From an optimization exercise on the open Yosys and OpenROAD flow, aimed at small area, a short achievable clock period and few clock cycles; shortcuts taken in it are not production practice. Where RTL was checked, it was by simulation tests only, not by an equivalence proof against the original. Some runs may be left out. An edit can pass the tests and still lose a function that they never use. Function not checked in runs 4 and 9: the RTL went through the layout flow alone.

Fig. 1: run 1, logic cells by family
Scale bar: 50 um.
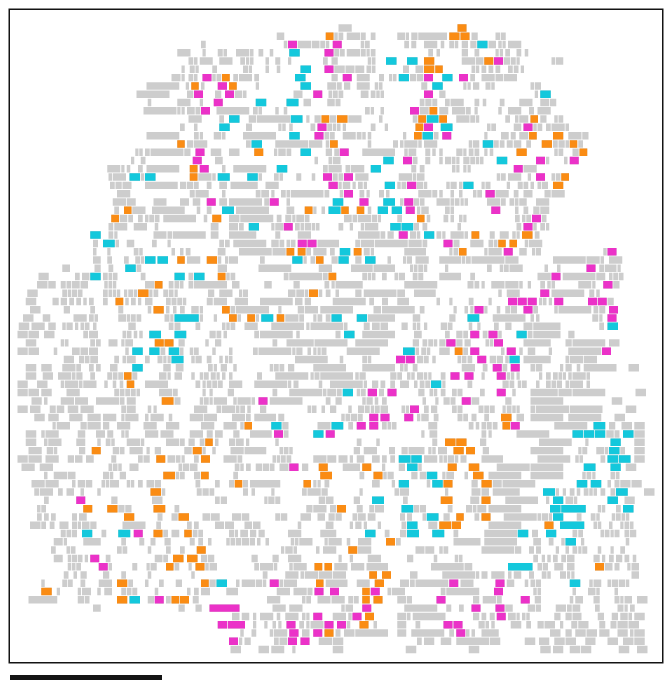
Fig. 2: run 1, zoomed window
Scale bar: 10 um. Region (41, 148) to (66, 173) um. Cells in grey, sequential cells in the stronger grey; small squares are vias.
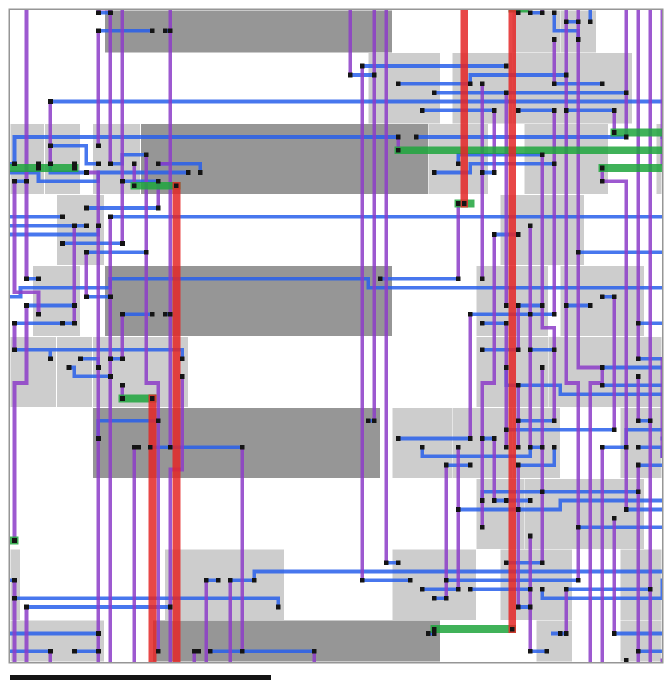
Fig. 3: run 1, routed metal per tile
Scale bar: 50 um. 21 x 21 tiles, from white (low) to dark blue (high), scaled to the fullest tile. Values are wire area over tile area, all layers added.
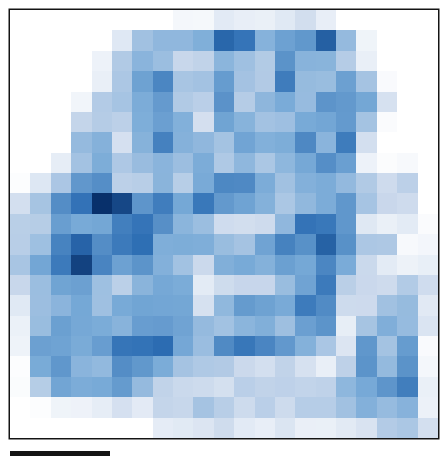
## flow/config.mk

```make
export PLATFORM = sky130hd
export DESIGN_NAME = FPU_FSM
export DESIGN_NICKNAME = FPU_FSM
export VERILOG_FILES = /design/flow/design.v
export SDC_FILE = /design/flow/constraint.sdc
export NUM_CORES = 4
export LEC_CHECK = 0
export CAP_MARGIN = 20
export CORE_MARGIN = 2
export CORE_UTILIZATION = 40
export PLACE_DENSITY = 0.6
export SLEW_MARGIN = 20
```

## flow/constraint.sdc

```tcl
create_clock -name core_clock -period 22.0 [get_ports {clk}]
set_input_delay 4.4000 -clock core_clock [delete_from_list [all_inputs] [get_ports {clk}]]
set_output_delay 4.4000 -clock core_clock [all_outputs]
set_load 0.01 [all_outputs]
```

## flow/design.v

```verilog
module FPU_FSM (
  input wire clk,
  input wire reset,
  input wire start,
  input wire       sign_bit_a,
  input wire [7:0] int_part_a,
  input wire [7:0] frac_part_a,
  input wire       sign_bit_b,
  input wire [7:0] int_part_b,
  input wire [7:0] frac_part_b,
  input wire [1:0] S,  
  output reg [31:0] result,
  output wire       sign_bit_result,
  output wire [7:0] int_part_result,
  output wire [7:0] frac_part_result,
  output reg done
);
  localparam K = 4;           
  localparam NMC = 16 / K;    
  wire [15:0] A = {int_part_a, frac_part_a};
  wire [15:0] B = {int_part_b, frac_part_b};
  wire nzA = |A;
  wire nzB = |B;
  wire sac = sign_bit_a & nzA;
  wire sbc = sign_bit_b & nzB;
  function [19:0] norm16;
    input [15:0] v;
    reg [15:0] t;
    reg [3:0] z;
    begin
      t = v;
      z[3] = (t[15:8] == 8'd0); if (z[3]) t = {t[7:0], 8'd0};
      z[2] = (t[15:12] == 4'd0); if (z[2]) t = {t[11:0], 4'd0};
      z[1] = (t[15:14] == 2'd0); if (z[1]) t = {t[13:0], 2'd0};
      z[0] = ~t[15];             if (z[0]) t = {t[14:0], 1'b0};
      norm16 = {z, t};
    end
  endfunction
  wire [19:0] nA = norm16(A);
  wire [19:0] nB = norm16(B);
  wire [15:0] An = nzA ? nA[15:0] : 16'h8000;
  wire [15:0] Bn = nzB ? nB[15:0] : 16'h8000;
  wire [7:0] ea = nzA ? (8'd134 - {4'd0, nA[19:16]}) : 8'd0;
  wire [7:0] eb = nzB ? (8'd134 - {4'd0, nB[19:16]}) : 8'd0;
  wire eff_sub = sac ^ sbc ^ S[0];
  wire [16:0] s_ab = {1'b0, A} + {1'b0, B};
  wire [16:0] d_ab = {1'b0, A} - {1'b0, B};
  wire [15:0] d_ba = B - A;
  wire a_ge_b = ~d_ab[16];
  wire [16:0] M = !eff_sub ? s_ab : (a_ge_b ? d_ab : {1'b0, d_ba});
  wire add_sign = (!eff_sub || a_ge_b) ? sac : (sbc ^ S[0]);
  reg [16:0] mt;
  reg [4:0] mz;
  always @(*) begin
    mt = M;
    mz[4] = (mt[16:1] == 16'd0); if (mz[4]) mt = {mt[0], 16'd0};
    mz[3] = (mt[16:9] == 8'd0);  if (mz[3]) mt = {mt[8:0], 8'd0};
    mz[2] = (mt[16:13] == 4'd0); if (mz[2]) mt = {mt[12:0], 4'd0};
    mz[1] = (mt[16:15] == 2'd0); if (mz[1]) mt = {mt[14:0], 2'd0};
    mz[0] = ~mt[16];             if (mz[0]) mt = {mt[15:0], 1'b0};
  end
  wire [31:0] add_res = (M == 17'd0) ? {add_sign, 31'd0}
                      : {add_sign, 8'd135 - {3'd0, mz}, mt[15:0], 7'd0};
  localparam ST_IDLE = 2'd0, ST_MUL = 2'd1, ST_MPACK = 2'd2, ST_DIV = 2'd3;
  reg [1:0] st;
  reg [2:0] cnt;
  reg [16:0] X;        
  reg [15:0] V;        
  reg [15:0] Mq;       
  reg [5:0] bud;       
  wire is_div = (st == ST_DIV);
  wire [16:0] xs [0:K];
  wire [K-1:0] qv;     
  wire [K-1:0] mo;     
  wire [5:0] bs [0:K];
  assign xs[0] = X;
  assign bs[0] = bud;
  genvar g;
  generate
    for (g = 0; g < K; g = g + 1) begin : stg
      wire [16:0] op2 = is_div ? ~{1'b0, V} : (Mq[g] ? {1'b0, V} : 17'd0);
      wire [17:0] sum = {1'b0, xs[g]} + {1'b0, op2} + {17'd0, is_div};
      wire q = sum[17];
      wire [15:0] y = q ? sum[15:0] : xs[g][15:0];
      assign xs[g+1] = is_div ? {y, 1'b0} : {1'b0, sum[16:1]};
      assign mo[g] = sum[0];
      wire valid = ~bs[g][5];
      assign qv[g] = q & valid;
      assign bs[g+1] = bs[g] - 6'd1 - {5'd0, q};
    end
  endgenerate
  wire [31:0] P = {X[15:0], Mq};
  wire pc = P[31];
  wire [22:0] pm = pc ? P[30:8] : P[29:7];
  wire pg = pc ? P[7] : P[6];
  wire pr = pc ? P[6] : P[5];
  wire ps = pc ? (|P[5:0]) : (|P[4:0]);
  wire rnd = pg & (pr | ps | pm[0]);
  wire ones = &pm;
  wire [22:0] pm_r = !rnd ? pm : (ones ? 23'h400000 : pm + 23'd1);
  wire [7:0] pe = result[30:23] + {7'd0, pc} + {7'd0, rnd & ones};
  wire q0 = (An >= Bn);
  integer j;
  always @(posedge clk or posedge reset) begin
    if (reset) begin
      st <= ST_IDLE;
      done <= 1'b0;
    end else begin
      done <= 1'b0;
      case (st)
        ST_IDLE: if (start) begin
          cnt <= 3'd0;
          if (!S[1]) begin
            done <= 1'b1;
          end else if (!S[0]) begin
            if (nzA && nzB) st <= ST_MUL;
            else done <= 1'b1;
          end else begin
            st <= ST_DIV;
          end
        end
        ST_MUL: begin
          cnt <= cnt + 3'd1;
          if (cnt == NMC - 1) st <= ST_MPACK;
        end
        ST_MPACK: begin
          st <= ST_IDLE;
          done <= 1'b1;
        end
        ST_DIV: begin
          cnt <= cnt + 3'd1;
          if (bs[K][5]) begin
            st <= ST_IDLE;
            done <= 1'b1;
          end
        end
      endcase
    end
  end
  always @(posedge clk) begin
    case (st)
      ST_IDLE: if (start) begin
        if (!S[1]) begin
          result <= add_res;
        end else if (!S[0]) begin
          result <= {sac ^ sbc, (nzA && nzB) ? (ea + eb - 8'd127) : 8'd0, 23'd0};
          V <= An;
          Mq <= Bn;
          X <= 17'd0;
        end else begin
          result <= {sac ^ sbc, ea - eb + 8'd127 - {7'd0, ~q0}, 23'd0};
          V <= Bn;
          X <= q0 ? {1'b0, An} : {An, 1'b0};
          bud <= q0 ? 6'd23 : 6'd22;
        end
      end
      ST_MUL: begin
        X <= xs[K];
        Mq <= {mo[K-1:0] , Mq[15:K]};
      end
      ST_MPACK: begin
        result[30:0] <= {pe, pm_r};
      end
      ST_DIV: begin
        X <= xs[K];
        bud <= bs[K];
        for (j = 0; j < 23; j = j + 1)
          if (cnt == (23 - j) / K) result[j] <= qv[(23 - j) % K];
      end
    endcase
  end
  wire [7:0] re = result[30:23];
  wire [38:0] Z = {1'b1, result[22:0], 15'd0};
  wire [7:0] t = 8'd157 - re;
  wire [38:0] Zs = Z >> t[5:0];
  wire inr = (re >= 8'd119) && (re <= 8'd157);
  assign {int_part_result, frac_part_result} = inr ? Zs[15:0] : 16'd0;
  assign sign_bit_result = result[31];
endmodule
```

## flow/run.sh

```bash
#!/bin/bash
# synth_recipe.tcl (not shown) runs the flow's synth.tcl, then flattens the netlist and writes it again
# the make line also repeats each setting of config.mk as NAME=value (left out here)
make -C /OpenROAD-flow-scripts/flow DESIGN_CONFIG=/design/flow/config.mk WORK_HOME=/design/flow/orfs CLKGATE_MAP_FILE= SYNTH_SCRIPT=/design/flow/synth_recipe.tcl finish
```

==> results.yml, run 1 <==
global_routing:
  grt_usage: 0.258
  met3_usage: 0.0320
  grt_pass1_wl_um: 95700
  grt.overflow.total: 0
  use_met2: 0.405
  antenna_found_initial: 0
  grtUsageMet1: 0.371
  busiest_layer: "met2"
  grt_pass1_vias: 16900
  grt_max_degree: 77
route:
  dr.pass1.iters: 6
  vias_per_cell: 6.13
  ant_nets: 0
  vias: 18200
  drt_wl_total_um: 61600
  initialDrtViolationCount: 1815
  avgRoutedWirePerCell_um: 20.7
  drc_errors: 0
worst_setup_path:
  reg2reg_slack_ns: 7.21
  crit_arrival_ns: 14.89
  crit_path_start: "st[0]"
  cp-end-kind: "register"
  worstSetupPathType: "register to register"
  worstSetupStartpointType: "register"
  critPathTopFamily: "compound AO/OA/AOI/OAI gates"
  crit_fanout: 76
  cp.depth: 57
  crit_path_end: "bud[4]"
  cp_data_required_time_ns: 22.10
  critical_path.max_stage_delay_ns: 0.96
  worstReg2RegStart: "st[0]"
  critPathSlowestCell: "nor4b_1"
  worst-path-buf-inv: 7
  crit_path_frequent_cell: "o21ai_0"
  worstRegToRegCells: 57
  reg2reg_to: "bud[4]"
timing:
  report.final.slew_viol_count: 0
  fin_crit_sh: 0.672
  setup_violations: 0
  max_freq_mhz: 67.6
  setup_ws_ns: 7.21
  setup_tns_ns: 0
  period_needed_ns: 14.79
  finalHoldViolCount: 0
  fin_skew_ns: 0.0222
  tightest_slew_ns: 1.12
  maxSlewHeadroom: 0.243
  grt_setup_unrepaired: "no"
clock_tree:
  clkSinkCount: 93
  hold_buffers: 0
  post_cts_resized: 0
  ctsLongestPathBuffers: 2
  clk_pin_slew_ns: 0.08
  cts_root_buffer: "clkbuf_16"
  numCtsBuffers: 9
  cts_tree: "done"
  h-tree-depth: 3
  worst_skew_pair.late_latency_ns: 0.37
  post_cts_buffers: 0
run_status:
  status: "finished clean"
floorplanning:
  die_x_um: 214
  die_h_um: 214
  core_area_mm2: 0.0433
  ios: 89
  rows: 76
  die_area_mm2: 0.0458
  start_util: 0.408
final_layout:
  multi_input_area_mm2: 0.0139
  synthToLayoutAreaGrowth_pct: 9.08
  insertedDiodeCount: 0
  register_area_mm2: 0.00278
  drive_above_1_share: 0.0519
  nets: 2611
  nFillCells: 4437
synthesis:
  seq_area_frac_synth: 0.158
  ys_warn_count: 1
  synth-seq-cells: 93
  synthArstFlopShare: 0.0323
  synth_edf_count: 90
  yosysMostFrequentCell: "nand2_1"
  synth_ff_type: "edfxtp_1"
  syn_inst: 2385
  syn_area_per_cell_um2: 7.39
  synth_top_cell_area_share: 0.153
  netlist_top_cells_count: "nand2_1, o21ai_0, a21oi_1, ha_1, nor2_1"
  synth_area_leader_cell: "edfxtp_1"
  ys_top_cells_by_area: "edfxtp_1, ha_1, nand2_1, o21ai_0, a21oi_1"
  synth_cell_type_count: 100
  netlist_area_mm2: 0.0176
run:
  max_cap_violations: 0
place:
  pre_cts_slack_ns: 7.53
  gp_congestion: 0.952
  portBuffers: 88
  dp_hpwl_um: 49300
hold_path:
  hold_class: "register to register"
Testbench counts for the RTL of run 1, summed over its fixed seeds: cycles 38,716.
Back to the opening pictures, Fig. 1:
| colour | family | cells |
|---|---|---|
| magenta | xor and xnor cells | 130 |
| orange | non-inverting ao/oa cells | 134 |
| cyan | mux cells | 121 |
Finished Layout Cells: 2973
most common cell after layout, fill and taps aside: nand2_1
multi-input combinational area share: 0.720

Back to the opening pictures, Fig. 2:
| colour | layer |
|---|---|
| green | M3 |
| red | M4 |
| blue | M1 |
| purple | M2 |
sequential cells in the window: 5
most frequent: edfxtp_1 (5), a21oi_1 (5), ha_1 (5)
netlist names of flops here include: V (5)
cells with their middle in the window: 36

Back to the opening pictures, Fig. 3:
densest ninth of the die: west
tiles over half the peak: 25%
nearly empty tiles: 15%

==> run 1: cell type report <==
cell class                      instances  area share
Clock buffer                            9      0.0117
Sequential cell                        93       0.144
Tap cell                              585      0.0381
Multi-Input combinational cell       2032       0.720
Timing Repair Buffer                  116      0.0565
Inverter                              131      0.0256
Clock inverter                          7     0.00338
==> run 1: through the flow <==
step	instances	hold slack, ns	cell area (um^2)	util
2_1_floorplan	2386	0.511	17600	-
3_3_place_gp	2956	0.538	18900	0.437
3_5_place_dp	2956	0.537	18900	0.437
4_1_cts	2972	0.557	19200	0.444
5_1_grt	2973	0.588	19200	0.445
6_report	2973	0.561	19200	0.445
==> run 1: tightest hold or removal path, cell delays in order, from the launching register on <==
cell,delay (ns)
edfxtp_1,0.35
nand2_1,0.06
nand2_1,0.05
==> run 1: registers in the layout (all words and copies together), names as in the netlist <==
name / count
cnt: 3
Mq: 16
X: 17
st: 2
bud: 6
result: 32
done: 1
V: 16
==> run 1: logic make-up after synthesis <==
| group | count (synthesis) | share of synthesized area |
|---|---|---|
| buf+inv | 261 | 0.0590 |
| compound gates | 823 | 0.300 |
| simple gates | 766 | 0.204 |
| flops | 93 | 0.158 |
| fa+ha+maj | 189 | 0.140 |
| other cells | 2 | 0.000426 |
| mux | 121 | 0.0736 |
| xor+xnor | 130 | 0.0661 |
==> run 1: metal layers <==
layer	wire, um	up-vias	share of wire
li1	-	8746	-
met1	28800	8630	0.47
met2	27200	767	0.44
met3	4070	88	0.066
met4	1530	0	0.025
met5	0	-	0
==> run 1: worst min-delay path by stage <==
| stage | cells after the start | start | to |
|---|---|---|---|
| global route | 2 | Mq[4] | Mq[0] |
| CTS | 2 | Mq[4] | Mq[0] |
| detailed placement | 2 | Mq[4] | Mq[0] |
| floorplan | 2 | Mq[4] | Mq[0] |
| global placement | 2 | Mq[4] | Mq[0] |
| finish | 2 | Mq[4] | Mq[0] |
==> run 1: cells in the final DEF, fill, tap and decap left out, types with 78 or more instances in the layout <==
cell	instances
a21oi_1	215
clkdlybuf4s50_1	87
edfxtp_1	90
ha_1	175
inv_1	128
mux2i_1	88
nand2_1	325
nor2_1	163
o21ai_0	233
xnor2_1	78
## Run 2: files that changed since run 1, shown whole
==> flow/design.v <==
module FPU_FSM (
  input wire clk,
  input wire reset,
  input wire start,
  input wire       sign_bit_a,
  input wire [7:0] int_part_a,
  input wire [7:0] frac_part_a,
  input wire       sign_bit_b,
  input wire [7:0] int_part_b,
  input wire [7:0] frac_part_b,
  input wire [1:0] S,  
  output reg [31:0] result,
  output wire       sign_bit_result,
  output wire [7:0] int_part_result,
  output wire [7:0] frac_part_result,
  output reg done
);
  localparam K = 4;           
  localparam NMC = 16 / K;    
  wire [15:0] A = {int_part_a, frac_part_a};
  wire [15:0] B = {int_part_b, frac_part_b};
  wire nzA = |A;
  wire nzB = |B;
  wire sac = sign_bit_a & nzA;
  wire sbc = sign_bit_b & nzB;
  wire eff_sub = sac ^ sbc ^ S[0];
  wire a_ge_b = (A >= B);
  wire swap = eff_sub & ~a_ge_b;
  wire [15:0] big = swap ? B : A;
  wire [15:0] sml = swap ? A : B;
  wire [16:0] sum_ab = {1'b0, big} + {1'b0, sml ^ {16{eff_sub}}} + {16'd0, eff_sub};
  wire [16:0] M = {sum_ab[16] & ~eff_sub, sum_ab[15:0]};
  wire add_sign = swap ? (sbc ^ S[0]) : sac;
  wire [16:0] nin = S[1] ? {A, 1'b0} : M;
  reg [16:0] nt;
  reg [4:0] nz;
  always @(*) begin
    nt = nin;
    nz[4] = (nt[16:1] == 16'd0); if (nz[4]) nt = {nt[0], 16'd0};
    nz[3] = (nt[16:9] == 8'd0);  if (nz[3]) nt = {nt[8:0], 8'd0};
    nz[2] = (nt[16:13] == 4'd0); if (nz[2]) nt = {nt[12:0], 4'd0};
    nz[1] = (nt[16:15] == 2'd0); if (nz[1]) nt = {nt[14:0], 2'd0};
    nz[0] = ~nt[16];             if (nz[0]) nt = {nt[15:0], 1'b0};
  end
  reg [15:0] bt;
  reg [3:0] bz;
  always @(*) begin
    bt = B;
    bz[3] = (bt[15:8] == 8'd0);  if (bz[3]) bt = {bt[7:0], 8'd0};
    bz[2] = (bt[15:12] == 4'd0); if (bz[2]) bt = {bt[11:0], 4'd0};
    bz[1] = (bt[15:14] == 2'd0); if (bz[1]) bt = {bt[13:0], 2'd0};
    bz[0] = ~bt[15];             if (bz[0]) bt = {bt[14:0], 1'b0};
  end
  wire [15:0] An = nzA ? nt[16:1] : 16'h8000;
  wire [15:0] Bn = nzB ? bt : 16'h8000;
  wire [7:0] ea = nzA ? (8'd134 - {4'd0, nz[3:0]}) : 8'd0;
  wire [7:0] eb = nzB ? (8'd134 - {4'd0, bz}) : 8'd0;
  wire [31:0] add_res = (M == 17'd0) ? {add_sign, 31'd0}
                      : {add_sign, 8'd135 - {3'd0, nz}, nt[15:0], 7'd0};
  reg b_mul, b_pack, b_div;
  reg [2:0] cnt;
  reg [16:0] X;        
  reg [16:0] Vx;       
  reg [5:0] bud;       
  wire idle = ~(b_mul | b_pack | b_div);
  wire [15:0] Mq = result[22:7];    
  wire [16:0] xs [0:K];
  wire [K-1:0] qv;     
  wire [K-1:0] mo;     
  wire [5:0] bs [0:K];
  assign xs[0] = X;
  assign bs[0] = bud;
  genvar g;
  generate
    for (g = 0; g < K; g = g + 1) begin : stg
      wire [16:0] op2 = Vx & {17{b_div | Mq[g]}};
      wire [17:0] sum = {1'b0, xs[g]} + {1'b0, op2} + {17'd0, b_div};
      wire q = sum[17];
      wire [15:0] y = q ? sum[15:0] : xs[g][15:0];
      assign xs[g+1] = b_div ? {y, 1'b0} : {1'b0, sum[16:1]};
      assign mo[g] = sum[0];
      assign qv[g] = q & ~bs[g][5];
      assign bs[g+1] = bs[g] - 6'd1 - {5'd0, q};
    end
  endgenerate
  wire [31:0] P = {X[15:0], Mq};
  wire pc = P[31];
  wire [22:0] pm = pc ? P[30:8] : P[29:7];
  wire pg = pc ? P[7] : P[6];
  wire pr = pc ? P[6] : P[5];
  wire ps = pc ? (|P[5:0]) : (|P[4:0]);
  wire rnd = pg & (pr | ps | pm[0]);
  wire ones = &pm;
  wire [22:0] pm_r = !rnd ? pm : (ones ? 23'h400000 : pm + 23'd1);
  wire [7:0] pe = result[30:23] + {7'd0, pc} + {7'd0, rnd & ones};
  reg q0r;
  wire first = (cnt == 3'd0);
  wire q0 = first ? stg[0].q : q0r;
  always @(posedge clk or posedge reset) begin
    if (reset) begin
      b_mul <= 1'b0;
      b_pack <= 1'b0;
      b_div <= 1'b0;
      done <= 1'b0;
    end else begin
      done <= 1'b0;
      if (idle) begin
        if (start) begin
          if (!S[1] || (!S[0] && !(nzA && nzB))) done <= 1'b1;
          else if (!S[0]) b_mul <= 1'b1;
          else b_div <= 1'b1;
        end
      end
      if (b_mul && cnt == NMC - 1) begin
        b_mul <= 1'b0;
        b_pack <= 1'b1;
      end
      if (b_pack) begin
        b_pack <= 1'b0;
        done <= 1'b1;
      end
      if (b_div && bs[K][5]) begin
        b_div <= 1'b0;
        done <= 1'b1;
      end
    end
  end
  integer j;
  always @(posedge clk) begin
    cnt <= idle ? 3'd0 : cnt + 3'd1;
    X <= xs[K];
    bud <= bs[K];
    if (b_div && first) q0r <= stg[0].q;
    if (idle) begin
      if (S[0]) begin
        X <= {1'b0, An};
        Vx <= ~{1'b0, Bn};
        bud <= 6'd23;
      end else begin
        X <= 17'd0;
        Vx <= {1'b0, An};
      end
    end
    if (idle && start) begin
      if (!S[1]) begin
        result <= add_res;
      end else if (!S[0]) begin
        result <= {sac ^ sbc, (nzA && nzB) ? (ea + eb - 8'd127) : 8'd0, (nzA && nzB) ? Bn : 16'd0, 7'd0};
      end else begin
        result <= {sac ^ sbc, ea - eb + 8'd127, 23'd0};
      end
    end
    if (b_mul) result[22:7] <= {mo[K-1:0], Mq[15:K]};
    if (b_pack) result[30:0] <= {pe, pm_r};
    if (b_div) begin
      if (first && !q0) result[30:23] <= result[30:23] - 8'd1;
      for (j = 0; j < 23; j = j + 1) begin
        if (q0) begin
          if (cnt == (23 - j) / K) result[j] <= qv[(23 - j) % K];
        end else begin
          if (cnt == (24 - j) / K) result[j] <= qv[(24 - j) % K];
        end
      end
    end
  end
  wire [7:0] re = result[30:23];
  wire [24:0] W = {1'b1, result[22:0], 1'b0};
  wire [7:0] u = 8'd143 - re;
  wire [24:0] Ws = W >> u[4:0];
  wire inr = (re >= 8'd119) && (re <= 8'd143);
  assign {int_part_result, frac_part_result} = inr ? Ws[15:0] : 16'd0;
  assign sign_bit_result = result[31];
endmodule
==> flow/config.mk <==
export PLATFORM = sky130hd
export DESIGN_NAME = FPU_FSM
export DESIGN_NICKNAME = FPU_FSM
export VERILOG_FILES = /design/flow/design.v
export SDC_FILE = /design/flow/constraint.sdc
export NUM_CORES = 4
export LEC_CHECK = 0
export ABC_AREA = 1
export CAP_MARGIN = 20
export CORE_MARGIN = 2
export CORE_UTILIZATION = 65
export PLACE_DENSITY = 0.75
export SLEW_MARGIN = 20
Fig. 4: run 2, routed metal per tile
Scale bar: 50 um. 31 x 31 tiles, from white (low) to dark blue (high), scaled to the fullest tile. Values are wire area over tile area, all layers added.
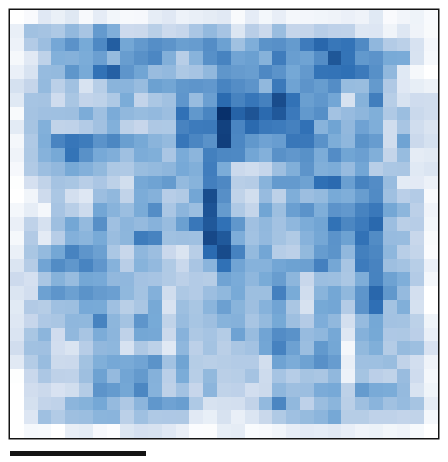
tiles over half the peak: 30%
nearly empty tiles: 1.7%
fullest tile: 0.87
densest ninth of the die: north
detail-routed net length per standard cell: 16.7 um
GR Util All Layers: 0.394
DR vias: 17.8k

Fig. 5: run 2, register map, names as in the netlist
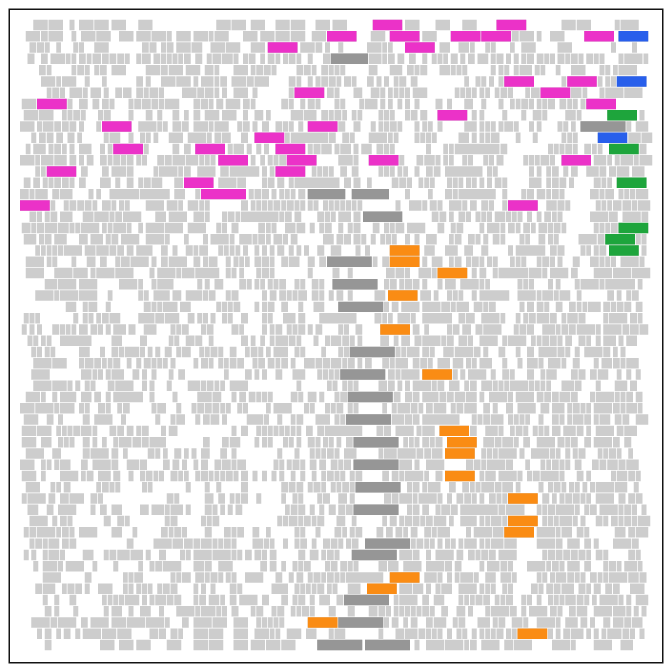
| colour | name in the netlist | flops |
|---|---|---|
| magenta | result | 32 |
| orange | X | 17 |
| green | bud | 6 |
| blue | cnt | 3 |

==> run 2 against run 1 <==
Effect of this change: still clean; die area shrank 46%; hold slack lost 0.087 ns; utilization grew 26 points; via count shrank 2.5%; cell count is essentially flat; sequential share of layout area shrank 3.4 points; area after synthesis shrank 13%; non-clock buffer count shrank 11; clock-buffer cell count is the same; largest cell class unchanged.
==> results.yml, run 2 <==
floorplanning:
  ios: 89
  core_area_mm2: 0.0233
  die_h_um: 157
  die_area_mm2: 0.0247
  rows: 56
  die_x_um: 157
  start_util: 0.657
final_layout:
  synthToLayoutAreaGrowth_pct: 7.90
  insertedDiodeCount: 0
  regMostFlops: "result"
  drive_above_1_share: 0.0392
  mostFrequentLayoutCells: "nand2_1, inv_1, o21ai_0"
  nFillCells: 2175
  layout_commonest_cell: "nand2_1"
  largest_reg_flops: 32
  nets: 2839
  top_regs: "result x32, Vx x17, X x17"
  final_cell_area_mm2: 0.0165
place:
  dp_hpwl_um: 39500
  gp_congestion: 1.01
  place_area_mm2: 0.0161
  portBuffers: 88
synthesis:
  seq_area_frac_synth: 0.119
  synth_top_cell_area_share: 0.160
  synth_ff_type: "dfxtp_1"
  synth_edf_count: 19
  synthArstFlopShare: 0.0500
  netlist_top_cells_count: "nand2_1, inv_1, o21ai_0, nor2_1, a21oi_1"
  syn_inst: 2651
  syn_area_per_cell_um2: 5.76
  synth-seq-cells: 80
  synth_area_leader_cell: "nand2_1"
  yosysMostFrequentCell: "nand2_1"
  netlist_area_mm2: 0.0153
  synth_cell_type_count: 61
  ys_warn_count: 1
  ys_top_cells_by_area: "nand2_1, ha_1, o21ai_0, inv_1, dfxtp_1"
timing:
  fin_skew_ns: 0.0294
  setup_tns_ns: 0
  grt_setup_unrepaired: "no"
  tightest_slew_ns: 1.10
  whs_ns: 0.474
  period_needed_ns: 13.92
  maxSlewHeadroom: 0.267
  report.final.slew_viol_count: 0
  fin_crit_sh: 0.633
  finalHoldViolCount: 0
  max_freq_mhz: 71.9
  setup_violations: 0
route:
  initialDrtViolationCount: 1966
  drt_wl_total_um: 49600
  drc_errors: 0
  wl_met1_um: 20900
  wl_met2_um: 21900
  dr_wl_met3_um: 4940
  vias_per_cell: 5.99
  top_layer: "met4"
  dr.pass1.iters: 6
  ant_nets: 0
clock_tree:
  worst_skew_pair.late_latency_ns: 0.38
  numCtsBuffers: 9
  hold_buffers: 0
  clk_pin_slew_ns: 0.09
  h-tree-depth: 3
  post_cts_resized: 0
  clkSinkCount: 80
  ctsLongestPathBuffers: 2
  cts_tree: "done"
  cts_root_buffer: "clkbuf_16"
  post_cts_buffers: 0
worst_setup_path:
  crit_path_frequent_cell: "nand2_1"
  worstSetupPathType: "register to register"
  critPathSlowestCell: "inv_1"
  cp_data_required_time_ns: 22.19
  worstSetupStartpointType: "register"
  crit_arrival_ns: 14.10
  cp-end-kind: "register"
  critical_path.max_stage_delay_ns: 0.52
  crit_fanout: 24
  crit_path_start: "result[7]"
  worstReg2RegStart: "result[7]"
global_routing:
  grt.overflow.total: 0
  antenna_found_initial: 0
  grt_pass1_wl_um: 78700
  grt_pass1_vias: 16100
  grt_max_degree: 76
run:
  max_cap_violations: 0
run_status:
  status: "finished clean"
hold_path:
  hold_class: "register to register"
  min_from: "cnt[0]"
Testbench counts for the RTL of run 2, summed over its fixed seeds: cycles 39,063.
-- run 2: cell types whose count changed after synthesis, moves of 57 or more --
cell,previous run,this run
dfxtp_1,0,57
edfxtp_1,90,19
inv_1,129,352
mux2i_1,88,21
nand2_1,326,652
nor2_1,163,277
o21ai_0,233,299
-- run 2: cell type report --
type	count	area, um^2	share of cell area
multi-input cells	2086	11600	0.701
flip-flops and latches	80	1810	0.110
inverters	365	1370	0.0831
repair buffers	105	1010	0.0612
well taps	319	399	0.0242
clock buffers	9	225	0.0137
clock inverters	7	109	0.00660
-- run 2: routing by layer --
metal,up-vias,global-route usage
met2,856,0.636
met1,8087,0.520
met4,0,0.161
met5,-,0
met3,124,0.0675
li1,8715,-
-- run 2: metrics by stage --
stage / instances / util / setup slack, ns
CTS: 2971 / 0.708 / 8.24
detailed placement: 2955 / 0.694 / 7.89
floorplan: 2651 / - / 9.58
finish: 2971 / 0.709 / 8.08
global route: 2971 / 0.709 / 7.07
global placement: 2955 / 0.694 / 8.19
-- run 2: worst paths after layout --
path | to | slack (ns) | cells past startpoint
worst max-delay path | done | 8.08 | 81
worst min-delay path | cnt[0] | 0.47 | 1
worst max register to register | done | 8.08 | 81
worst min register to register | cnt[0] | 0.47 | 1
max in group asynchronous | b_div | 17.58 | 2
min in group asynchronous | b_div | 4.22 | 2
-- run 2: cell families (layout without fill, tap and decap cells) --
kind of cell / Yosys count / in the layout / synth area share
AND/OR/NAND/NOR: 1114 / 1114 / 0.300
XOR/XNOR: 95 / 95 / 0.0545
adder cells (fa/ha/maj): 153 / 153 / 0.130
buffers and inverters: 485 / 486 / 0.126
flip-flops: 80 / 80 / 0.119
multiplexers: 21 / 21 / 0.0138
AO/OA/AOI/OAI: 703 / 703 / 0.258
-- run 2: worst max-delay path: cells and delay by family, from the launching register on --
family                   cells  cell delay [ns]
buffers and inverters       11             2.62
flip-flops                   1             0.45
adder cells (fa/ha/maj)      5             1.76
AND/OR/NAND/NOR             30             2.92
XOR/XNOR                     1             0.42
AO/OA/AOI/OAI               34             5.49
==> run 3: changes to the inputs <==
--- a/flow/config.mk
+++ b/flow/config.mk
@@ -8,6 +8,6 @@
 export ABC_AREA = 1
 export CAP_MARGIN = 20
 export CORE_MARGIN = 2
-export CORE_UTILIZATION = 65
-export PLACE_DENSITY = 0.75
+export CORE_UTILIZATION = 40
+export PLACE_DENSITY = 0.6
 export SLEW_MARGIN = 20
Fig. 6: run 3, routed metal per tile
Scale bar: 50 um. 40 x 40 tiles, from white (low) to dark blue (high), scaled to the fullest tile. Values are wire area over tile area, all layers added.
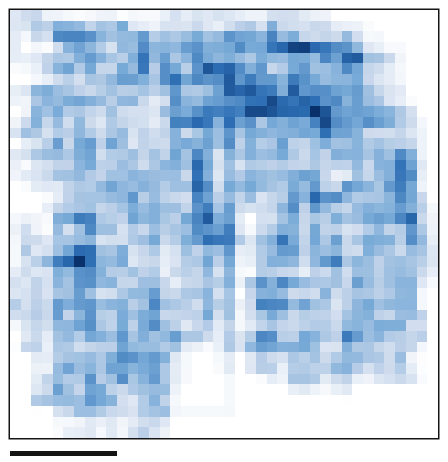
nearly empty tiles: 14%
densest ninth of the die: north
fullest tile: 0.73
mean over tiles: 0.22
routed wire length: 55500 um
DR vias: 17.4k
GR Util All Layers: 0.278
detail-routed net length per standard cell: 17.5 um

==> run 3 against run 2 <==
Effect of this change: critical path depth fell by 1; clock skew fell by 0.015 ns; cell count rose by 6.5%; area after synthesis did not move; die area rose by 61%; utilization fell by 26 points; worst setup slack got worse by 0.36 ns; still clean on timing, DRC and antenna; highest routed layer unchanged.
==> results.yml, run 3 <==
clock_tree:
  clkSinkCount: 80
  cts_root_buffer: "clkbuf_16"
  post_cts_resized: 0
  clk_pin_slew_ns: 0.07
  numCtsBuffers: 9
  hold_buffers: 0
  h-tree-depth: 3
  cts_tree: "done"
timing:
  max_freq_mhz: 70.1
  report.final.slew_viol_count: 0
  finalHoldViolCount: 0
  setup_violations: 0
  maxSlewHeadroom: 0.360
  grt_setup_unrepaired: "no"
  fin_crit_sh: 0.649
  period_needed_ns: 14.27
  setup_tns_ns: 0
  whs_ns: 0.473
floorplanning:
  rows: 71
  start_util: 0.406
  die_h_um: 199
  die_area_mm2: 0.0398
worst_setup_path:
  worstSetupStartpointType: "register"
  critical_path.max_stage_delay_ns: 0.60
  crit_path_frequent_cell: "nand2_1"
  crit_arrival_ns: 14.51
  critPathTopFamily: "compound AO/OA/AOI/OAI gates"
  worstSetupPathType: "register to register"
  cp_data_required_time_ns: 22.24
synthesis:
  ys_top_cells_by_area: "nand2_1, ha_1, o21ai_0, inv_1, dfxtp_1"
  synth_top_cell_area_share: 0.160
  synth_area_leader_cell: "nand2_1"
  syn_inst: 2651
  netlist_top_cells_count: "nand2_1, inv_1, o21ai_0, nor2_1, a21oi_1"
  syn_area_per_cell_um2: 5.76
  synth_ff_type: "dfxtp_1"
  synth_cell_type_count: 61
  synth_edf_count: 19
  synthArstFlopShare: 0.0500
  seq_area_frac_synth: 0.119
final_layout:
  largest_reg_flops: 32
  layout_commonest_cell: "nand2_1"
  final_cell_area_mm2: 0.0167
  mostFrequentLayoutCells: "nand2_1, inv_1, o21ai_0"
  final_core_util: 0.444
  drive_above_1_share: 0.0403
  top_regs: "result x32, Vx x17, X x17"
  insertedDiodeCount: 0
  synthToLayoutAreaGrowth_pct: 9.46
global_routing:
  grt_pass1_vias: 16000
  antenna_found_initial: 0
  grt_pass1_wl_um: 87000
  grt_max_degree: 70
place:
  gp_congestion: 0.941
  portBuffers: 88
  place_area_mm2: 0.0164
run_status:
  status: "finished clean"
hold_path:
  hold_class: "register to register"
run:
  max_cap_violations: 0
route:
  dr.pass1.iters: 7
  vias_per_cell: 5.48
Fig. 7: run 3, zoomed window
Scale bar: 10 um. Region (37, 137) to (62, 162) um. Cells in grey, sequential cells in the stronger grey; small squares are vias.
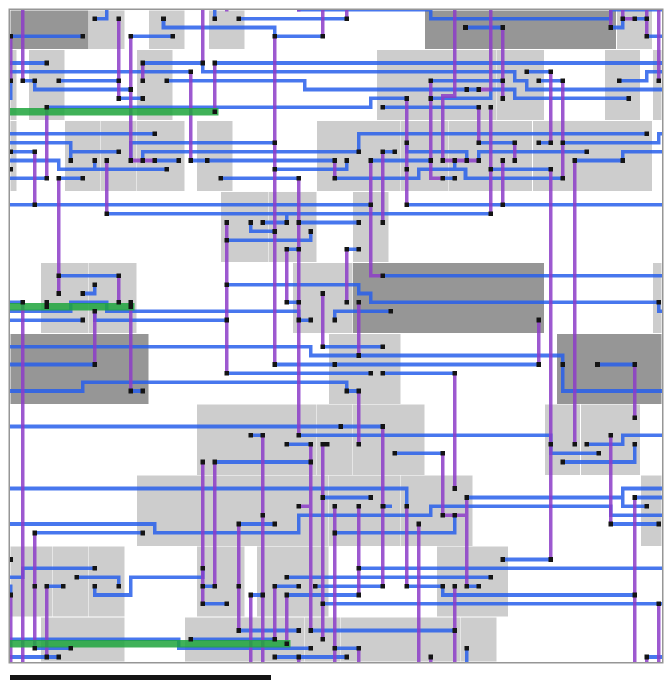
| colour | layer |
|---|---|
| green | M3 |
| blue | M1 |
| purple | M2 |
most frequent: nor2_1 (7), a21oi_1 (6)
cells with their middle in the window: 48
netlist names of flops here include: result (4)
sequential cells in the window: 4

==> run 3: stage by stage <==
step | instances | setup slack [ns]
2_1_floorplan | 2651 | 9.58
3_3_place_gp | 3148 | 7.97
3_5_place_dp | 3149 | 7.83
4_1_cts | 3165 | 7.93
5_1_grt | 3165 | 6.64
6_report | 3165 | 7.73
==> run 3: worst paths after layout <==
path                       startpoint         to  slack (ns)  cells past startpoint
max                             b_div  result[5]        7.73                     80
min                            cnt[0]     cnt[0]        0.47                      1
max reg2reg                     b_div  result[5]        7.73                     80
min reg2reg                    cnt[0]     cnt[0]        0.47                      1
max in group asynchronous       reset      b_div       17.53                      2
min in group asynchronous       reset      b_mul        4.27                      2
==> run 3: cells by family (layout without fill, tap and decap cells) <==
| logic type | Yosys count | count (layout) | synth area share |
|---|---|---|---|
| compound gates | 703 | 703 | 0.258 |
| xor+xnor | 95 | 95 | 0.0545 |
| fa+ha+maj | 153 | 153 | 0.130 |
| buf+inv | 485 | 488 | 0.126 |
| flops | 80 | 80 | 0.119 |
| mux | 21 | 21 | 0.0138 |
| simple gates | 1114 | 1114 | 0.300 |
==> run 3: layout make-up <==
class                           instances  area (um^2)  area share
Multi-Input combinational cell       2086        11600       0.692
Clock buffer                            9          225      0.0135
Inverter                              365         1370      0.0819
Sequential cell                        80         1810       0.108
Tap cell                              511          639      0.0382
Clock inverter                          7         85.1     0.00509
Timing Repair Buffer                  107         1020      0.0612
==> run 3: metal layers <==
layer,track usage,vias up,part of all wire
li1,-,8708,-
met5,0,-,0
met2,0.438,546,0.43
met3,0.0284,74,0.055
met4,0.0796,0,0.025
met1,0.399,8031,0.49
--- run 4 (changed files replaced; the others as in run 3) ---
==> flow/design.v <==
module FPU_FSM (
  input wire clk,
  input wire reset,
  input wire start,
  input wire       sign_bit_a,
  input wire [7:0] int_part_a,
  input wire [7:0] frac_part_a,
  input wire       sign_bit_b,
  input wire [7:0] int_part_b,
  input wire [7:0] frac_part_b,
  input wire [1:0] S,  
  output reg [31:0] result,
  output wire       sign_bit_result,
  output wire [7:0] int_part_result,
  output wire [7:0] frac_part_result,
  output reg done
);
  localparam NS = 3;                   
  localparam K = 2 * NS;               
  localparam NMC = (16 + K - 1) / K;   
  localparam MW = NMC * K;             
  localparam ML = 23 - MW;             
  wire [15:0] A = {int_part_a, frac_part_a};
  wire [15:0] B = {int_part_b, frac_part_b};
  wire nzA = |A;
  wire nzB = |B;
  wire sac = sign_bit_a & nzA;
  wire sbc = sign_bit_b & nzB;
  wire eff_sub = sac ^ sbc ^ S[0];
  wire [16:0] s_ab = {1'b0, A} + {1'b0, B};
  wire [16:0] d_ab = {1'b0, A} - {1'b0, B};
  wire [15:0] d_ba = B - A;
  wire a_lt_b = d_ab[16];
  wire [16:0] M = !eff_sub ? s_ab : (a_lt_b ? {1'b0, d_ba} : d_ab);
  wire add_sign = (eff_sub & a_lt_b) ? (sbc ^ S[0]) : sac;
  wire [16:0] nin = S[1] ? {A, 1'b0} : M;
  reg [16:0] nt;
  reg [4:0] nz;
  always @(*) begin
    nt = nin;
    nz[4] = (nt[16:1] == 16'd0); if (nz[4]) nt = {nt[0], 16'd0};
    nz[3] = (nt[16:9] == 8'd0);  if (nz[3]) nt = {nt[8:0], 8'd0};
    nz[2] = (nt[16:13] == 4'd0); if (nz[2]) nt = {nt[12:0], 4'd0};
    nz[1] = (nt[16:15] == 2'd0); if (nz[1]) nt = {nt[14:0], 2'd0};
    nz[0] = ~nt[16];             if (nz[0]) nt = {nt[15:0], 1'b0};
  end
  reg [15:0] bt;
  reg [3:0] bz;
  always @(*) begin
    bt = B;
    bz[3] = (bt[15:8] == 8'd0);  if (bz[3]) bt = {bt[7:0], 8'd0};
    bz[2] = (bt[15:12] == 4'd0); if (bz[2]) bt = {bt[11:0], 4'd0};
    bz[1] = (bt[15:14] == 2'd0); if (bz[1]) bt = {bt[13:0], 2'd0};
    bz[0] = ~bt[15];             if (bz[0]) bt = {bt[14:0], 1'b0};
  end
  wire [15:0] An = nzA ? nt[16:1] : 16'h8000;
  wire [15:0] Bn = nzB ? bt : 16'h8000;
  wire [7:0] ea = nzA ? (8'd134 - {4'd0, nz[3:0]}) : 8'd0;
  wire [7:0] eb = nzB ? (8'd134 - {4'd0, bz}) : 8'd0;
  reg [7:0] add_e;
  always @(*) begin
    case (nz)
      5'd0: add_e = 8'd135;  5'd1: add_e = 8'd134;  5'd2: add_e = 8'd133;
      5'd3: add_e = 8'd132;  5'd4: add_e = 8'd131;  5'd5: add_e = 8'd130;
      5'd6: add_e = 8'd129;  5'd7: add_e = 8'd128;  5'd8: add_e = 8'd127;
      5'd9: add_e = 8'd126;  5'd10: add_e = 8'd125; 5'd11: add_e = 8'd124;
      5'd12: add_e = 8'd123; 5'd13: add_e = 8'd122; 5'd14: add_e = 8'd121;
      5'd15: add_e = 8'd120; default: add_e = 8'd119;
    endcase
  end
  wire [31:0] add_res = (M == 17'd0) ? {add_sign, 31'd0}
                      : {add_sign, add_e, nt[15:0], 7'd0};
  wire mswap = (nz[3:0] > bz);
  wire [15:0] Mn = mswap ? An : Bn;
  wire [4:0] blen = 5'd16 - {1'b0, mswap ? nz[3:0] : bz};
  reg [2:0] mcyc;
  integer c;
  always @(*) begin
    mcyc = NMC;
    for (c = NMC - 1; c >= 1; c = c - 1)
      if (blen <= c * K) mcyc = c;
  end
  wire [MW-1:0] mq0 = {Mn, {(MW-16){1'b0}}} >> (MW - K * mcyc);
  wire [17:0] v3_in = {2'b0, (S[0] | mswap) ? Bn : An};
  wire q0 = (An >= Bn);
  wire [7:0] de = ea - eb + 8'd127;
  wire [7:0] de1 = ea - eb + 8'd126;
  wire [17:0] V3_next = v3_in + {v3_in[16:0], 1'b0};
  reg b_mul, b_pack, b_div;
  reg [2:0] cnt;
  reg [16:0] X;        
  reg [15:0] V;        
  reg [17:0] V3;       
  reg [5:0] bud;       
  wire idle = ~(b_mul | b_pack | b_div);
  wire [MW-1:0] MQ = result[22:ML];    
  wire [16:0] xs [0:NS];
  wire [K-1:0] q;      
  wire [K-1:0] mo;     
  assign xs[0] = X;
  genvar g;
  generate
    for (g = 0; g < NS; g = g + 1) begin : stg
      wire [1:0] bb = MQ[2*g+1:2*g];
      wire [17:0] sel = (bb == 2'd0) ? 18'd0 : (bb == 2'd1) ? {2'b0, V}
                      : (bb == 2'd2) ? {1'b0, V, 1'b0} : V3;
      wire [17:0] op2 = b_div ? ~{2'b0, V} : sel;
      wire [18:0] a1 = {2'b0, xs[g]} + {1'b0, op2} + {18'd0, b_div};
      wire [18:0] a2 = {1'b0, xs[g], 1'b0} - {3'b0, V};
      wire [18:0] a3 = {1'b0, xs[g], 1'b0} - {1'b0, V3};
      wire q1 = a1[18];
      wire q2 = q1 ? ~a3[18] : ~a2[18];
      wire [15:0] r2 = q1 ? (q2 ? a3[15:0] : {a1[14:0], 1'b0})
                          : (q2 ? a2[15:0] : {xs[g][14:0], 1'b0});
      assign xs[g+1] = b_div ? {r2, 1'b0} : {1'b0, a1[17:2]};
      assign q[2*g] = q1;
      assign q[2*g+1] = q2;
      assign mo[2*g+1:2*g] = a1[1:0];
    end
  endgenerate
  wire [2*K:0] ge;
  genvar n;
  generate
    for (n = 0; n <= 2 * K; n = n + 1) begin : gen_ge
      assign ge[n] = ($signed(bud) >= n);
    end
  endgenerate
  reg [K-1:0] qv;
  reg [3:0] pc;
  integer t;
  always @(*) begin
    pc = 4'd0;
    for (t = 0; t < K; t = t + 1) begin
      qv[t] = q[t] & ge[t + pc];
      pc = pc + {3'd0, q[t]};
    end
  end
  wire div_end = ~ge[K + pc];
  wire [5:0] bud_next = bud - K[5:0] - {2'd0, pc};
  wire [MW-1:0] MQn = {mo, MQ[MW-1:K]};
  wire [16+MW-1:0] P = {xs[NS][15:0], MQn};
  localparam PT = 16 + MW - 1;
  wire pcar = P[PT];
  wire [22:0] pm = pcar ? P[PT-1:PT-23] : P[PT-2:PT-24];
  wire pg = pcar ? P[PT-24] : P[PT-25];
  wire pr = pcar ? P[PT-25] : P[PT-26];
  wire ps = pcar ? (|P[PT-26:0]) : (|P[PT-27:0]);
  wire rnd = pg & (pr | ps | pm[0]);
  wire ones = &pm;
  wire [22:0] pm_r = !rnd ? pm : (ones ? 23'h400000 : pm + 23'd1);
  wire [7:0] pe = result[30:23] + {7'd0, pcar} + {7'd0, rnd & ones};
  always @(posedge clk or posedge reset) begin
    if (reset) begin
      b_mul <= 1'b0;
      b_pack <= 1'b0;
      b_div <= 1'b0;
      done <= 1'b0;
    end else begin
      done <= 1'b0;
      if (idle) begin
        if (start) begin
          if (!S[1] || (!S[0] && !(nzA && nzB))) done <= 1'b1;
          else if (!S[0]) b_mul <= 1'b1;
          else b_div <= 1'b1;
        end
      end
      if (b_mul && cnt == NMC - 1) begin
        b_mul <= 1'b0;
        done <= 1'b1;
      end
      if (b_pack) begin
        b_pack <= 1'b0;
        done <= 1'b1;
      end
      if (b_div && div_end) begin
        b_div <= 1'b0;
        done <= 1'b1;
      end
    end
  end
  integer j;
  always @(posedge clk) begin
    cnt <= cnt + 3'd1;
    X <= xs[NS];
    bud <= bud_next;
    if (idle) begin
      V <= v3_in[15:0];
      V3 <= V3_next;
      bud <= q0 ? 6'd23 : 6'd22;
      if (S[0]) begin
        X <= q0 ? {1'b0, An} : {An, 1'b0};
        cnt <= 3'd0;
      end else begin
        X <= 17'd0;
        cnt <= NMC - mcyc;
      end
    end
    if (idle && start) begin
      if (!S[1]) begin
        result <= add_res;
      end else if (!S[0]) begin
        result <= {sac ^ sbc, 31'd0};
        if (nzA && nzB) begin
          result[30:23] <= ea + eb - 8'd127;
          result[22:ML] <= mq0;
        end
      end else begin
        result <= {sac ^ sbc, q0 ? de : de1, 23'd0};
      end
    end
    if (b_mul) begin
      if (cnt == NMC - 1) result[30:0] <= {pe, pm_r};
      else result[22:ML] <= MQn;
    end
    if (b_div) begin
      for (j = 0; j < 23; j = j + 1)
        if (cnt == (23 - j) / K) result[j] <= qv[(23 - j) % K];
    end
  end
  wire [7:0] re = result[30:23];
  wire [24:0] W = {1'b1, result[22:0], 1'b0};
  wire [7:0] u = 8'd143 - re;
  wire [24:0] Ws = W >> u[4:0];
  wire inr = (re >= 8'd119) && (re <= 8'd143);
  assign {int_part_result, frac_part_result} = inr ? Ws[15:0] : 16'd0;
  assign sign_bit_result = result[31];
endmodule
==> flow/config.mk <==
export PLATFORM = sky130hd
export DESIGN_NAME = FPU_FSM
export DESIGN_NICKNAME = FPU_FSM
export VERILOG_FILES = /design/flow/design.v
export SDC_FILE = /design/flow/constraint.sdc
export NUM_CORES = 4
export LEC_CHECK = 0
export ABC_AREA = 1
export CAP_MARGIN = 20
export CORE_MARGIN = 2
export CORE_UTILIZATION = 65
export PLACE_DENSITY = 0.75
export SLEW_MARGIN = 20
Fig. 8: run 4, register map, names as in the netlist
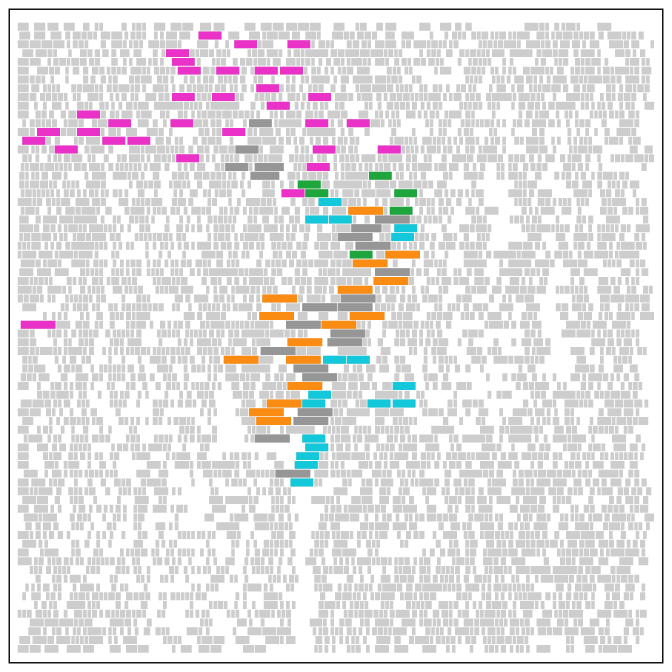
| colour | name in the netlist | flops |
|---|---|---|
| magenta | result | 32 |
| green | bud | 6 |
| cyan | X | 17 |
| orange | V | 16 |
fin util: 0.692
Seq area share: 0.0836

Fig. 9: run 4, logic cells by family
Scale bar: 50 um.
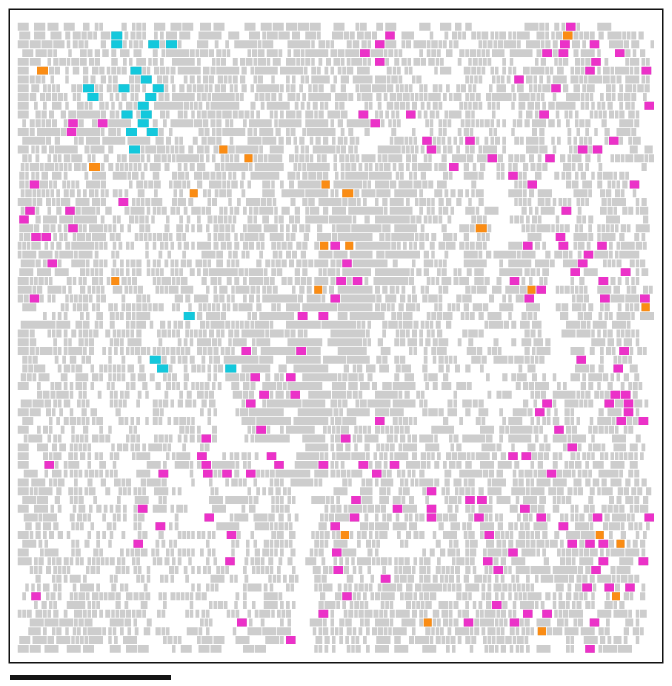
| colour | family | cells |
|---|---|---|
| magenta | xor and xnor cells | 157 |
| orange | non-inverting ao/oa cells | 21 |
| cyan | mux cells | 22 |
Finished Layout Cells: 4909
multi-input combinational area share: 0.760

==> run 4 against run 3 <==
Effect of this change: largest cell class unchanged; first-iteration DRC count increased to 3.3 times the previous value; sequential cell count grew 14; register-to-register slack improved by 0.63 ns; utilization grew 25 points; highest routed layer unchanged; die area is 3.0% higher; fmax increased by 4.6%; area after synthesis up 68%; hold slack improved by 0.056 ns; global-route usage grew 21 points; clock skew fell by 0.0022 ns; clock-buffer cell count up 2.
==> results.yml, run 4 <==
global_routing:
  grt_pass1_wl_um: 157000
  grt.overflow.total: 0
  grt_usage: 0.485
  grt_max_degree: 83
  grt_pass1_vias: 28300
  antenna_found_initial: 1
final_layout:
  multi_input_area_mm2: 0.0204
  mostFrequentLayoutCells: "nand2_1, inv_1, a21oi_1"
  register_area_mm2: 0.00224
  nFillCells: 3725
  insertedDiodeCount: 0
  drive_above_1_share: 0.0531
  layout_commonest_cell: "nand2_1"
  synthToLayoutAreaGrowth_pct: 4.67
  top_regs: "result x32, V3 x17, X x17"
  nets: 4722
  largest_reg_flops: 32
  regMostFlops: "result"
clock_tree:
  ctsLongestPathBuffers: 2
  clkSinkCount: 94
  hold_buffers: 0
  cts_tree: "done"
  post_cts_buffers: 0
  cts_root_buffer: "clkbuf_16"
  clk_pin_slew_ns: 0.07
  worst_skew_pair.late_latency_ns: 0.36
  post_cts_resized: 0
  numCtsBuffers: 9
  h-tree-depth: 3
floorplanning:
  die_h_um: 202
  core_area_mm2: 0.0387
  die_x_um: 202
  die_area_mm2: 0.0410
  ios: 89
  start_util: 0.661
  rows: 72
worst_setup_path:
  worstRegToRegCells: 63
  worstSetupPathType: "register to register"
  critPathTopFamily: "simple AND/OR/NAND/NOR gates"
  worstSetupStartpointType: "register"
  crit_fanout: 82
  cp_data_required_time_ns: 22.24
  crit_arrival_ns: 13.89
  crit_path_start: "b_div"
  worst-path-buf-inv: 6
  worstReg2RegStart: "b_div"
  cp-end-kind: "register"
  critical_path.max_stage_delay_ns: 0.78
  critPathSlowestCell: "buf_4"
  cp.depth: 63
timing:
  finalHoldViolCount: 0
  grt_setup_unrepaired: "no"
  fin_skew_ns: 0.0119
  fin_crit_sh: 0.620
  maxSlewHeadroom: 0.185
  setup_violations: 0
  period_needed_ns: 13.64
  setup_tns_ns: 0
  setup_ws_ns: 8.36
  max_freq_mhz: 73.3
  report.final.slew_viol_count: 0
  tightest_slew_ns: 1.21
run:
  max_cap_violations: 0
synthesis:
  synth_area_leader_cell: "nand2_1"
  syn_inst: 4413
  syn_area_per_cell_um2: 5.80
  synthArstFlopShare: 0.0319
  ys_warn_count: 1
  synth_cell_type_count: 72
  netlist_area_mm2: 0.0256
  ys_top_cells_by_area: "nand2_1, ha_1, inv_1, a21oi_1, o21ai_0"
  synth_top_cell_area_share: 0.183
  synth_edf_count: 34
  synth-seq-cells: 94
  seq_area_frac_synth: 0.0874
  netlist_top_cells_count: "nand2_1, inv_1, a21oi_1, o21ai_0, nor2_1"
  synth_ff_type: "dfxtp_1"
  yosysMostFrequentCell: "nand2_1"
hold_path:
  hold_class: "register to register"
  min_from: "result[2]"
  whs_path_depth: 2
place:
  place_inst: 4893
  portBuffers: 88
  gp_congestion: 1.10
  dp_hpwl_um: 81100
  pre_cts_slack_ns: 8.14
route:
  ant_nets: 0
  vias_per_cell: 6.36
  vias: 31200
  drc_errors: 0
  avgRoutedWirePerCell_um: 20.8
  initialDrtViolationCount: 4579
  dr.pass1.iters: 7
  drt_wl_total_um: 102000
run_status:
  status: "finished clean"
-- run 4: kinds of logic (layout without fill, tap and decap cells) --
family	count (synthesis)	after routing	synth area share
other	1	1	0.000147
AND/OR/NAND/NOR	2100	2100	0.360
buffers and inverters	745	723	0.118
flip-flops	94	94	0.0874
XOR/XNOR	157	157	0.0537
adder cells (fa/ha/maj)	297	297	0.151
AO/OA/AOI/OAI	997	997	0.221
multiplexers	22	22	0.00860
-- run 4: area by class of cell --
cell class              count  share of cell area
clock buffers              11             0.00869
multi-input cells        3574               0.760
well taps                 518              0.0242
clock inverters             5             0.00140
flip-flops and latches     94              0.0836
inverters                 600              0.0843
repair buffers            107              0.0381
-- run 4: stage by stage --
step	area, um^2	hold WS, ns	utilization
floorplan	25600	0.478	-
global placement	26500	0.507	0.684
detailed placement	26500	0.515	0.684
CTS	26800	0.529	0.691
global route	26800	0.557	0.692
finish	26800	0.529	0.692
-- run 4: final timing paths --
check                             end  slack (ns)
min                         result[2]        0.53
max reg2reg                result[29]        8.36
max                        result[29]        8.36
min reg2reg                 result[2]        0.53
max in group asynchronous       b_div       17.54
min in group asynchronous       b_div        4.25
-- run 4: worst reg2reg max path: cells and delay by family (launching register included) --
kind	cells	cell delay [ns]
AO/OA/AOI/OAI	16	2.94
AND/OR/NAND/NOR	34	6.31
adder cells (fa/ha/maj)	7	2.11
flip-flops	1	0.41
buffers and inverters	6	1.74
-- run 4: routing by layer --
metal  part of all wire  track usage  up-vias  wire (um)
met2               0.41        0.738     2252      42300
met1               0.37        0.595    13900      37600
li1                   -            -    14600          -
met5                  0            0        -          0
met3               0.13        0.127      498      13700
met4              0.085        0.338        0       8730
Fig. 10: run 4, zoomed window
Scale bar: 10 um. Region (38, 139) to (63, 164) um. Cells in grey, sequential cells in the stronger grey; small squares are vias.
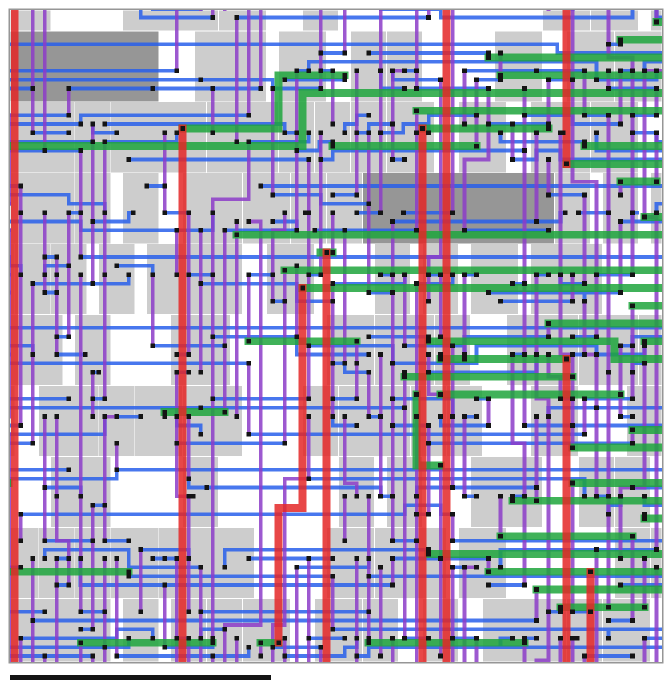

==> run 5: changes to the inputs <==
--- a/flow/design.v
+++ b/flow/design.v
@@ -15,7 +15,7 @@
   output wire [7:0] frac_part_result,
   output reg done
 );
-  localparam NS = 3;                   
+  localparam NS = 2;                   
   localparam K = 2 * NS;               
   localparam NMC = (16 + K - 1) / K;   
   localparam MW = NMC * K;             
@@ -122,7 +122,7 @@
   genvar n;
   generate
     for (n = 0; n <= 2 * K; n = n + 1) begin : gen_ge
-      assign ge[n] = ($signed(bud) >= n);
+      assign ge[n] = ~bud[5] && (bud[4:0] >= n);
     end
   endgenerate
   reg [K-1:0] qv;
Fig. 11: run 5, zoomed window
Scale bar: 10 um. Region (34, 127) to (59, 152) um. Cells in grey, sequential cells in the stronger grey; small squares are vias.
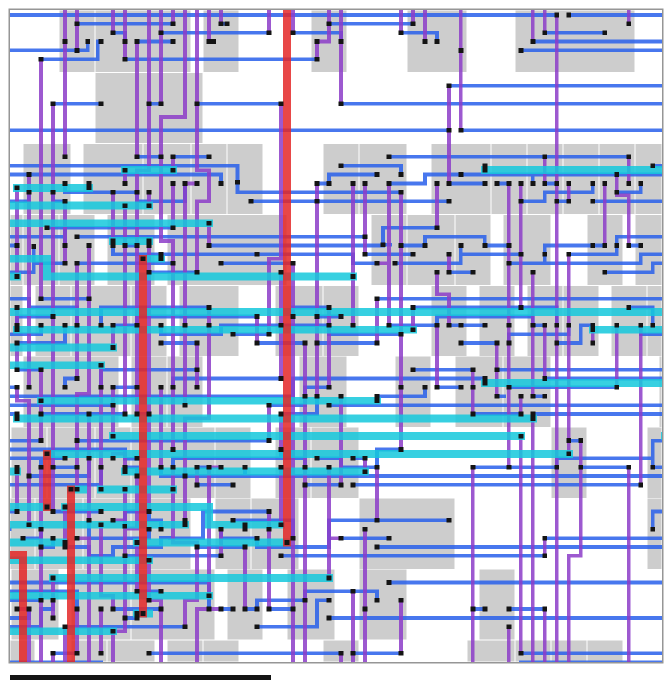
| colour | layer |
|---|---|
| blue | M1 |
| purple | M2 |
| red | M4 |
| cyan | M3 |
sequential cells in the window: 0
cells with their middle in the window: 70
most frequent: nand2_1 (29), o21ai_0 (14), nand2_2 (6)

==> run 5 against run 4 <==
Effect of this change: largest cell class unchanged; die area is 16% lower; highest routed layer is now met5; still clean on timing, DRC and antenna; clock-buffer cell count shrank 2; final area shrank 16%.
==> results.yml, run 5 <==
synthesis:
  syn_inst: 3731
  ys_top_cells_by_area: "nand2_1, ha_1, inv_1, o21ai_0, nand3_1"
  synth-seq-cells: 94
  synth_top_cell_area_share: 0.189
  synth_edf_count: 34
  synthArstFlopShare: 0.0319
  synth_area_leader_cell: "nand2_1"
  synth_cell_type_count: 71
  seq_area_frac_synth: 0.105
  yosysMostFrequentCell: "nand2_1"
  ys_warn_count: 1
  syn_area_per_cell_um2: 5.73
  netlist_area_mm2: 0.0214
  netlist_top_cells_count: "nand2_1, inv_1, o21ai_0, nand3_1, a21oi_1"
  synth_ff_type: "dfxtp_1"
global_routing:
  grt_usage: 0.456
  grt_pass1_vias: 23900
  grt.overflow.total: 0
  grt_pass1_wl_um: 124000
  grt_max_degree: 70
  antenna_found_initial: 1
timing:
  maxSlewHeadroom: 0.235
  max_freq_mhz: 72.0
  tightest_slew_ns: 1.15
  setup_violations: 0
  finalHoldViolCount: 0
  report.final.slew_viol_count: 0
  fin_crit_sh: 0.631
  fin_skew_ns: 0.0174
  period_needed_ns: 13.88
  grt_setup_unrepaired: "no"
  setup_tns_ns: 0
route:
  drc_errors: 0
  drt_wl_total_um: 80200
  vias_per_cell: 6.34
  avgRoutedWirePerCell_um: 19.3
  dr.pass1.iters: 11
  ant_nets: 0
  initialDrtViolationCount: 3946
  vias: 26300
worst_setup_path:
  crit_arrival_ns: 13.98
  worstReg2RegStart: "result[8]"
  critical_path.max_stage_delay_ns: 0.60
  crit_path_frequent_cell: "nand2_1"
  cp_data_required_time_ns: 22.10
  cp-end-kind: "register"
  worstSetupStartpointType: "input port"
  crit_fanout: 31
  crit_path_start: "int_part_a[1]"
  worstSetupPathType: "input port to register"
  critPathSlowestCell: "ha_1"
clock_tree:
  post_cts_buffers: 0
  clk_pin_slew_ns: 0.08
  worst_skew_pair.late_latency_ns: 0.37
  post_cts_resized: 0
  clkSinkCount: 94
  h-tree-depth: 3
  hold_buffers: 0
  cts_tree: "done"
  ctsLongestPathBuffers: 2
  numCtsBuffers: 9
  cts_root_buffer: "clkbuf_16"
final_layout:
  top_regs: "result x32, V3 x18, X x17"
  insertedDiodeCount: 0
  nets: 3990
  regMostFlops: "result"
  largest_reg_flops: 32
  layout_commonest_cell: "nand2_1"
  mostFrequentLayoutCells: "nand2_1, inv_1, o21ai_0"
  synthToLayoutAreaGrowth_pct: 5.73
  drive_above_1_share: 0.0396
floorplanning:
  core_area_mm2: 0.0325
  die_x_um: 185
  die_area_mm2: 0.0344
  start_util: 0.659
  rows: 66
  die_h_um: 185
  ios: 89
hold_path:
  hold_class: "register to register"
  min_from: "result[2]"
place:
  portBuffers: 88
  gp_congestion: 1.10
  dp_hpwl_um: 64000
run_status:
  status: "finished clean"
run:
  max_cap_violations: 0
Testbench counts for the RTL of run 5, summed over its fixed seeds: cycles 32,564.
Fig. 12: run 5, cell placement
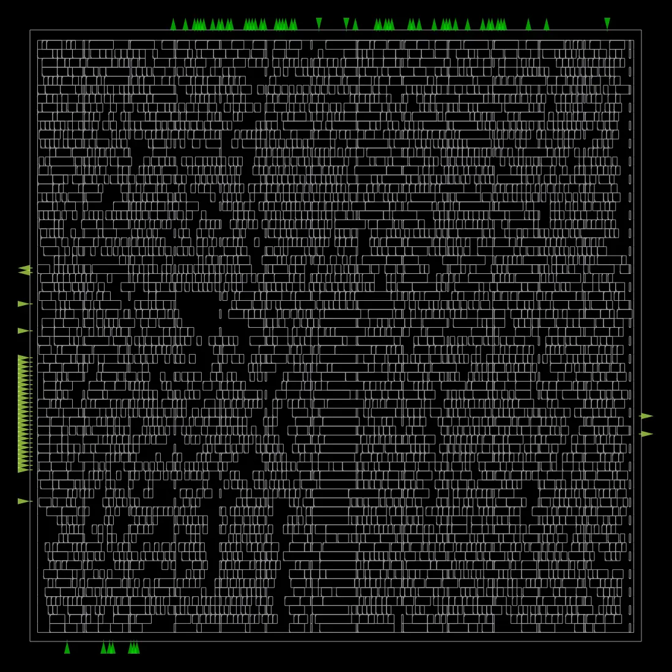
Filler Cell Count: 2963
tap cell instance count: 442

## run 5: changes by cell type in the layout (fill, tap and decap cells not counted), sizes merged, moves of 28 or more
| cell | delta |
|---|---|
| nor2 | -49 |
| nand3 | -32 |
| xor2 | -29 |
| inv | -87 |
| nand2 | -183 |
| o21ai | -28 |
| ha | -51 |
| a21oi | -108 |
## run 5: cells by family after synthesis
group,share of synthesized area
mux,0.0104
flops,0.105
simple gates,0.357
buf+inv,0.119
xor+xnor,0.0455
fa+ha+maj,0.148
other cells,0.000175
compound gates,0.215
## run 5: per-layer routing
layer / part of all wire / track usage / routed length [um]
met1: 0.37 / 0.574 / 29800
met2: 0.43 / 0.717 / 34300
met3: 0.13 / 0.100 / 10600
met4: 0.067 / 0.264 / 5340
met5: 0.00016 / 0 / 13
## run 5: area by class of cell
cell class	instances	area (um^2)
clock inverters	7	67.6
well taps	442	553
multi-input cells	2991	16600
flip-flops and latches	94	2240
repair buffers	103	993
clock buffers	9	225
fillers	2963	9840
inverters	509	1910
## run 5: path summary, 6_finish.rpt
check,to,slack [ns],depth (start not counted)
max,V3[16],8.12,48
min,result[2],0.55,2
max reg2reg,result[29],8.34,64
min reg2reg,result[2],0.55,2
max in group asynchronous,b_div,17.64,2
min in group asynchronous,b_div,4.20,2
## run 5: critical path: cells and delay by family
| family | cells | cell delay (ns) |
|---|---|---|
| AND/OR/NAND/NOR | 24 | 3.48 |
| AO/OA/AOI/OAI | 14 | 2.75 |
| XOR/XNOR | 1 | 0.10 |
| adder cells (fa/ha/maj) | 3 | 1.29 |
| buffers and inverters | 6 | 1.91 |
## run 5: through the flow
stage,setup slack (ns),hold slack (ns),cell area [um^2],std cells,util
finish,8.12,0.547,22600,4155,0.697
global route,7.41,0.584,22600,4155,0.697
CTS,8.47,0.546,22600,4155,0.697
detailed placement,8.18,0.526,22300,4139,0.687
global placement,8.61,0.515,22300,4139,0.687
floorplan,10.88,0.488,21400,3731,-
==> run 6: a larger rewrite; changed files in full <==
removed: flow/run.sh
==> flow/design.v <==
module FPU_FSM (
  input wire clk,
  input wire reset,
  input wire start,
  input wire       sign_bit_a,
  input wire [7:0] int_part_a,
  input wire [7:0] frac_part_a,
  input wire       sign_bit_b,
  input wire [7:0] int_part_b,
  input wire [7:0] frac_part_b,
  input wire [1:0] S,  
  output wire [31:0] result,
  output wire       sign_bit_result,
  output wire [7:0] int_part_result,
  output wire [7:0] frac_part_result,
  output reg done
);
  localparam K = 4;                    
  localparam NMC = (16 + K - 1) / K;   
  localparam MW = NMC * K;             
  localparam ML = 23 - MW;             
  wire [15:0] A = {int_part_a, frac_part_a};
  wire [15:0] B = {int_part_b, frac_part_b};
  wire nzA = |A;
  wire nzB = |B;
  wire sac = sign_bit_a & nzA;
  wire sbc = sign_bit_b & nzB;
  wire eff_sub = sac ^ sbc ^ S[0];
  wire [16:0] s_ab = {1'b0, A} + {1'b0, B};
  wire [16:0] d_ab = {1'b0, A} - {1'b0, B};
  wire [15:0] d_ba = B - A;
  wire a_lt_b = d_ab[16];
  wire [16:0] M = !eff_sub ? s_ab : (a_lt_b ? {1'b0, d_ba} : d_ab);
  wire add_sign = (eff_sub & a_lt_b) ? (sbc ^ S[0]) : sac;
  wire [16:0] nin = S[1] ? {A, 1'b0} : M;
  reg [16:0] nt;
  reg [4:0] nz;
  always @(*) begin
    nt = nin;
    nz[4] = (nt[16:1] == 16'd0); if (nz[4]) nt = {nt[0], 16'd0};
    nz[3] = (nt[16:9] == 8'd0);  if (nz[3]) nt = {nt[8:0], 8'd0};
    nz[2] = (nt[16:13] == 4'd0); if (nz[2]) nt = {nt[12:0], 4'd0};
    nz[1] = (nt[16:15] == 2'd0); if (nz[1]) nt = {nt[14:0], 2'd0};
    nz[0] = ~nt[16];             if (nz[0]) nt = {nt[15:0], 1'b0};
  end
  reg [15:0] bt;
  reg [3:0] bz;
  always @(*) begin
    bt = B;
    bz[3] = (bt[15:8] == 8'd0);  if (bz[3]) bt = {bt[7:0], 8'd0};
    bz[2] = (bt[15:12] == 4'd0); if (bz[2]) bt = {bt[11:0], 4'd0};
    bz[1] = (bt[15:14] == 2'd0); if (bz[1]) bt = {bt[13:0], 2'd0};
    bz[0] = ~bt[15];             if (bz[0]) bt = {bt[14:0], 1'b0};
  end
  wire [15:0] An = nzA ? nt[16:1] : 16'h8000;
  wire [15:0] Bn = nzB ? bt : 16'h8000;
  wire [7:0] ea = nzA ? (8'd134 - {4'd0, nz[3:0]}) : 8'd0;
  wire [7:0] eb = nzB ? (8'd134 - {4'd0, bz}) : 8'd0;
  reg [7:0] add_e;
  always @(*) begin
    case (nz)
      5'd0: add_e = 8'd135;  5'd1: add_e = 8'd134;  5'd2: add_e = 8'd133;
      5'd3: add_e = 8'd132;  5'd4: add_e = 8'd131;  5'd5: add_e = 8'd130;
      5'd6: add_e = 8'd129;  5'd7: add_e = 8'd128;  5'd8: add_e = 8'd127;
      5'd9: add_e = 8'd126;  5'd10: add_e = 8'd125; 5'd11: add_e = 8'd124;
      5'd12: add_e = 8'd123; 5'd13: add_e = 8'd122; 5'd14: add_e = 8'd121;
      5'd15: add_e = 8'd120; default: add_e = 8'd119;
    endcase
  end
  wire mzero = eff_sub ? (A == B) : ~(nzA | nzB);
  wire [31:0] add_res = mzero ? {add_sign, 31'd0}
                      : {add_sign, add_e, nt[15:0], 7'd0};
  wire [4:0] blen = 5'd16 - {1'b0, nz[3:0]};
  reg [2:0] mcyc;
  integer c;
  always @(*) begin
    mcyc = NMC;
    for (c = NMC - 1; c >= 1; c = c - 1)
      if (blen <= c * K) mcyc = c;
  end
  wire [MW-1:0] mq0 = {An, {(MW-16){1'b0}}} >> (MW - K * mcyc);
  wire q0 = (An >= Bn);
  wire [7:0] ex = ea + (eb ^ {8{S[0]}}) + {7'd0, ~S[0]};
  wire [7:0] ex1 = ex - 8'd1;
  reg [31:0] res;
  reg b_mul, b_div, pk;
  reg dm;              
  reg [2:0] cnt;
  reg [16:0] X;        
  reg [16:0] V;        
  reg [5:0] bud;       
  wire idle = ~(b_mul | b_div);
  wire [MW-1:0] MQ = res[22:ML];    
  wire [16:0] xs [0:K];
  wire [K-1:0] q;      
  wire [K-1:0] mo;     
  assign xs[0] = X;
  genvar g;
  generate
    for (g = 0; g < K; g = g + 1) begin : stg
      wire [16:0] op2 = V & {17{dm | MQ[g]}};
      wire [17:0] sum = {1'b0, xs[g]} + {1'b0, op2} + {17'd0, dm};
      wire qq = sum[17];
      wire [15:0] y = qq ? sum[15:0] : xs[g][15:0];
      assign xs[g+1] = dm ? {y, 1'b0} : {1'b0, sum[16:1]};
      assign q[g] = qq;
      assign mo[g] = sum[0];
    end
  endgenerate
  wire [2*K:0] ge;
  genvar n;
  generate
    for (n = 0; n <= 2 * K; n = n + 1) begin : gen_ge
      assign ge[n] = ~bud[5] && (bud[4:0] >= n);
    end
  endgenerate
  reg [K-1:0] qv;
  reg [3:0] pc;        
  integer t;
  always @(*) begin
    pc = 4'd0;
    for (t = 0; t < K - 1; t = t + 1) begin
      qv[t] = q[t] & ge[t + pc];
      pc = pc + {3'd0, q[t]};
    end
    qv[K-1] = q[K-1] & ge[K - 1 + pc];
  end
  wire div_end = q[K-1] ? ~ge[K + 1 + pc] : ~ge[K + pc];
  wire [5:0] bud_t = bud - K[5:0] - {2'd0, pc};
  wire [5:0] bud_t1 = bud - K[5:0] - 6'd1 - {2'd0, pc};
  wire [5:0] bud_next = q[K-1] ? bud_t1 : bud_t;
  wire [MW-1:0] MQn = {mo, MQ[MW-1:K]};
  wire [16+MW-1:0] P = {X[15:0], MQ};
  localparam PT = 16 + MW - 1;
  wire pcar = P[PT];
  wire [22:0] pm = pcar ? P[PT-1:PT-23] : P[PT-2:PT-24];
  wire pg = pcar ? P[PT-24] : P[PT-25];
  wire pr = pcar ? P[PT-25] : P[PT-26];
  wire ps = pcar ? (|P[PT-26:0]) : (|P[PT-27:0]);
  wire rnd = pg & (pr | ps | pm[0]);
  wire ones = &pm;
  wire [22:0] pm_r = !rnd ? pm : (ones ? 23'h400000 : pm + 23'd1);
  wire [7:0] pe = res[30:23] + {7'd0, pcar} + {7'd0, rnd & ones};
  always @(posedge clk or posedge reset) begin
    if (reset) begin
      b_mul <= 1'b0;
      pk <= 1'b0;
      b_div <= 1'b0;
      done <= 1'b0;
    end else begin
      done <= 1'b0;
      if (idle) begin
        if (start) begin
          pk <= 1'b0;
          if (!S[1] || (!S[0] && !(nzA && nzB))) done <= 1'b1;
          else if (!S[0]) b_mul <= 1'b1;
          else b_div <= 1'b1;
        end
      end
      if (b_mul && cnt == NMC - 1) begin
        b_mul <= 1'b0;
        pk <= 1'b1;
        done <= 1'b1;
      end
      if (b_div && div_end) begin
        b_div <= 1'b0;
        done <= 1'b1;
      end
    end
  end
  integer j;
  always @(posedge clk) begin
    cnt <= cnt + 3'd1;
    if (!idle) begin
      X <= xs[K];
      bud <= bud_next;
    end
    if (idle && start) begin
      dm <= S[0];
      V <= S[0] ? ~{1'b0, Bn} : {1'b0, Bn};
      bud <= q0 ? 6'd23 : 6'd22;
      if (S[0]) begin
        X <= q0 ? {1'b0, An} : {An, 1'b0};
        cnt <= 3'd0;
      end else begin
        X <= 17'd0;
        cnt <= NMC - mcyc;
      end
    end
    if (idle && start) begin
      if (!S[1]) begin
        res <= add_res;
      end else if (!S[0]) begin
        res <= {sac ^ sbc, 31'd0};
        if (nzA && nzB) begin
          res[30:23] <= ex ^ 8'h80;
          res[22:ML] <= mq0;
        end
      end else begin
        res <= {sac ^ sbc, (q0 ? ex : ex1) ^ 8'h80, 23'd0};
      end
    end
    if (b_mul) res[22:ML] <= MQn;
    if (b_div) begin
      for (j = 0; j < 23; j = j + 1)
        if (cnt == (23 - j) / K) res[j] <= qv[(23 - j) % K];
    end
  end
  assign result = pk ? {res[31], pe, pm_r} : res;
  wire [7:0] re = result[30:23];
  wire [24:0] W = {1'b1, result[22:0], 1'b0};
  wire [7:0] u = 8'd143 - re;
  wire [24:0] Ws = W >> u[4:0];
  wire inr = (re >= 8'd119) && (re <= 8'd143);
  assign {int_part_result, frac_part_result} = inr ? Ws[15:0] : 16'd0;
  assign sign_bit_result = result[31];
endmodule
==> flow/flow/run.sh <==
#!/bin/bash
set -euo pipefail
cd "$(dirname "$0")/.."
bash standard.sh SETUP_SLACK_MARGIN=8 finish > standard_flow.log 2>&1
==> flow/standard.sh <==
#!/bin/bash
# synth_recipe.tcl (not shown) runs the flow's synth.tcl, then flattens the netlist and writes it again
# the make line also repeats each setting of config.mk as NAME=value (left out here)
make -C /OpenROAD-flow-scripts/flow DESIGN_CONFIG=/design/flow/config.mk WORK_HOME=/design/flow/orfs CLKGATE_MAP_FILE= SYNTH_SCRIPT=/design/flow/synth_recipe.tcl "${@:-finish}"
Fig. 13: run 6, zoomed window
Scale bar: 10 um. Region (29, 112) to (54, 137) um. Cells in grey, sequential cells in the stronger grey; small squares are vias.
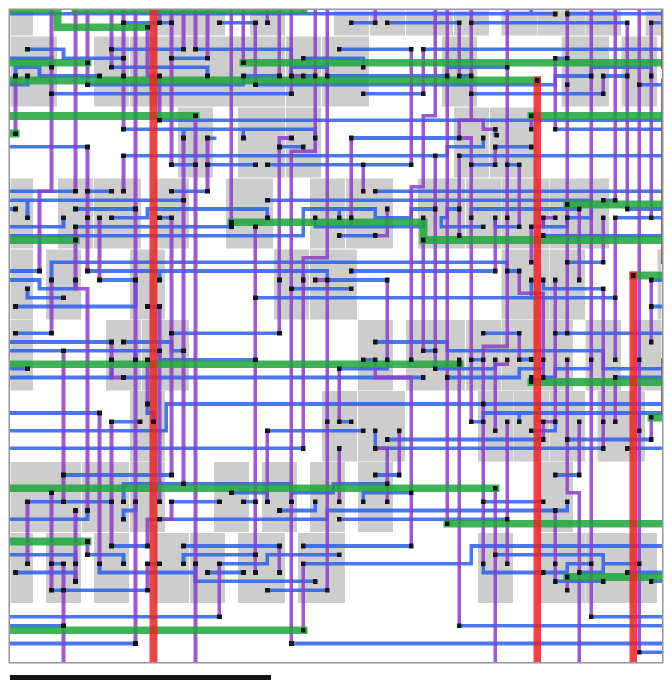
| colour | layer |
|---|---|
| red | M4 |
| green | M3 |
| purple | M2 |
| blue | M1 |
sequential cells in the window: 0
most frequent: nand2_1 (35), o21ai_1 (9)
cells with their middle in the window: 64

Fig. 14: run 6, register map, names as in the netlist
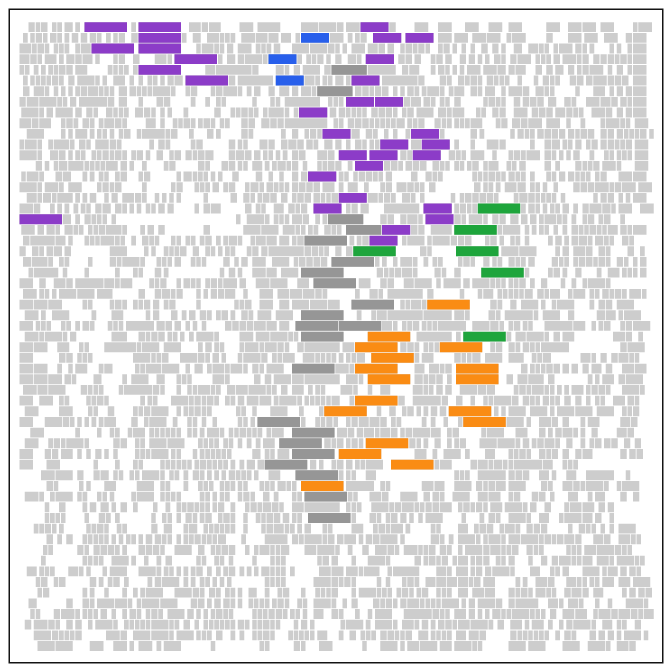
| colour | name in the netlist | flops |
|---|---|---|
| green | bud | 6 |
| blue | cnt | 3 |
| orange | X | 17 |
| purple | res | 32 |
not coloured: 22
Seq area share: 0.114
Storage cell area: 0.00212 mm^2
fin util: 0.717

==> run 6 against run 5 <==
Effect of this change: area after synthesis shrank 20%; highest routed layer is now met4; clock skew down 0.0089 ns; synthesized cell count shrank 20%; utilization increased by 2.0 points; die area down 20%; register-to-register slack better by 0.81 ns.
==> results.yml, run 6 <==
run_status:
  status: "finished clean"
route:
  dr.pass1.iters: 10
  initialDrtViolationCount: 2733
  avgRoutedWirePerCell_um: 18.3
  vias_per_cell: 6.16
  drt_wl_total_um: 61200
timing:
  max_freq_mhz: 74.2
  finalHoldViolCount: 0
  period_needed_ns: 13.47
  whs_ns: 0.488
  maxSlewHeadroom: 0.278
  fin_skew_ns: 0.00849
  setup_violations: 0
  setup_tns_ns: 0
synthesis:
  synth-seq-cells: 80
  synth_cell_type_count: 64
  syn_inst: 2976
  syn_area_per_cell_um2: 5.75
  synthArstFlopShare: 0.0500
  yosysMostFrequentCell: "nand2_1"
  ys_warn_count: 1
  synth_edf_count: 50
  netlist_top_cells_count: "nand2_1, inv_1, nor2_1, o21ai_0, a21oi_1"
  seq_area_frac_synth: 0.124
  synth_ff_type: "edfxtp_1"
  synth_area_leader_cell: "nand2_1"
place:
  dp_hpwl_um: 48000
  portBuffers: 88
  pre_cts_slack_ns: 6.41
  place_inst: 3307
  place_area_mm2: 0.0180
hold_path:
  whs_path_depth: 2
  hold_class: "register to register"
worst_setup_path:
  cp_data_required_time_ns: 22.20
  worstSetupPathType: "input port to register"
  crit_path_frequent_cell: "nand2_1"
  critical_path.max_stage_delay_ns: 0.64
  crit_fanout: 34
  critPathSlowestCell: "ha_1"
floorplanning:
  die_x_um: 166
  ios: 89
  core_area_mm2: 0.0260
  rows: 59
  die_area_mm2: 0.0276
global_routing:
  antenna_found_initial: 0
  grt.overflow.total: 0
  grt_max_degree: 76
  grt_pass1_wl_um: 95900
clock_tree:
  clkSinkCount: 80
  clk_pin_slew_ns: 0.06
  cts_root_buffer: "clkbuf_16"
  numCtsBuffers: 9
final_layout:
  synthToLayoutAreaGrowth_pct: 8.90
  regMostFlops: "res"
  layout_commonest_cell: "nand2_1"
  final_cell_area_mm2: 0.0186
  nFillCells: 2307
  mostFrequentLayoutCells: "nand2_1, inv_1, nor2_1"
  insertedDiodeCount: 0
  stdcell_count: 3343
run:
  max_cap_violations: 0
Testbench counts for the RTL of run 6, summed over its fixed seeds: cycles 33,852.
-- run 6: cell types whose count changed in the layout (fill, tap and decap cells not counted), moves of 18 or more --
cell      previous run  this run
nand2_1           1075       834
nand3_1            284       193
inv_1              490       402
ha_1               226       157
o21ai_0            339       271
a21oi_1            277       220
o221ai_1            35         0
dfxtp_1             57        26
or2_2               29         6
o21ai_1             18        37
buf_4               15        33
-- run 6: cell families (layout without fill, tap and decap cells) --
| kind of cell | Yosys count | in the layout | synth area share |
|---|---|---|---|
| muxes | 23 | 23 | 0.0142 |
| other | 1 | 1 | 0.000219 |
| adders and majority gates | 170 | 170 | 0.130 |
| buffers and inverters | 530 | 562 | 0.123 |
| xor gates and xnor gates | 112 | 112 | 0.0573 |
| DFF | 80 | 80 | 0.124 |
| AOI/OAI and AO/OA | 652 | 652 | 0.210 |
| and+or+nand+nor | 1408 | 1408 | 0.342 |
-- run 6: critical path: cells and delay by family --
| kind | cells | cell delay, ns |
|---|---|---|
| adders and majority gates | 2 | 0.88 |
| buffers and inverters | 6 | 1.78 |
| AOI/OAI and AO/OA | 13 | 1.95 |
| and+or+nand+nor | 24 | 4.59 |
-- run 6: final cells by class --
class / count / area [um^2] / area share
clock buffers: 13 / 304 / 0.0163
clock inverters: 3 / 41.3 / 0.00222
inverters: 421 / 1590 / 0.0854
multi-input cells: 2366 / 12900 / 0.695
flip-flops and latches: 80 / 2120 / 0.114
well taps: 335 / 419 / 0.0225
repair buffers: 125 / 1200 / 0.0644
-- run 6: what timing repair did --
| action | 4_1_cts | 5_1_grt |
|---|---|---|
| gates resized for setup | 6 | 14 |
| setup endpoints to repair | 30 | 32 |
| hold buffers | 0 | 0 |
| buffers inserted | 2 | 18 |
| pin swaps | 1 | 2 |
| cloned | 0 | 0 |
-- run 6: worst paths after layout --
path	slack [ns]	start	endpoint
max	8.53	int_part_b[3]	X[7]
min	0.49	res[0]	res[0]
max reg2reg	9.15	dm	bud[5]
min reg2reg	0.49	res[0]	res[0]
max in group asynchronous	17.59	reset	b_mul
min in group asynchronous	4.24	reset	done
-- run 6: routing by layer --
metal,global-route usage,up-vias,wire length (um),part of all wire
li1,-,9751,-,-
met1,0.535,9175,23300,0.38
met2,0.683,1371,26900,0.44
met3,0.0777,284,6870,0.11
met4,0.257,0,4180,0.068
met5,0,-,0,0
==> run 7: changes to the inputs <==
==> flow/flow/run.sh (replaced) <==
#!/bin/bash
set -euo pipefail
cd "$(dirname "$0")/.."
bash standard.sh SETUP_SLACK_MARGIN=12 finish > standard_flow.log 2>&1
==> run 7 against run 6 <==
Effect of this change: the run now fails in global routing (5_1_grt); synthesized cell count unchanged; area after synthesis unchanged.
==> results.yml, run 7 <==
run_status:
  status: "aborted with a tool error"
  stop_stage: "global routing (5_1_grt)"
  firstError: "[ERROR GRT-0116] Global routing finished with congestion. Check the congestion regions in the DRC Viewer."
clock_tree:
  cts_root_buffer: "clkbuf_16"
  hold_buffers: 0
  ctsLongestPathBuffers: 2
  numCtsBuffers: 9
  clkSinkCount: 80
  h-tree-depth: 3
synthesis:
  synth_edf_count: 50
  synth_cell_type_count: 64
  synth_area_leader_cell: "nand2_1"
  yosysMostFrequentCell: "nand2_1"
  syn_inst: 2976
  synthMuxAreaShare: 0.0142
  synthArstFlopShare: 0.0500
  synth-seq-cells: 80
  ys_top_cells_by_area: "nand2_1, ha_1, inv_1, edfxtp_1, o21ai_0"
  synth_compound_gate_area_share: 0.210
  ys_warn_count: 1
  synthSimpleGateAreaFrac: 0.342
  synth_xor_area_frac: 0.0573
  syn_area_per_cell_um2: 5.75
  synth_ff_type: "edfxtp_1"
  netlist_top_cells_count: "nand2_1, inv_1, nor2_1, o21ai_0, a21oi_1"
  synth_top_cell_area_share: 0.183
  synth_top_family_by_area: "simple AND/OR/NAND/NOR gates"
  seq_area_frac_synth: 0.124
  netlist_area_mm2: 0.0171
  synthAdderAreaFrac: 0.130
place:
  dp_hpwl_um: 49200
  gp_congestion: 1.06
  portBuffers: 88
floorplanning:
  die_h_um: 166
  start_util: 0.658
  rows: 59
  ios: 89
  die_x_um: 166
global_routing:
  grt_max_degree: 53
  grt.overflow.total: 107
  grt_usage: 0.699
  grt_pass1_vias: 26900
  grt_pass1_wl_um: 153000
run 7: logic make-up after synthesis:
kind of cell    count (synthesis)
flops                          80
other cells                     1
buf+inv                       530
compound gates                652
simple gates                 1408
mux                            23
xor+xnor                      112
fa+ha+maj                     170
run 7: worst min-delay path by stage:
stage | startpoint | depth (start not counted) | to
2_1_floorplan | res[2] | 2 | res[2]
4_1_cts | res[4] | 2 | res[4]
3_5_place_dp | res[4] | 2 | res[4]
3_3_place_gp | res[6] | 2 | res[6]
run 7: stage by stage:
stage | worst slack, ns | instances | cell area (um^2) | utilization
after floorplan | 11.46 | 2976 | 17500 | -
after global placement | 8.89 | 3305 | 18300 | 0.704
after detailed placement | 8.80 | 3305 | 18300 | 0.704
after CTS | 11.51 | 3603 | 22000 | 0.846
run 7: timing repair:
item,4_1_cts
gates cloned,14
buffers inserted,268
pin swaps,154
resized for setup,388
setup endpoints to repair,66
run 7: layer usage:
| layer | GRT overflow | GRT usage |
|---|---|---|
| met1 | 2 | 0.706 |
| met5 | 0 | 0.146 |
| met2 | 54 | 0.919 |
| met4 | 49 | 0.683 |
| met3 | 2 | 0.481 |
==> run 8: changes to the inputs <==
==> flow/run.sh (new file) <==
#!/bin/bash
# synth_recipe.tcl (not shown) runs the flow's synth.tcl, then flattens the netlist and writes it again
# the make line also repeats each setting of config.mk as NAME=value (left out here)
make -C /OpenROAD-flow-scripts/flow DESIGN_CONFIG=/design/flow/config.mk WORK_HOME=/design/flow/orfs CLKGATE_MAP_FILE= SYNTH_SCRIPT=/design/flow/synth_recipe.tcl finish
removed: flow/flow/run.sh
removed: flow/standard.sh
Fig. 15: run 8, register map, names as in the netlist
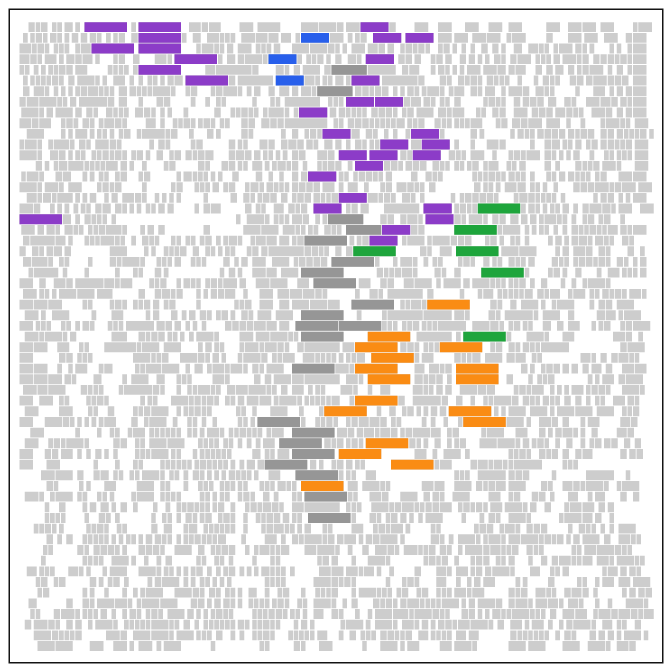
| colour | name in the netlist | flops |
|---|---|---|
| orange | X | 17 |
| purple | res | 32 |
| blue | cnt | 3 |
| green | bud | 6 |
fin util: 0.707
Seq area share: 0.115

Fig. 16: run 8, logic cells by family
Scale bar: 50 um.
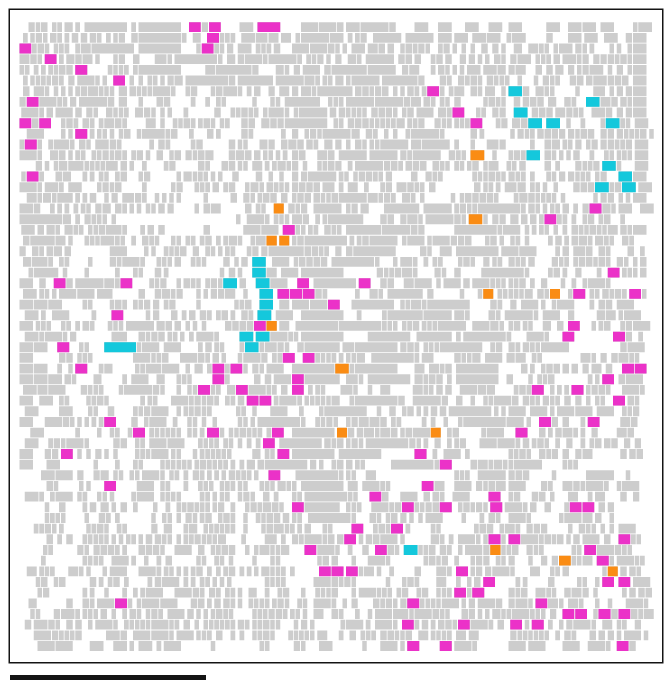
| colour | family | cells |
|---|---|---|
| magenta | xor and xnor cells | 112 |
| orange | non-inverting ao/oa cells | 14 |
| cyan | mux cells | 23 |
multi-input combinational area share: 0.702
Finished Layout Cells: 3323

==> run 8 against run 7 <==
Effect of this change: synthesized cell count is the same; area after synthesis is the same; now clean on timing, DRC and antenna.
==> results.yml, run 8 <==
worst_setup_path:
  worst-path-buf-inv: 7
  crit_arrival_ns: 15.86
  crit_fanout: 75
  critical_path.max_stage_delay_ns: 0.66
  worstSetupPathType: "register to register"
  critPathTopFamily: "compound AO/OA/AOI/OAI gates"
  cp-end-kind: "register"
  critPathSlowestCell: "nor2_2"
  cp_data_required_time_ns: 22.11
place:
  pre_cts_slack_ns: 6.41
  place_area_mm2: 0.0180
  gp_congestion: 1.06
  portBuffers: 88
  dp_hpwl_um: 48000
synthesis:
  synth_cell_type_count: 64
  netlist_top_cells_count: "nand2_1, inv_1, nor2_1, o21ai_0, a21oi_1"
  synthMuxAreaShare: 0.0142
  synth_xor_area_frac: 0.0573
  synth_compound_gate_area_share: 0.210
  yosysMostFrequentCell: "nand2_1"
  ys_top_cells_by_area: "nand2_1, ha_1, inv_1, edfxtp_1, o21ai_0"
  synth_edf_count: 50
  synth_area_leader_cell: "nand2_1"
  synth_ff_type: "edfxtp_1"
  seq_area_frac_synth: 0.124
  syn_area_per_cell_um2: 5.75
  synthSimpleGateAreaFrac: 0.342
  syn_inst: 2976
  synth_top_family_by_area: "simple AND/OR/NAND/NOR gates"
  synthAdderAreaFrac: 0.130
  synth-seq-cells: 80
  synthArstFlopShare: 0.0500
  netlist_area_mm2: 0.0171
  synth_top_cell_area_share: 0.183
clock_tree:
  numCtsBuffers: 9
  h-tree-depth: 3
  post_cts_resized: 0
  cts_root_buffer: "clkbuf_16"
  hold_buffers: 0
  cts_tree: "done"
  clk_pin_slew_ns: 0.06
  post_cts_buffers: 0
  worst_skew_pair.late_latency_ns: 0.36
  clkSinkCount: 80
  ctsLongestPathBuffers: 2
route:
  drc_errors: 0
  dr.pass1.iters: 7
  avgRoutedWirePerCell_um: 18.3
  ant_nets: 0
  vias_per_cell: 6.19
  drt_wl_total_um: 60900
  vias: 20600
  initialDrtViolationCount: 2611
global_routing:
  grt_pass1_vias: 18800
  grt_usage: 0.425
  grt_max_degree: 76
  grt.overflow.total: 0
  grt_pass1_wl_um: 95800
  antenna_found_initial: 0
final_layout:
  insertedDiodeCount: 0
  largest_reg_flops: 32
  nets: 3192
  nFillCells: 2332
  final_cell_area_mm2: 0.0184
  top_regs: "res x32, V x17, X x17"
  register_area_mm2: 0.00212
  multi_input_area_mm2: 0.0129
  drive_above_1_share: 0.0348
  synthToLayoutAreaGrowth_pct: 7.48
  layout_commonest_cell: "nand2_1"
  mostFrequentLayoutCells: "nand2_1, inv_1, nor2_1"
  regMostFlops: "res"
timing:
  tightest_slew_ns: 1.04
  setup_violations: 0
  period_needed_ns: 15.75
  fin_crit_sh: 0.716
  report.final.slew_viol_count: 0
  max_freq_mhz: 63.5
  setup_tns_ns: 0
  finalHoldViolCount: 0
  fin_skew_ns: 0.0121
  grt_setup_unrepaired: "no"
hold_path:
  hold_class: "register to register"
run_status:
  status: "finished clean"
floorplanning:
  rows: 59
  start_util: 0.658
  ios: 89
  core_area_mm2: 0.0260
  die_x_um: 166
  die_h_um: 166
  die_area_mm2: 0.0276
run:
  max_cap_violations: 0
[run 8: cell counts after synthesis]
No cell type changed its count.
[run 8: final timing paths]
check	from	endpoint	slack, ns	cells after the start
max in group asynchronous	reset	b_mul	17.58	2
min in group asynchronous	reset	done	4.24	2
max	dm	bud[5]	6.25	81
min reg2reg	res[0]	res[0]	0.48	2
max reg2reg	dm	bud[5]	6.25	81
min	res[0]	res[0]	0.48	2
[run 8: cell families (layout without fill, tap and decap cells)]
| group | Yosys count | after routing |
|---|---|---|
| xor gates and xnor gates | 112 | 112 |
| and+or+nand+nor | 1408 | 1408 |
| DFF | 80 | 80 |
| adders and majority gates | 170 | 170 |
| buffers and inverters | 530 | 542 |
| muxes | 23 | 23 |
| AOI/OAI and AO/OA | 652 | 652 |
| other | 1 | 1 |
[run 8: layout make-up]
class                           instances  area share
Multi-Input combinational cell       2366       0.702
Sequential cell                        80       0.115
Inverter                              421      0.0860
Timing Repair Buffer                  105      0.0549
Tap cell                              335      0.0228
Clock buffer                           13      0.0165
Clock inverter                          3     0.00225
[run 8: layer usage]
layer / wire length (um) / vias up / global-route usage
li1: - / 9716 / -
met1: 23100 / 9209 / 0.533
met2: 26700 / 1348 / 0.682
met3: 6960 / 284 / 0.0779
met4: 4200 / 0 / 0.257
met5: 0 / - / 0
[run 8: worst reg2reg max path, delay by kind of cell (launching register included)]
kind                       cells  cell delay [ns]
AOI/OAI and AO/OA             38             7.71
adders and majority gates      4             1.36
buffers and inverters          7             2.45
DFF                            1             0.36
and+or+nand+nor               32             3.62
[run 8: stage by stage]
| stage | hold slack [ns] | utilization | std cells |
|---|---|---|---|
| 2_1_floorplan | 0.448 | - | 2976 |
| 3_3_place_gp | 0.468 | 0.694 | 3307 |
| 3_5_place_dp | 0.472 | 0.694 | 3307 |
| 4_1_cts | 0.486 | 0.707 | 3323 |
| 5_1_grt | 0.533 | 0.707 | 3323 |
| 6_report | 0.484 | 0.707 | 3323 |
==> run 9: changes to the inputs <==
--- a/flow/design.v
+++ b/flow/design.v
@@ -15,7 +15,7 @@
   output wire [7:0] frac_part_result,
   output reg done
 );
-  localparam K = 4;                    
+  localparam K = 3;                    
   localparam NMC = (16 + K - 1) / K;   
   localparam MW = NMC * K;             
   localparam ML = 23 - MW;             
==> flow/flow/run.sh (new file) <==
#!/bin/bash
set -euo pipefail
cd "$(dirname "$0")/.."
bash standard.sh SETUP_SLACK_MARGIN=11 finish > standard_flow.log 2>&1
==> flow/standard.sh (new file) <==
#!/bin/bash
# synth_recipe.tcl (not shown) runs the flow's synth.tcl, then flattens the netlist and writes it again
# the make line also repeats each setting of config.mk as NAME=value (left out here)
make -C /OpenROAD-flow-scripts/flow DESIGN_CONFIG=/design/flow/config.mk WORK_HOME=/design/flow/orfs CLKGATE_MAP_FILE= SYNTH_SCRIPT=/design/flow/synth_recipe.tcl "${@:-finish}"
removed: flow/run.sh
Fig. 17: run 9, register map, names as in the netlist
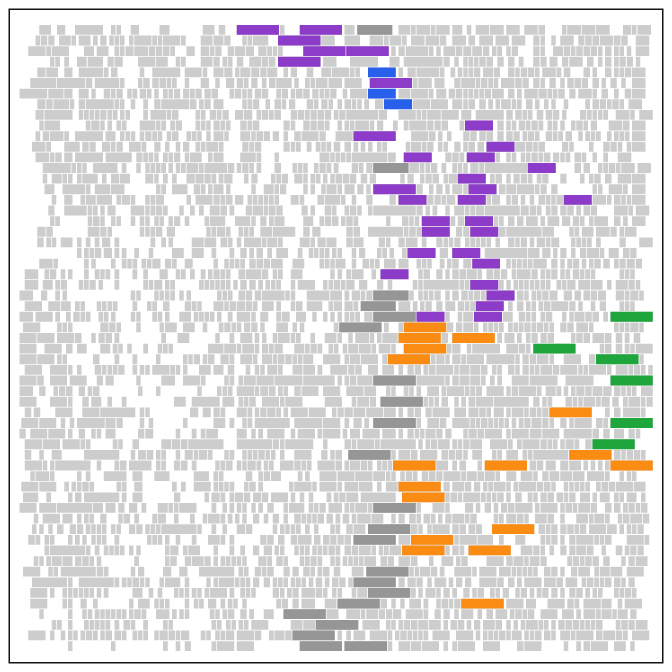
| colour | name in the netlist | flops |
|---|---|---|
| purple | res | 32 |
| green | bud | 6 |
| blue | cnt | 3 |
| orange | X | 17 |
not coloured: 22

Fig. 18: run 9, routed metal per tile
Scale bar: 50 um. 33 x 33 tiles, from white (low) to dark blue (high), scaled to the fullest tile. Values are wire area over tile area, all layers added.
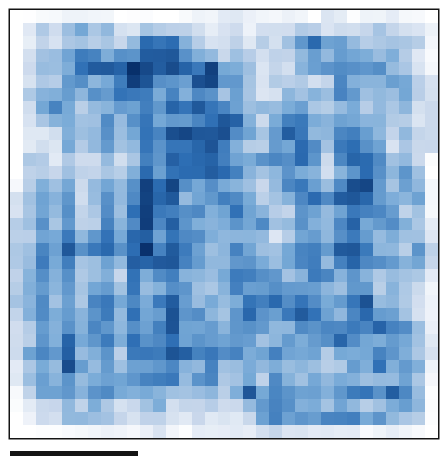
fullest tile: 0.89
mean over tiles: 0.41
nearly empty tiles: 3.1%
densest ninth of the die: centre
tiles over half the peak: 45%

==> run 9 against run 8 <==
Effect of this change: cell count grew 2.0%; global-route usage grew 0.97 points; critical path type is now input port to register; die area grew 0.86%; still clean; largest cell class unchanged.
==> results.yml, run 9 <==
worst_setup_path:
  worstReg2RegStart: "dm"
  reg2reg_to: "X[11]"
  crit_fanout: 21
  cp-end-kind: "register"
  worstRegToRegCells: 55
  critPathSlowestCell: "nor2_1"
  crit_arrival_ns: 10.83
  cp_data_required_time_ns: 22.10
  worstSetupStartpointType: "input port"
  crit_path_frequent_cell: "nand2_1"
floorplanning:
  core_area_mm2: 0.0261
  rows: 59
  ios: 89
  start_util: 0.662
final_layout:
  final-nonclk-buf-share: 0.0732
  design.seq.count: 80
  multi_input_area_mm2: 0.0135
  layout_commonest_cell: "nand2_1"
  top_area_cell_class: "multi-input combinational cells"
  seq-cell-share: 0.109
  final_cell_area_mm2: 0.0195
  nets: 3245
  drive_above_1_share: 0.0900
  register_area_mm2: 0.00212
  mostFrequentLayoutCells: "nand2_1, inv_1, o21ai_0"
  synthToLayoutAreaGrowth_pct: 12.8
  clockBufferCount: 10
  insertedDiodeCount: 0
  multi_input_area_share: 0.692
global_routing:
  antenna_found_initial: 0
  grt.overflow.total: 0
  grt_usage: 0.435
  grt_max_degree: 66
clock_tree:
  clk_pin_slew_ns: 0.06
  h-tree-depth: 3
  hold_buffers: 0
  cts_tree: "done"
  worst_skew_pair.late_latency_ns: 0.35
  clkSinkCount: 80
  numCtsBuffers: 9
  ctsLongestPathBuffers: 2
  cts_root_buffer: "clkbuf_16"
synthesis:
  yosysMostFrequentCell: "nand2_1"
  netlist_top_cells_count: "nand2_1, inv_1, o21ai_0, nor2_1, nand3_1"
  netlist_area_mm2: 0.0173
  synth_ff_type: "edfxtp_1"
  synth-seq-cells: 80
  syn_area_per_cell_um2: 5.76
  synth_edf_count: 50
  synthArstFlopShare: 0.0500
  ys_warn_count: 1
  ys_top_cells_by_area: "nand2_1, ha_1, inv_1, edfxtp_1, o21ai_0"
  seq_area_frac_synth: 0.123
hold_path:
  min_to: "res[0]"
  whs_path_depth: 2
  hold_class: "register to register"
  min_from: "res[0]"
timing:
  maxSlewHeadroom: 0.259
  setup_tns_ns: 0
  max_freq_mhz: 93.2
  report.final.slew_viol_count: 0
  setup_violations: 0
  grt_setup_unrepaired: "yes"
  period_needed_ns: 10.73
  finalHoldViolCount: 0
  fin_skew_ns: 0.00884
route:
  initialDrtViolationCount: 2984
  vias_per_cell: 6.25
  drc_errors: 0
  drt_wl_total_um: 63800
  dr.pass1.iters: 11
  vias: 21200
place:
  dp_hpwl_um: 49600
  gp_congestion: 1.09
  portBuffers: 88
run_status:
  status: "finished clean"
[run 9: cell types whose count changed in the layout (fill, tap and decap cells not counted), moves of 11 or more]
cell and change:
buf_4 +39, a21oi_1 -37, clkdlybuf4s50_1 -33, ha_1 -28, dlymetal6s2s_1 +22, nand2_2 +22, nor2_1 -21, ha_4 +14
nand4_1 +13, inv_2 +12, nand3_1 +12, o21ai_1 -11
[run 9: logic make-up after synthesis]
| kind of cell | Yosys count | share of synthesized area |
|---|---|---|
| multiplexers | 12 | 0.00696 |
| XOR/XNOR | 109 | 0.0558 |
| AND/OR/NAND/NOR | 1468 | 0.365 |
| buffers and inverters | 552 | 0.129 |
| other | 1 | 0.000217 |
| adder cells (fa/ha/maj) | 156 | 0.119 |
| flip-flops | 80 | 0.123 |
| AO/OA/AOI/OAI | 616 | 0.201 |
[run 9: worst max-delay path by stage]
stage	endpoint	from	slack (ns)
floorplan	res[29]	frac_part_a[0]	11.93
detailed placement	X[16]	frac_part_a[0]	9.46
global route	res[29]	int_part_a[3]	10.91
global placement	X[16]	int_part_a[5]	9.76
CTS	res[29]	frac_part_a[2]	11.01
finish	res[29]	int_part_a[6]	11.27
[run 9: worst max-delay path: cells and delay by family]
kind | cells | cell delay, ns
adders and majority gates | 1 | 0.23
and+or+nand+nor | 32 | 4.37
buffers and inverters | 6 | 0.96
AOI/OAI and AO/OA | 6 | 0.85
[run 9: through the flow]
stage                util  cells  hold slack [ns]  setup WS, ns
floorplan               -   2994            0.448         11.93
global placement    0.695   3323            0.460          9.76
detailed placement  0.696   3324            0.473          9.46
CTS                 0.719   3344            0.488         11.01
global route        0.747   3390            0.525         10.91
finish              0.747   3390            0.488         11.27
[run 9: metal layers]
layer | routed length [um] | global-route usage | vias to the layer above
li1 | - | - | 9847
met1 | 23400 | 0.524 | 9464
met2 | 28600 | 0.717 | 1507
met3 | 6900 | 0.0696 | 365
met4 | 4920 | 0.288 | 0
met5 | 0 | 0 | -
[run 9: repair_timing]
item                       CTS  global route
setup endpoints to repair   48            55
pin swaps                    3            26
cloned                       0             4
setup buffers                4            42
resized for setup           63           116
==> run 10: changes to the inputs <==
--- a/flow/design.v
+++ b/flow/design.v
@@ -32,7 +32,7 @@
   wire a_lt_b = d_ab[16];
   wire [16:0] M = !eff_sub ? s_ab : (a_lt_b ? {1'b0, d_ba} : d_ab);
   wire add_sign = (eff_sub & a_lt_b) ? (sbc ^ S[0]) : sac;
-  wire [16:0] nin = S[1] ? {A, 1'b0} : M;
+  wire [16:0] nin = M;
   reg [16:0] nt;
   reg [4:0] nz;
   always @(*) begin
@@ -43,6 +43,15 @@
     nz[1] = (nt[16:15] == 2'd0); if (nz[1]) nt = {nt[14:0], 2'd0};
     nz[0] = ~nt[16];             if (nz[0]) nt = {nt[15:0], 1'b0};
   end
+  reg [15:0] at;
+  reg [3:0] az;
+  always @(*) begin
+    at = A;
+    az[3] = (at[15:8] == 8'd0);  if (az[3]) at = {at[7:0], 8'd0};
+    az[2] = (at[15:12] == 4'd0); if (az[2]) at = {at[11:0], 4'd0};
+    az[1] = (at[15:14] == 2'd0); if (az[1]) at = {at[13:0], 2'd0};
+    az[0] = ~at[15];             if (az[0]) at = {at[14:0], 1'b0};
+  end
   reg [15:0] bt;
   reg [3:0] bz;
   always @(*) begin
@@ -52,9 +61,9 @@
     bz[1] = (bt[15:14] == 2'd0); if (bz[1]) bt = {bt[13:0], 2'd0};
     bz[0] = ~bt[15];             if (bz[0]) bt = {bt[14:0], 1'b0};
   end
-  wire [15:0] An = nzA ? nt[16:1] : 16'h8000;
+  wire [15:0] An = nzA ? at : 16'h8000;
   wire [15:0] Bn = nzB ? bt : 16'h8000;
-  wire [7:0] ea = nzA ? (8'd134 - {4'd0, nz[3:0]}) : 8'd0;
+  wire [7:0] ea = nzA ? (8'd134 - {4'd0, az}) : 8'd0;
   wire [7:0] eb = nzB ? (8'd134 - {4'd0, bz}) : 8'd0;
   reg [7:0] add_e;
   always @(*) begin
@@ -70,7 +79,7 @@
   wire mzero = eff_sub ? (A == B) : ~(nzA | nzB);
   wire [31:0] add_res = mzero ? {add_sign, 31'd0}
                       : {add_sign, add_e, nt[15:0], 7'd0};
-  wire [4:0] blen = 5'd16 - {1'b0, nz[3:0]};
+  wire [4:0] blen = 5'd16 - {1'b0, az};
   reg [2:0] mcyc;
   integer c;
   always @(*) begin
==> flow/flow/run.sh (replaced) <==
#!/bin/bash
set -euo pipefail
cd "$(dirname "$0")/.."
bash standard.sh SETUP_SLACK_MARGIN=14 finish > standard_flow.log 2>&1
--- a/flow/config.mk
+++ b/flow/config.mk
@@ -8,6 +8,6 @@
 export ABC_AREA = 1
 export CAP_MARGIN = 20
 export CORE_MARGIN = 2
-export CORE_UTILIZATION = 65
-export PLACE_DENSITY = 0.75
+export CORE_UTILIZATION = 50
+export PLACE_DENSITY = 0.65
 export SLEW_MARGIN = 20
==> run 10 against run 9 <==
Effect of this change: still clean on timing, DRC and antenna; routed wire length up 20%; fmax up 25%; cell count up 15%; hold slack better by 0.0059 ns; clock skew up 0.0076 ns; utilization down 1.1 points; global-route usage down 5.8 points; worst setup slack better by 2.2 ns; critical endpoint is now frac_part_result[2]; largest cell class unchanged; highest routed layer unchanged.
==> results.yml, run 10 <==
place:
  pre_cts_slack_ns: 11.33
  portBuffers: 88
  gp_congestion: 1.01
  dp_hpwl_um: 50400
  place_inst: 3507
  place_area_mm2: 0.0186
floorplanning:
  die_h_um: 191
  start_util: 0.507
  rows: 68
  die_area_mm2: 0.0365
  die_x_um: 191
synthesis:
  synth_ff_type: "edfxtp_1"
  netlist_area_mm2: 0.0175
  seq_area_frac_synth: 0.121
  netlist_top_cells_count: "nand2_1, inv_1, nor2_1, o21ai_0, nand3_1"
  syn_area_per_cell_um2: 5.70
  synth_area_leader_cell: "nand2_1"
  ys_top_cells_by_area: "nand2_1, ha_1, inv_1, edfxtp_1, o21ai_0"
  syn_inst: 3066
  yosysMostFrequentCell: "nand2_1"
  synth_cell_type_count: 70
  synthArstFlopShare: 0.0500
  synth-seq-cells: 80
  synth_edf_count: 50
  synth_top_cell_area_share: 0.185
timing:
  setup_tns_ns: 0
  setup_violations: 0
  whs_ns: 0.494
  finalHoldViolCount: 0
  tightest_slew_ns: 1.37
  fin_skew_ns: 0.0164
  maxSlewHeadroom: 0.0820
  grt_setup_unrepaired: "yes"
  setup_ws_ns: 13.43
  max_freq_mhz: 117
  report.final.slew_viol_count: 0
  fin_crit_sh: 0.389
  period_needed_ns: 8.57
run_status:
  status: "finished clean"
global_routing:
  grt_pass1_vias: 20600
  grt_pass1_wl_um: 109000
  antenna_found_initial: 0
  grt.overflow.total: 0
  busiest_layer: "met2"
  met3_usage: 0.0529
  grtUsageMet1: 0.487
  use_met2: 0.621
final_layout:
  largest_reg_flops: 32
  insertedDiodeCount: 0
  final_cell_area_mm2: 0.0254
  regMostFlops: "res"
  layout_commonest_cell: "nand2_1"
  mostFrequentLayoutCells: "nand2_1, inv_1, buf_4"
  drive_above_1_share: 0.322
  top_regs: "res x32, V x17, X x17"
  stdcell_count: 3906
  nets: 3639
  nFillCells: 2771
route:
  avgRoutedWirePerCell_um: 19.7
  dr.pass1.iters: 9
  drc_errors: 0
  ant_nets: 0
  drt_wl_total_um: 76900
  initialDrtViolationCount: 2759
  vias_per_cell: 6.03
  vias: 23600
worst_setup_path:
  cp-end-kind: "output pin"
  cp_data_required_time_ns: 17.60
  crit_arrival_ns: 4.17
  worstSetupStartpointType: "register"
  worstSetupPathType: "register to output pin"
  crit_fanout: 6
clock_tree:
  numCtsBuffers: 9
  worst_skew_pair.late_latency_ns: 0.37
  post_cts_resized: 585
  cts_root_buffer: "clkbuf_16"
  clkSinkCount: 80
  hold_buffers: 0
  ctsLongestPathBuffers: 2
  cts_tree: "done"
  h-tree-depth: 3
run:
  max_cap_violations: 0
hold_path:
  hold_class: "register to register"
Testbench counts for the RTL of run 10, summed over its fixed seeds: cycles 41,078.
run 10: cell count changes after synthesis, sizes merged, moves of 6 or more:
cell / delta
nand2: +14
o21bai: -6
nand3: +21
nor2: +13
a21oi: +29
run 10: metal layers:
layer	wire [um]	up-vias	part of all wire
met4	4320	0	0.056
met3	7620	363	0.099
li1	-	10800	-
met2	35100	1517	0.46
met5	0	-	0
met1	29800	10900	0.39
run 10: layout make-up:
class | count | area, um^2 | share of cell area
clock buffer | 10 | 239 | 0.00943
clock inverter | 6 | 48.8 | 0.00192
inverter | 443 | 1820 | 0.0719
multi-input combinational | 2436 | 16100 | 0.637
sequential | 80 | 2120 | 0.0837
tap | 455 | 569 | 0.0225
timing repair buffer | 469 | 4360 | 0.172
timing repair inverter | 7 | 47.5 | 0.00188
run 10: worst max-delay path: stages (launching register included):
cell and delay [ns]:
edfxtp_1 0.49, buf_6 0.17, buf_12 0.12, buf_16 0.13, nand2_1 0.07, o21ai_2 0.08, ha_2 0.20, nand3_4 0.10
nor3_4 0.06, nand3_2 0.09, inv_2 0.05, fa_2 0.53, nand2_2 0.06, o21ai_2 0.10, buf_6 0.15, clkinvlp_4 0.14
nor2_4 0.12, inv_2 0.05, o21ai_2 0.13, nand4_1 0.11, o21ai_2 0.17, nand2_2 0.08, inv_2 0.07, buf_6 0.11
nand3_2 0.05, a22o_1 0.20, inv_1 0.04, buf_2 0.11
run 10: cells by family after synthesis:
kind of cell / Yosys count / synth area share
adder cells (fa/ha/maj): 154 / 0.116
AND/OR/NAND/NOR: 1515 / 0.368
other: 2 / 0.000430
flip-flops: 80 / 0.121
buffers and inverters: 556 / 0.130
multiplexers: 16 / 0.00917
AO/OA/AOI/OAI: 631 / 0.200
XOR/XNOR: 112 / 0.0561
run 10: worst paths after layout:
| kind | slack, ns | cells past startpoint | from | to |
|---|---|---|---|---|
| min in group asynchronous | 4.25 | 2 | reset | done |
| max | 13.43 | 27 | X[15] | frac_part_result[2] |
| min | 0.49 | 2 | res[1] | res[1] |
| max in group asynchronous | 17.54 | 2 | reset | pk |
| max reg2reg | 13.86 | 48 | dm | bud[5] |
| min reg2reg | 0.49 | 2 | res[1] | res[1] |
Fig. 19: run 10, routed metal per tile
Scale bar: 50 um. 38 x 38 tiles, from white (low) to dark blue (high), scaled to the fullest tile. Values are wire area over tile area, all layers added.
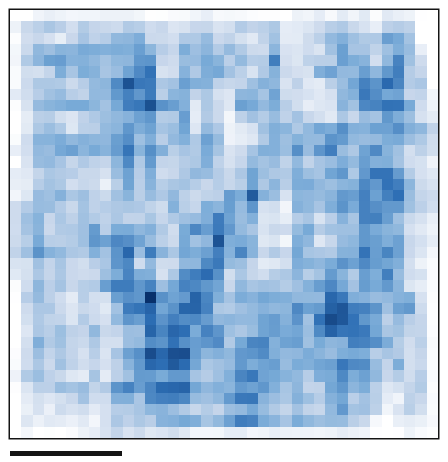
densest ninth of the die: south
nearly empty tiles: 3.3%
tiles over half the peak: 22%
fullest tile: 1.0
mean over tiles: 0.36

Fig. 20: run 10, cell placement
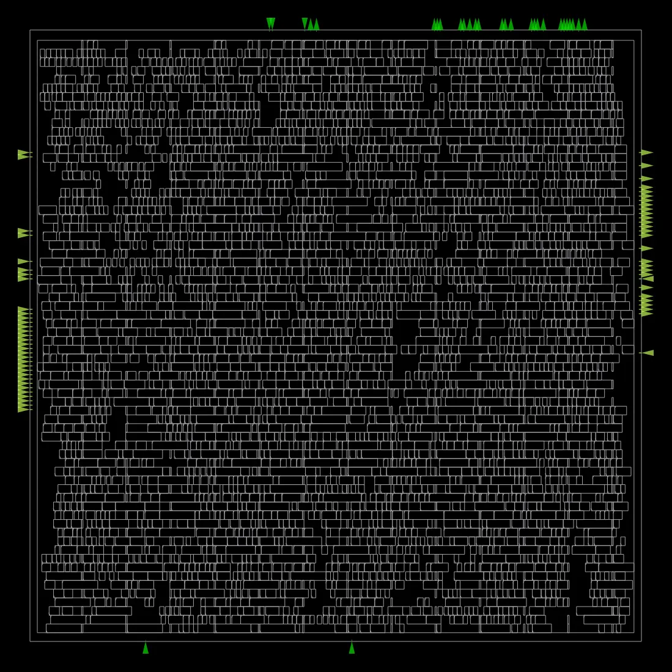
core area: 0.0345 mm^2
fin util: 0.736

==> run 11: changes to the inputs <==
==> flow/flow/run.sh (replaced) <==
#!/bin/bash
set -euo pipefail
cd "$(dirname "$0")/.."
bash standard.sh SETUP_SLACK_MARGIN=12 finish > standard_flow.log 2>&1
Fig. 21: run 11, cell placement
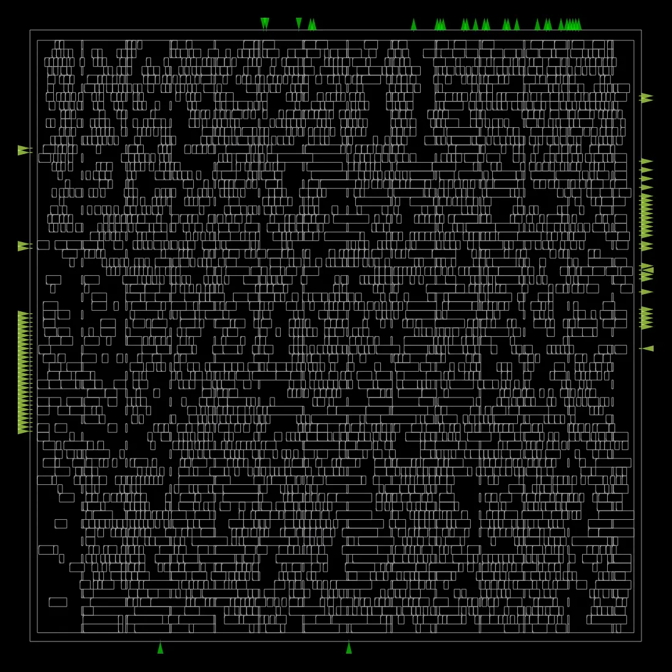
Finished Layout Cells: 3574
Filler Cell Count: 3551
Seq area share: 0.110
sequential cell count: 80
Cell Rows: 68

Fig. 22: run 11, routed metal per tile
Scale bar: 50 um. 38 x 38 tiles, from white (low) to dark blue (high), scaled to the fullest tile. Values are wire area over tile area, all layers added.
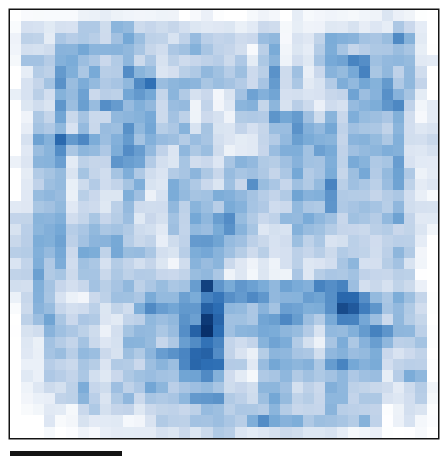
emptiest ninth of the die: south-west
densest ninth of the die: south
mean over tiles: 0.29
nearly empty tiles: 4.4%
fullest tile: 0.94

==> run 11 against run 10 <==
Effect of this change: hold slack worse by 0.0023 ns; global-route usage down 3.6 points; clock skew down 0.0015 ns; critical endpoint unchanged; synthesized cell count unchanged; area after synthesis unchanged; still clean on timing, DRC and antenna; cell count down 8.5%; non-clock buffer count down 325.
==> results.yml, run 11 <==
route:
  drc_errors: 0
  vias: 20500
  vias_per_cell: 5.72
  avgRoutedWirePerCell_um: 17.9
  ant_nets: 0
worst_setup_path:
  cp_data_required_time_ns: 17.60
  reg2reg_slack_ns: 12.67
  worstReg2RegStart: "dm"
  cp.depth: 29
  worstRegToRegCells: 41
  crit_path_start: "X[15]"
  crit_fanout: 28
  crit_arrival_ns: 5.25
  critPathTopFamily: "buffers and inverters"
  reg2reg_to: "X[4]"
  crit_path_end: "frac_part_result[2]"
  worstSetupStartpointType: "register"
  critPathSlowestCell: "clkdlybuf4s50_1"
clock_tree:
  clkSinkCount: 80
  cts_root_buffer: "clkbuf_16"
  ctsLongestPathBuffers: 2
  hold_buffers: 0
  clk_pin_slew_ns: 0.07
synthesis:
  syn_inst: 3066
  ys_warn_count: 1
  synth-seq-cells: 80
  netlist_area_mm2: 0.0175
  synth_top_cell_area_share: 0.185
  syn_area_per_cell_um2: 5.70
  synthArstFlopShare: 0.0500
  yosysMostFrequentCell: "nand2_1"
  ys_top_cells_by_area: "nand2_1, ha_1, inv_1, edfxtp_1, o21ai_0"
  seq_area_frac_synth: 0.121
  synth_edf_count: 50
  synth_area_leader_cell: "nand2_1"
run_status:
  status: "finished clean"
final_layout:
  regMostFlops: "res"
  top_regs: "res x32, V x17, X x17"
  drive_above_1_share: 0.0660
  final_cell_area_mm2: 0.0194
  nets: 3307
  largest_reg_flops: 32
  layout_commonest_cell: "nand2_1"
  insertedDiodeCount: 0
global_routing:
  grt_usage: 0.341
  antenna_found_initial: 1
  grt_pass1_wl_um: 98400
place:
  pre_cts_slack_ns: 10.55
  gp_congestion: 0.979
timing:
  period_needed_ns: 9.65
  setup_tns_ns: 0
  report.final.slew_viol_count: 0
  maxSlewHeadroom: 0.411
  setup_ws_ns: 12.35
  finalHoldViolCount: 0
floorplanning:
  die_h_um: 191
  die_x_um: 191
  start_util: 0.507
  ios: 89
  core_area_mm2: 0.0345
hold_path:
  hold_class: "register to register"
run:
  max_cap_violations: 0
-- run 11: worst min-delay path by stage --
stage / slack [ns] / cells past startpoint / end / startpoint
after floorplan: 0.45 / 2 / res[2] / res[2]
after global placement: 0.46 / 2 / res[4] / res[4]
after detailed placement: 0.47 / 2 / res[1] / res[1]
after CTS: 0.49 / 2 / res[1] / res[1]
after global routing: 0.51 / 2 / res[3] / res[3]
final: 0.49 / 2 / res[0] / res[0]
-- run 11: timing repair --
item / in CTS / in global routing
gates cloned: 3 / 4
pin swaps: 2 / 7
setup buffers: 6 / 36
setup endpoints to repair: 66 / 68
resized for setup: 30 / 57
-- run 11: through the flow --
stage / std cells / util / hold slack, ns
after floorplan: 3066 / - / 0.448
after global placement: 3509 / 0.535 / 0.464
after detailed placement: 3509 / 0.535 / 0.473
after CTS: 3534 / 0.548 / 0.489
after global routing: 3574 / 0.562 / 0.514
final: 3574 / 0.562 / 0.491
-- run 11: final cells by class --
class / instances / area, um^2 / share of cell area
Multi-Input combinational cell: 2432 / 13300 / 0.688
Tap cell: 455 / 569 / 0.0294
Timing Repair Buffer: 144 / 1350 / 0.0696
Sequential cell: 80 / 2120 / 0.110
Inverter: 443 / 1710 / 0.0883
Timing Repair inverter: 4 / 22.5 / 0.00116
Clock inverter: 5 / 31.3 / 0.00162
Clock buffer: 11 / 234 / 0.0121
-- run 11: metal layers --
metal,GRT usage,share of wire,vias to the layer above
li1,-,-,10100
met1,0.441,0.42,9296
met2,0.572,0.46,946
met3,0.0364,0.078,157
met4,0.149,0.048,0
met5,0,0,-
-- run 11: kinds of logic after synthesis --
| kind of cell | count (synthesis) | synth area share |
|---|---|---|
| compound gates | 631 | 0.200 |
| flops | 80 | 0.121 |
| mux | 16 | 0.00917 |
| buf+inv | 556 | 0.130 |
| simple gates | 1515 | 0.368 |
| other cells | 2 | 0.000430 |
| xor+xnor | 112 | 0.0561 |
| fa+ha+maj | 154 | 0.116 |

[afterwards: timing with drivers on the ports]
No port has a modelled driver above. Below, the same layouts with a new extraction and two added sets of constraints.
Step 1: set_driving_cell puts a clkbuf_16 on clk and a buf_2 on each other input, an assumption about the parent block.
Step 2 times the ports against the registers' clock, not the clock port: input delays grow and output delays shrink by t, the midpoint of the rising clock arrivals with the driver on.
a / b / c = no drivers / after step 1 / after step 2; a / b = the first two.
| run | t, ns | setup slack, ns | hold WS [ns] | clock arrival spread, ns | slew at the worst register clock pin (ns) |
|---|---|---|---|---|---|
| run 1 | 0.412 | 7.209 / 7.209 / 7.209 | 0.561 / 0.561 / 0.561 | 0.022 / 0.022 | 0.08 / 0.08 |
| run 2 | 0.415 | 8.084 / 8.084 / 8.084 | 0.474 / 0.474 / 0.474 | 0.029 / 0.029 | 0.09 / 0.09 |
| run 3 | 0.406 | 7.727 / 7.727 / 7.727 | 0.473 / 0.473 / 0.473 | 0.014 / 0.014 | 0.08 / 0.08 |
| run 4 | 0.407 | 8.355 / 8.355 / 8.046 | 0.529 / 0.529 / 0.529 | 0.012 / 0.012 | 0.07 / 0.07 |
| run 5 | 0.415 | 8.116 / 8.132 / 7.717 | 0.547 / 0.547 / 0.547 | 0.018 / 0.019 | 0.09 / 0.09 |
| run 6 | 0.402 | 8.532 / 8.558 / 8.155 | 0.488 / 0.488 / 0.488 | 0.013 / 0.013 | 0.07 / 0.07 |
| run 8 | 0.406 | 6.252 / 6.252 / 6.252 | 0.484 / 0.484 / 0.484 | 0.015 / 0.015 | 0.07 / 0.07 |
| run 9 | 0.394 | 11.265 / 11.290 / 10.897 | 0.488 / 0.488 / 0.488 | 0.009 / 0.009 | 0.07 / 0.07 |
| run 10 | 0.413 | 13.433 / 13.386 / 13.363 | 0.494 / 0.494 / 0.494 | 0.018 / 0.018 | 0.08 / 0.08 |
| run 11 | 0.395 | 12.347 / 12.304 / 12.054 | 0.491 / 0.491 / 0.491 | 0.016 / 0.015 | 0.07 / 0.07 |
After both steps every run listed still meets setup and hold. The setup slack of run 5, which loses most, moves by +0.016 ns with the drivers and by -0.399 ns with both steps.
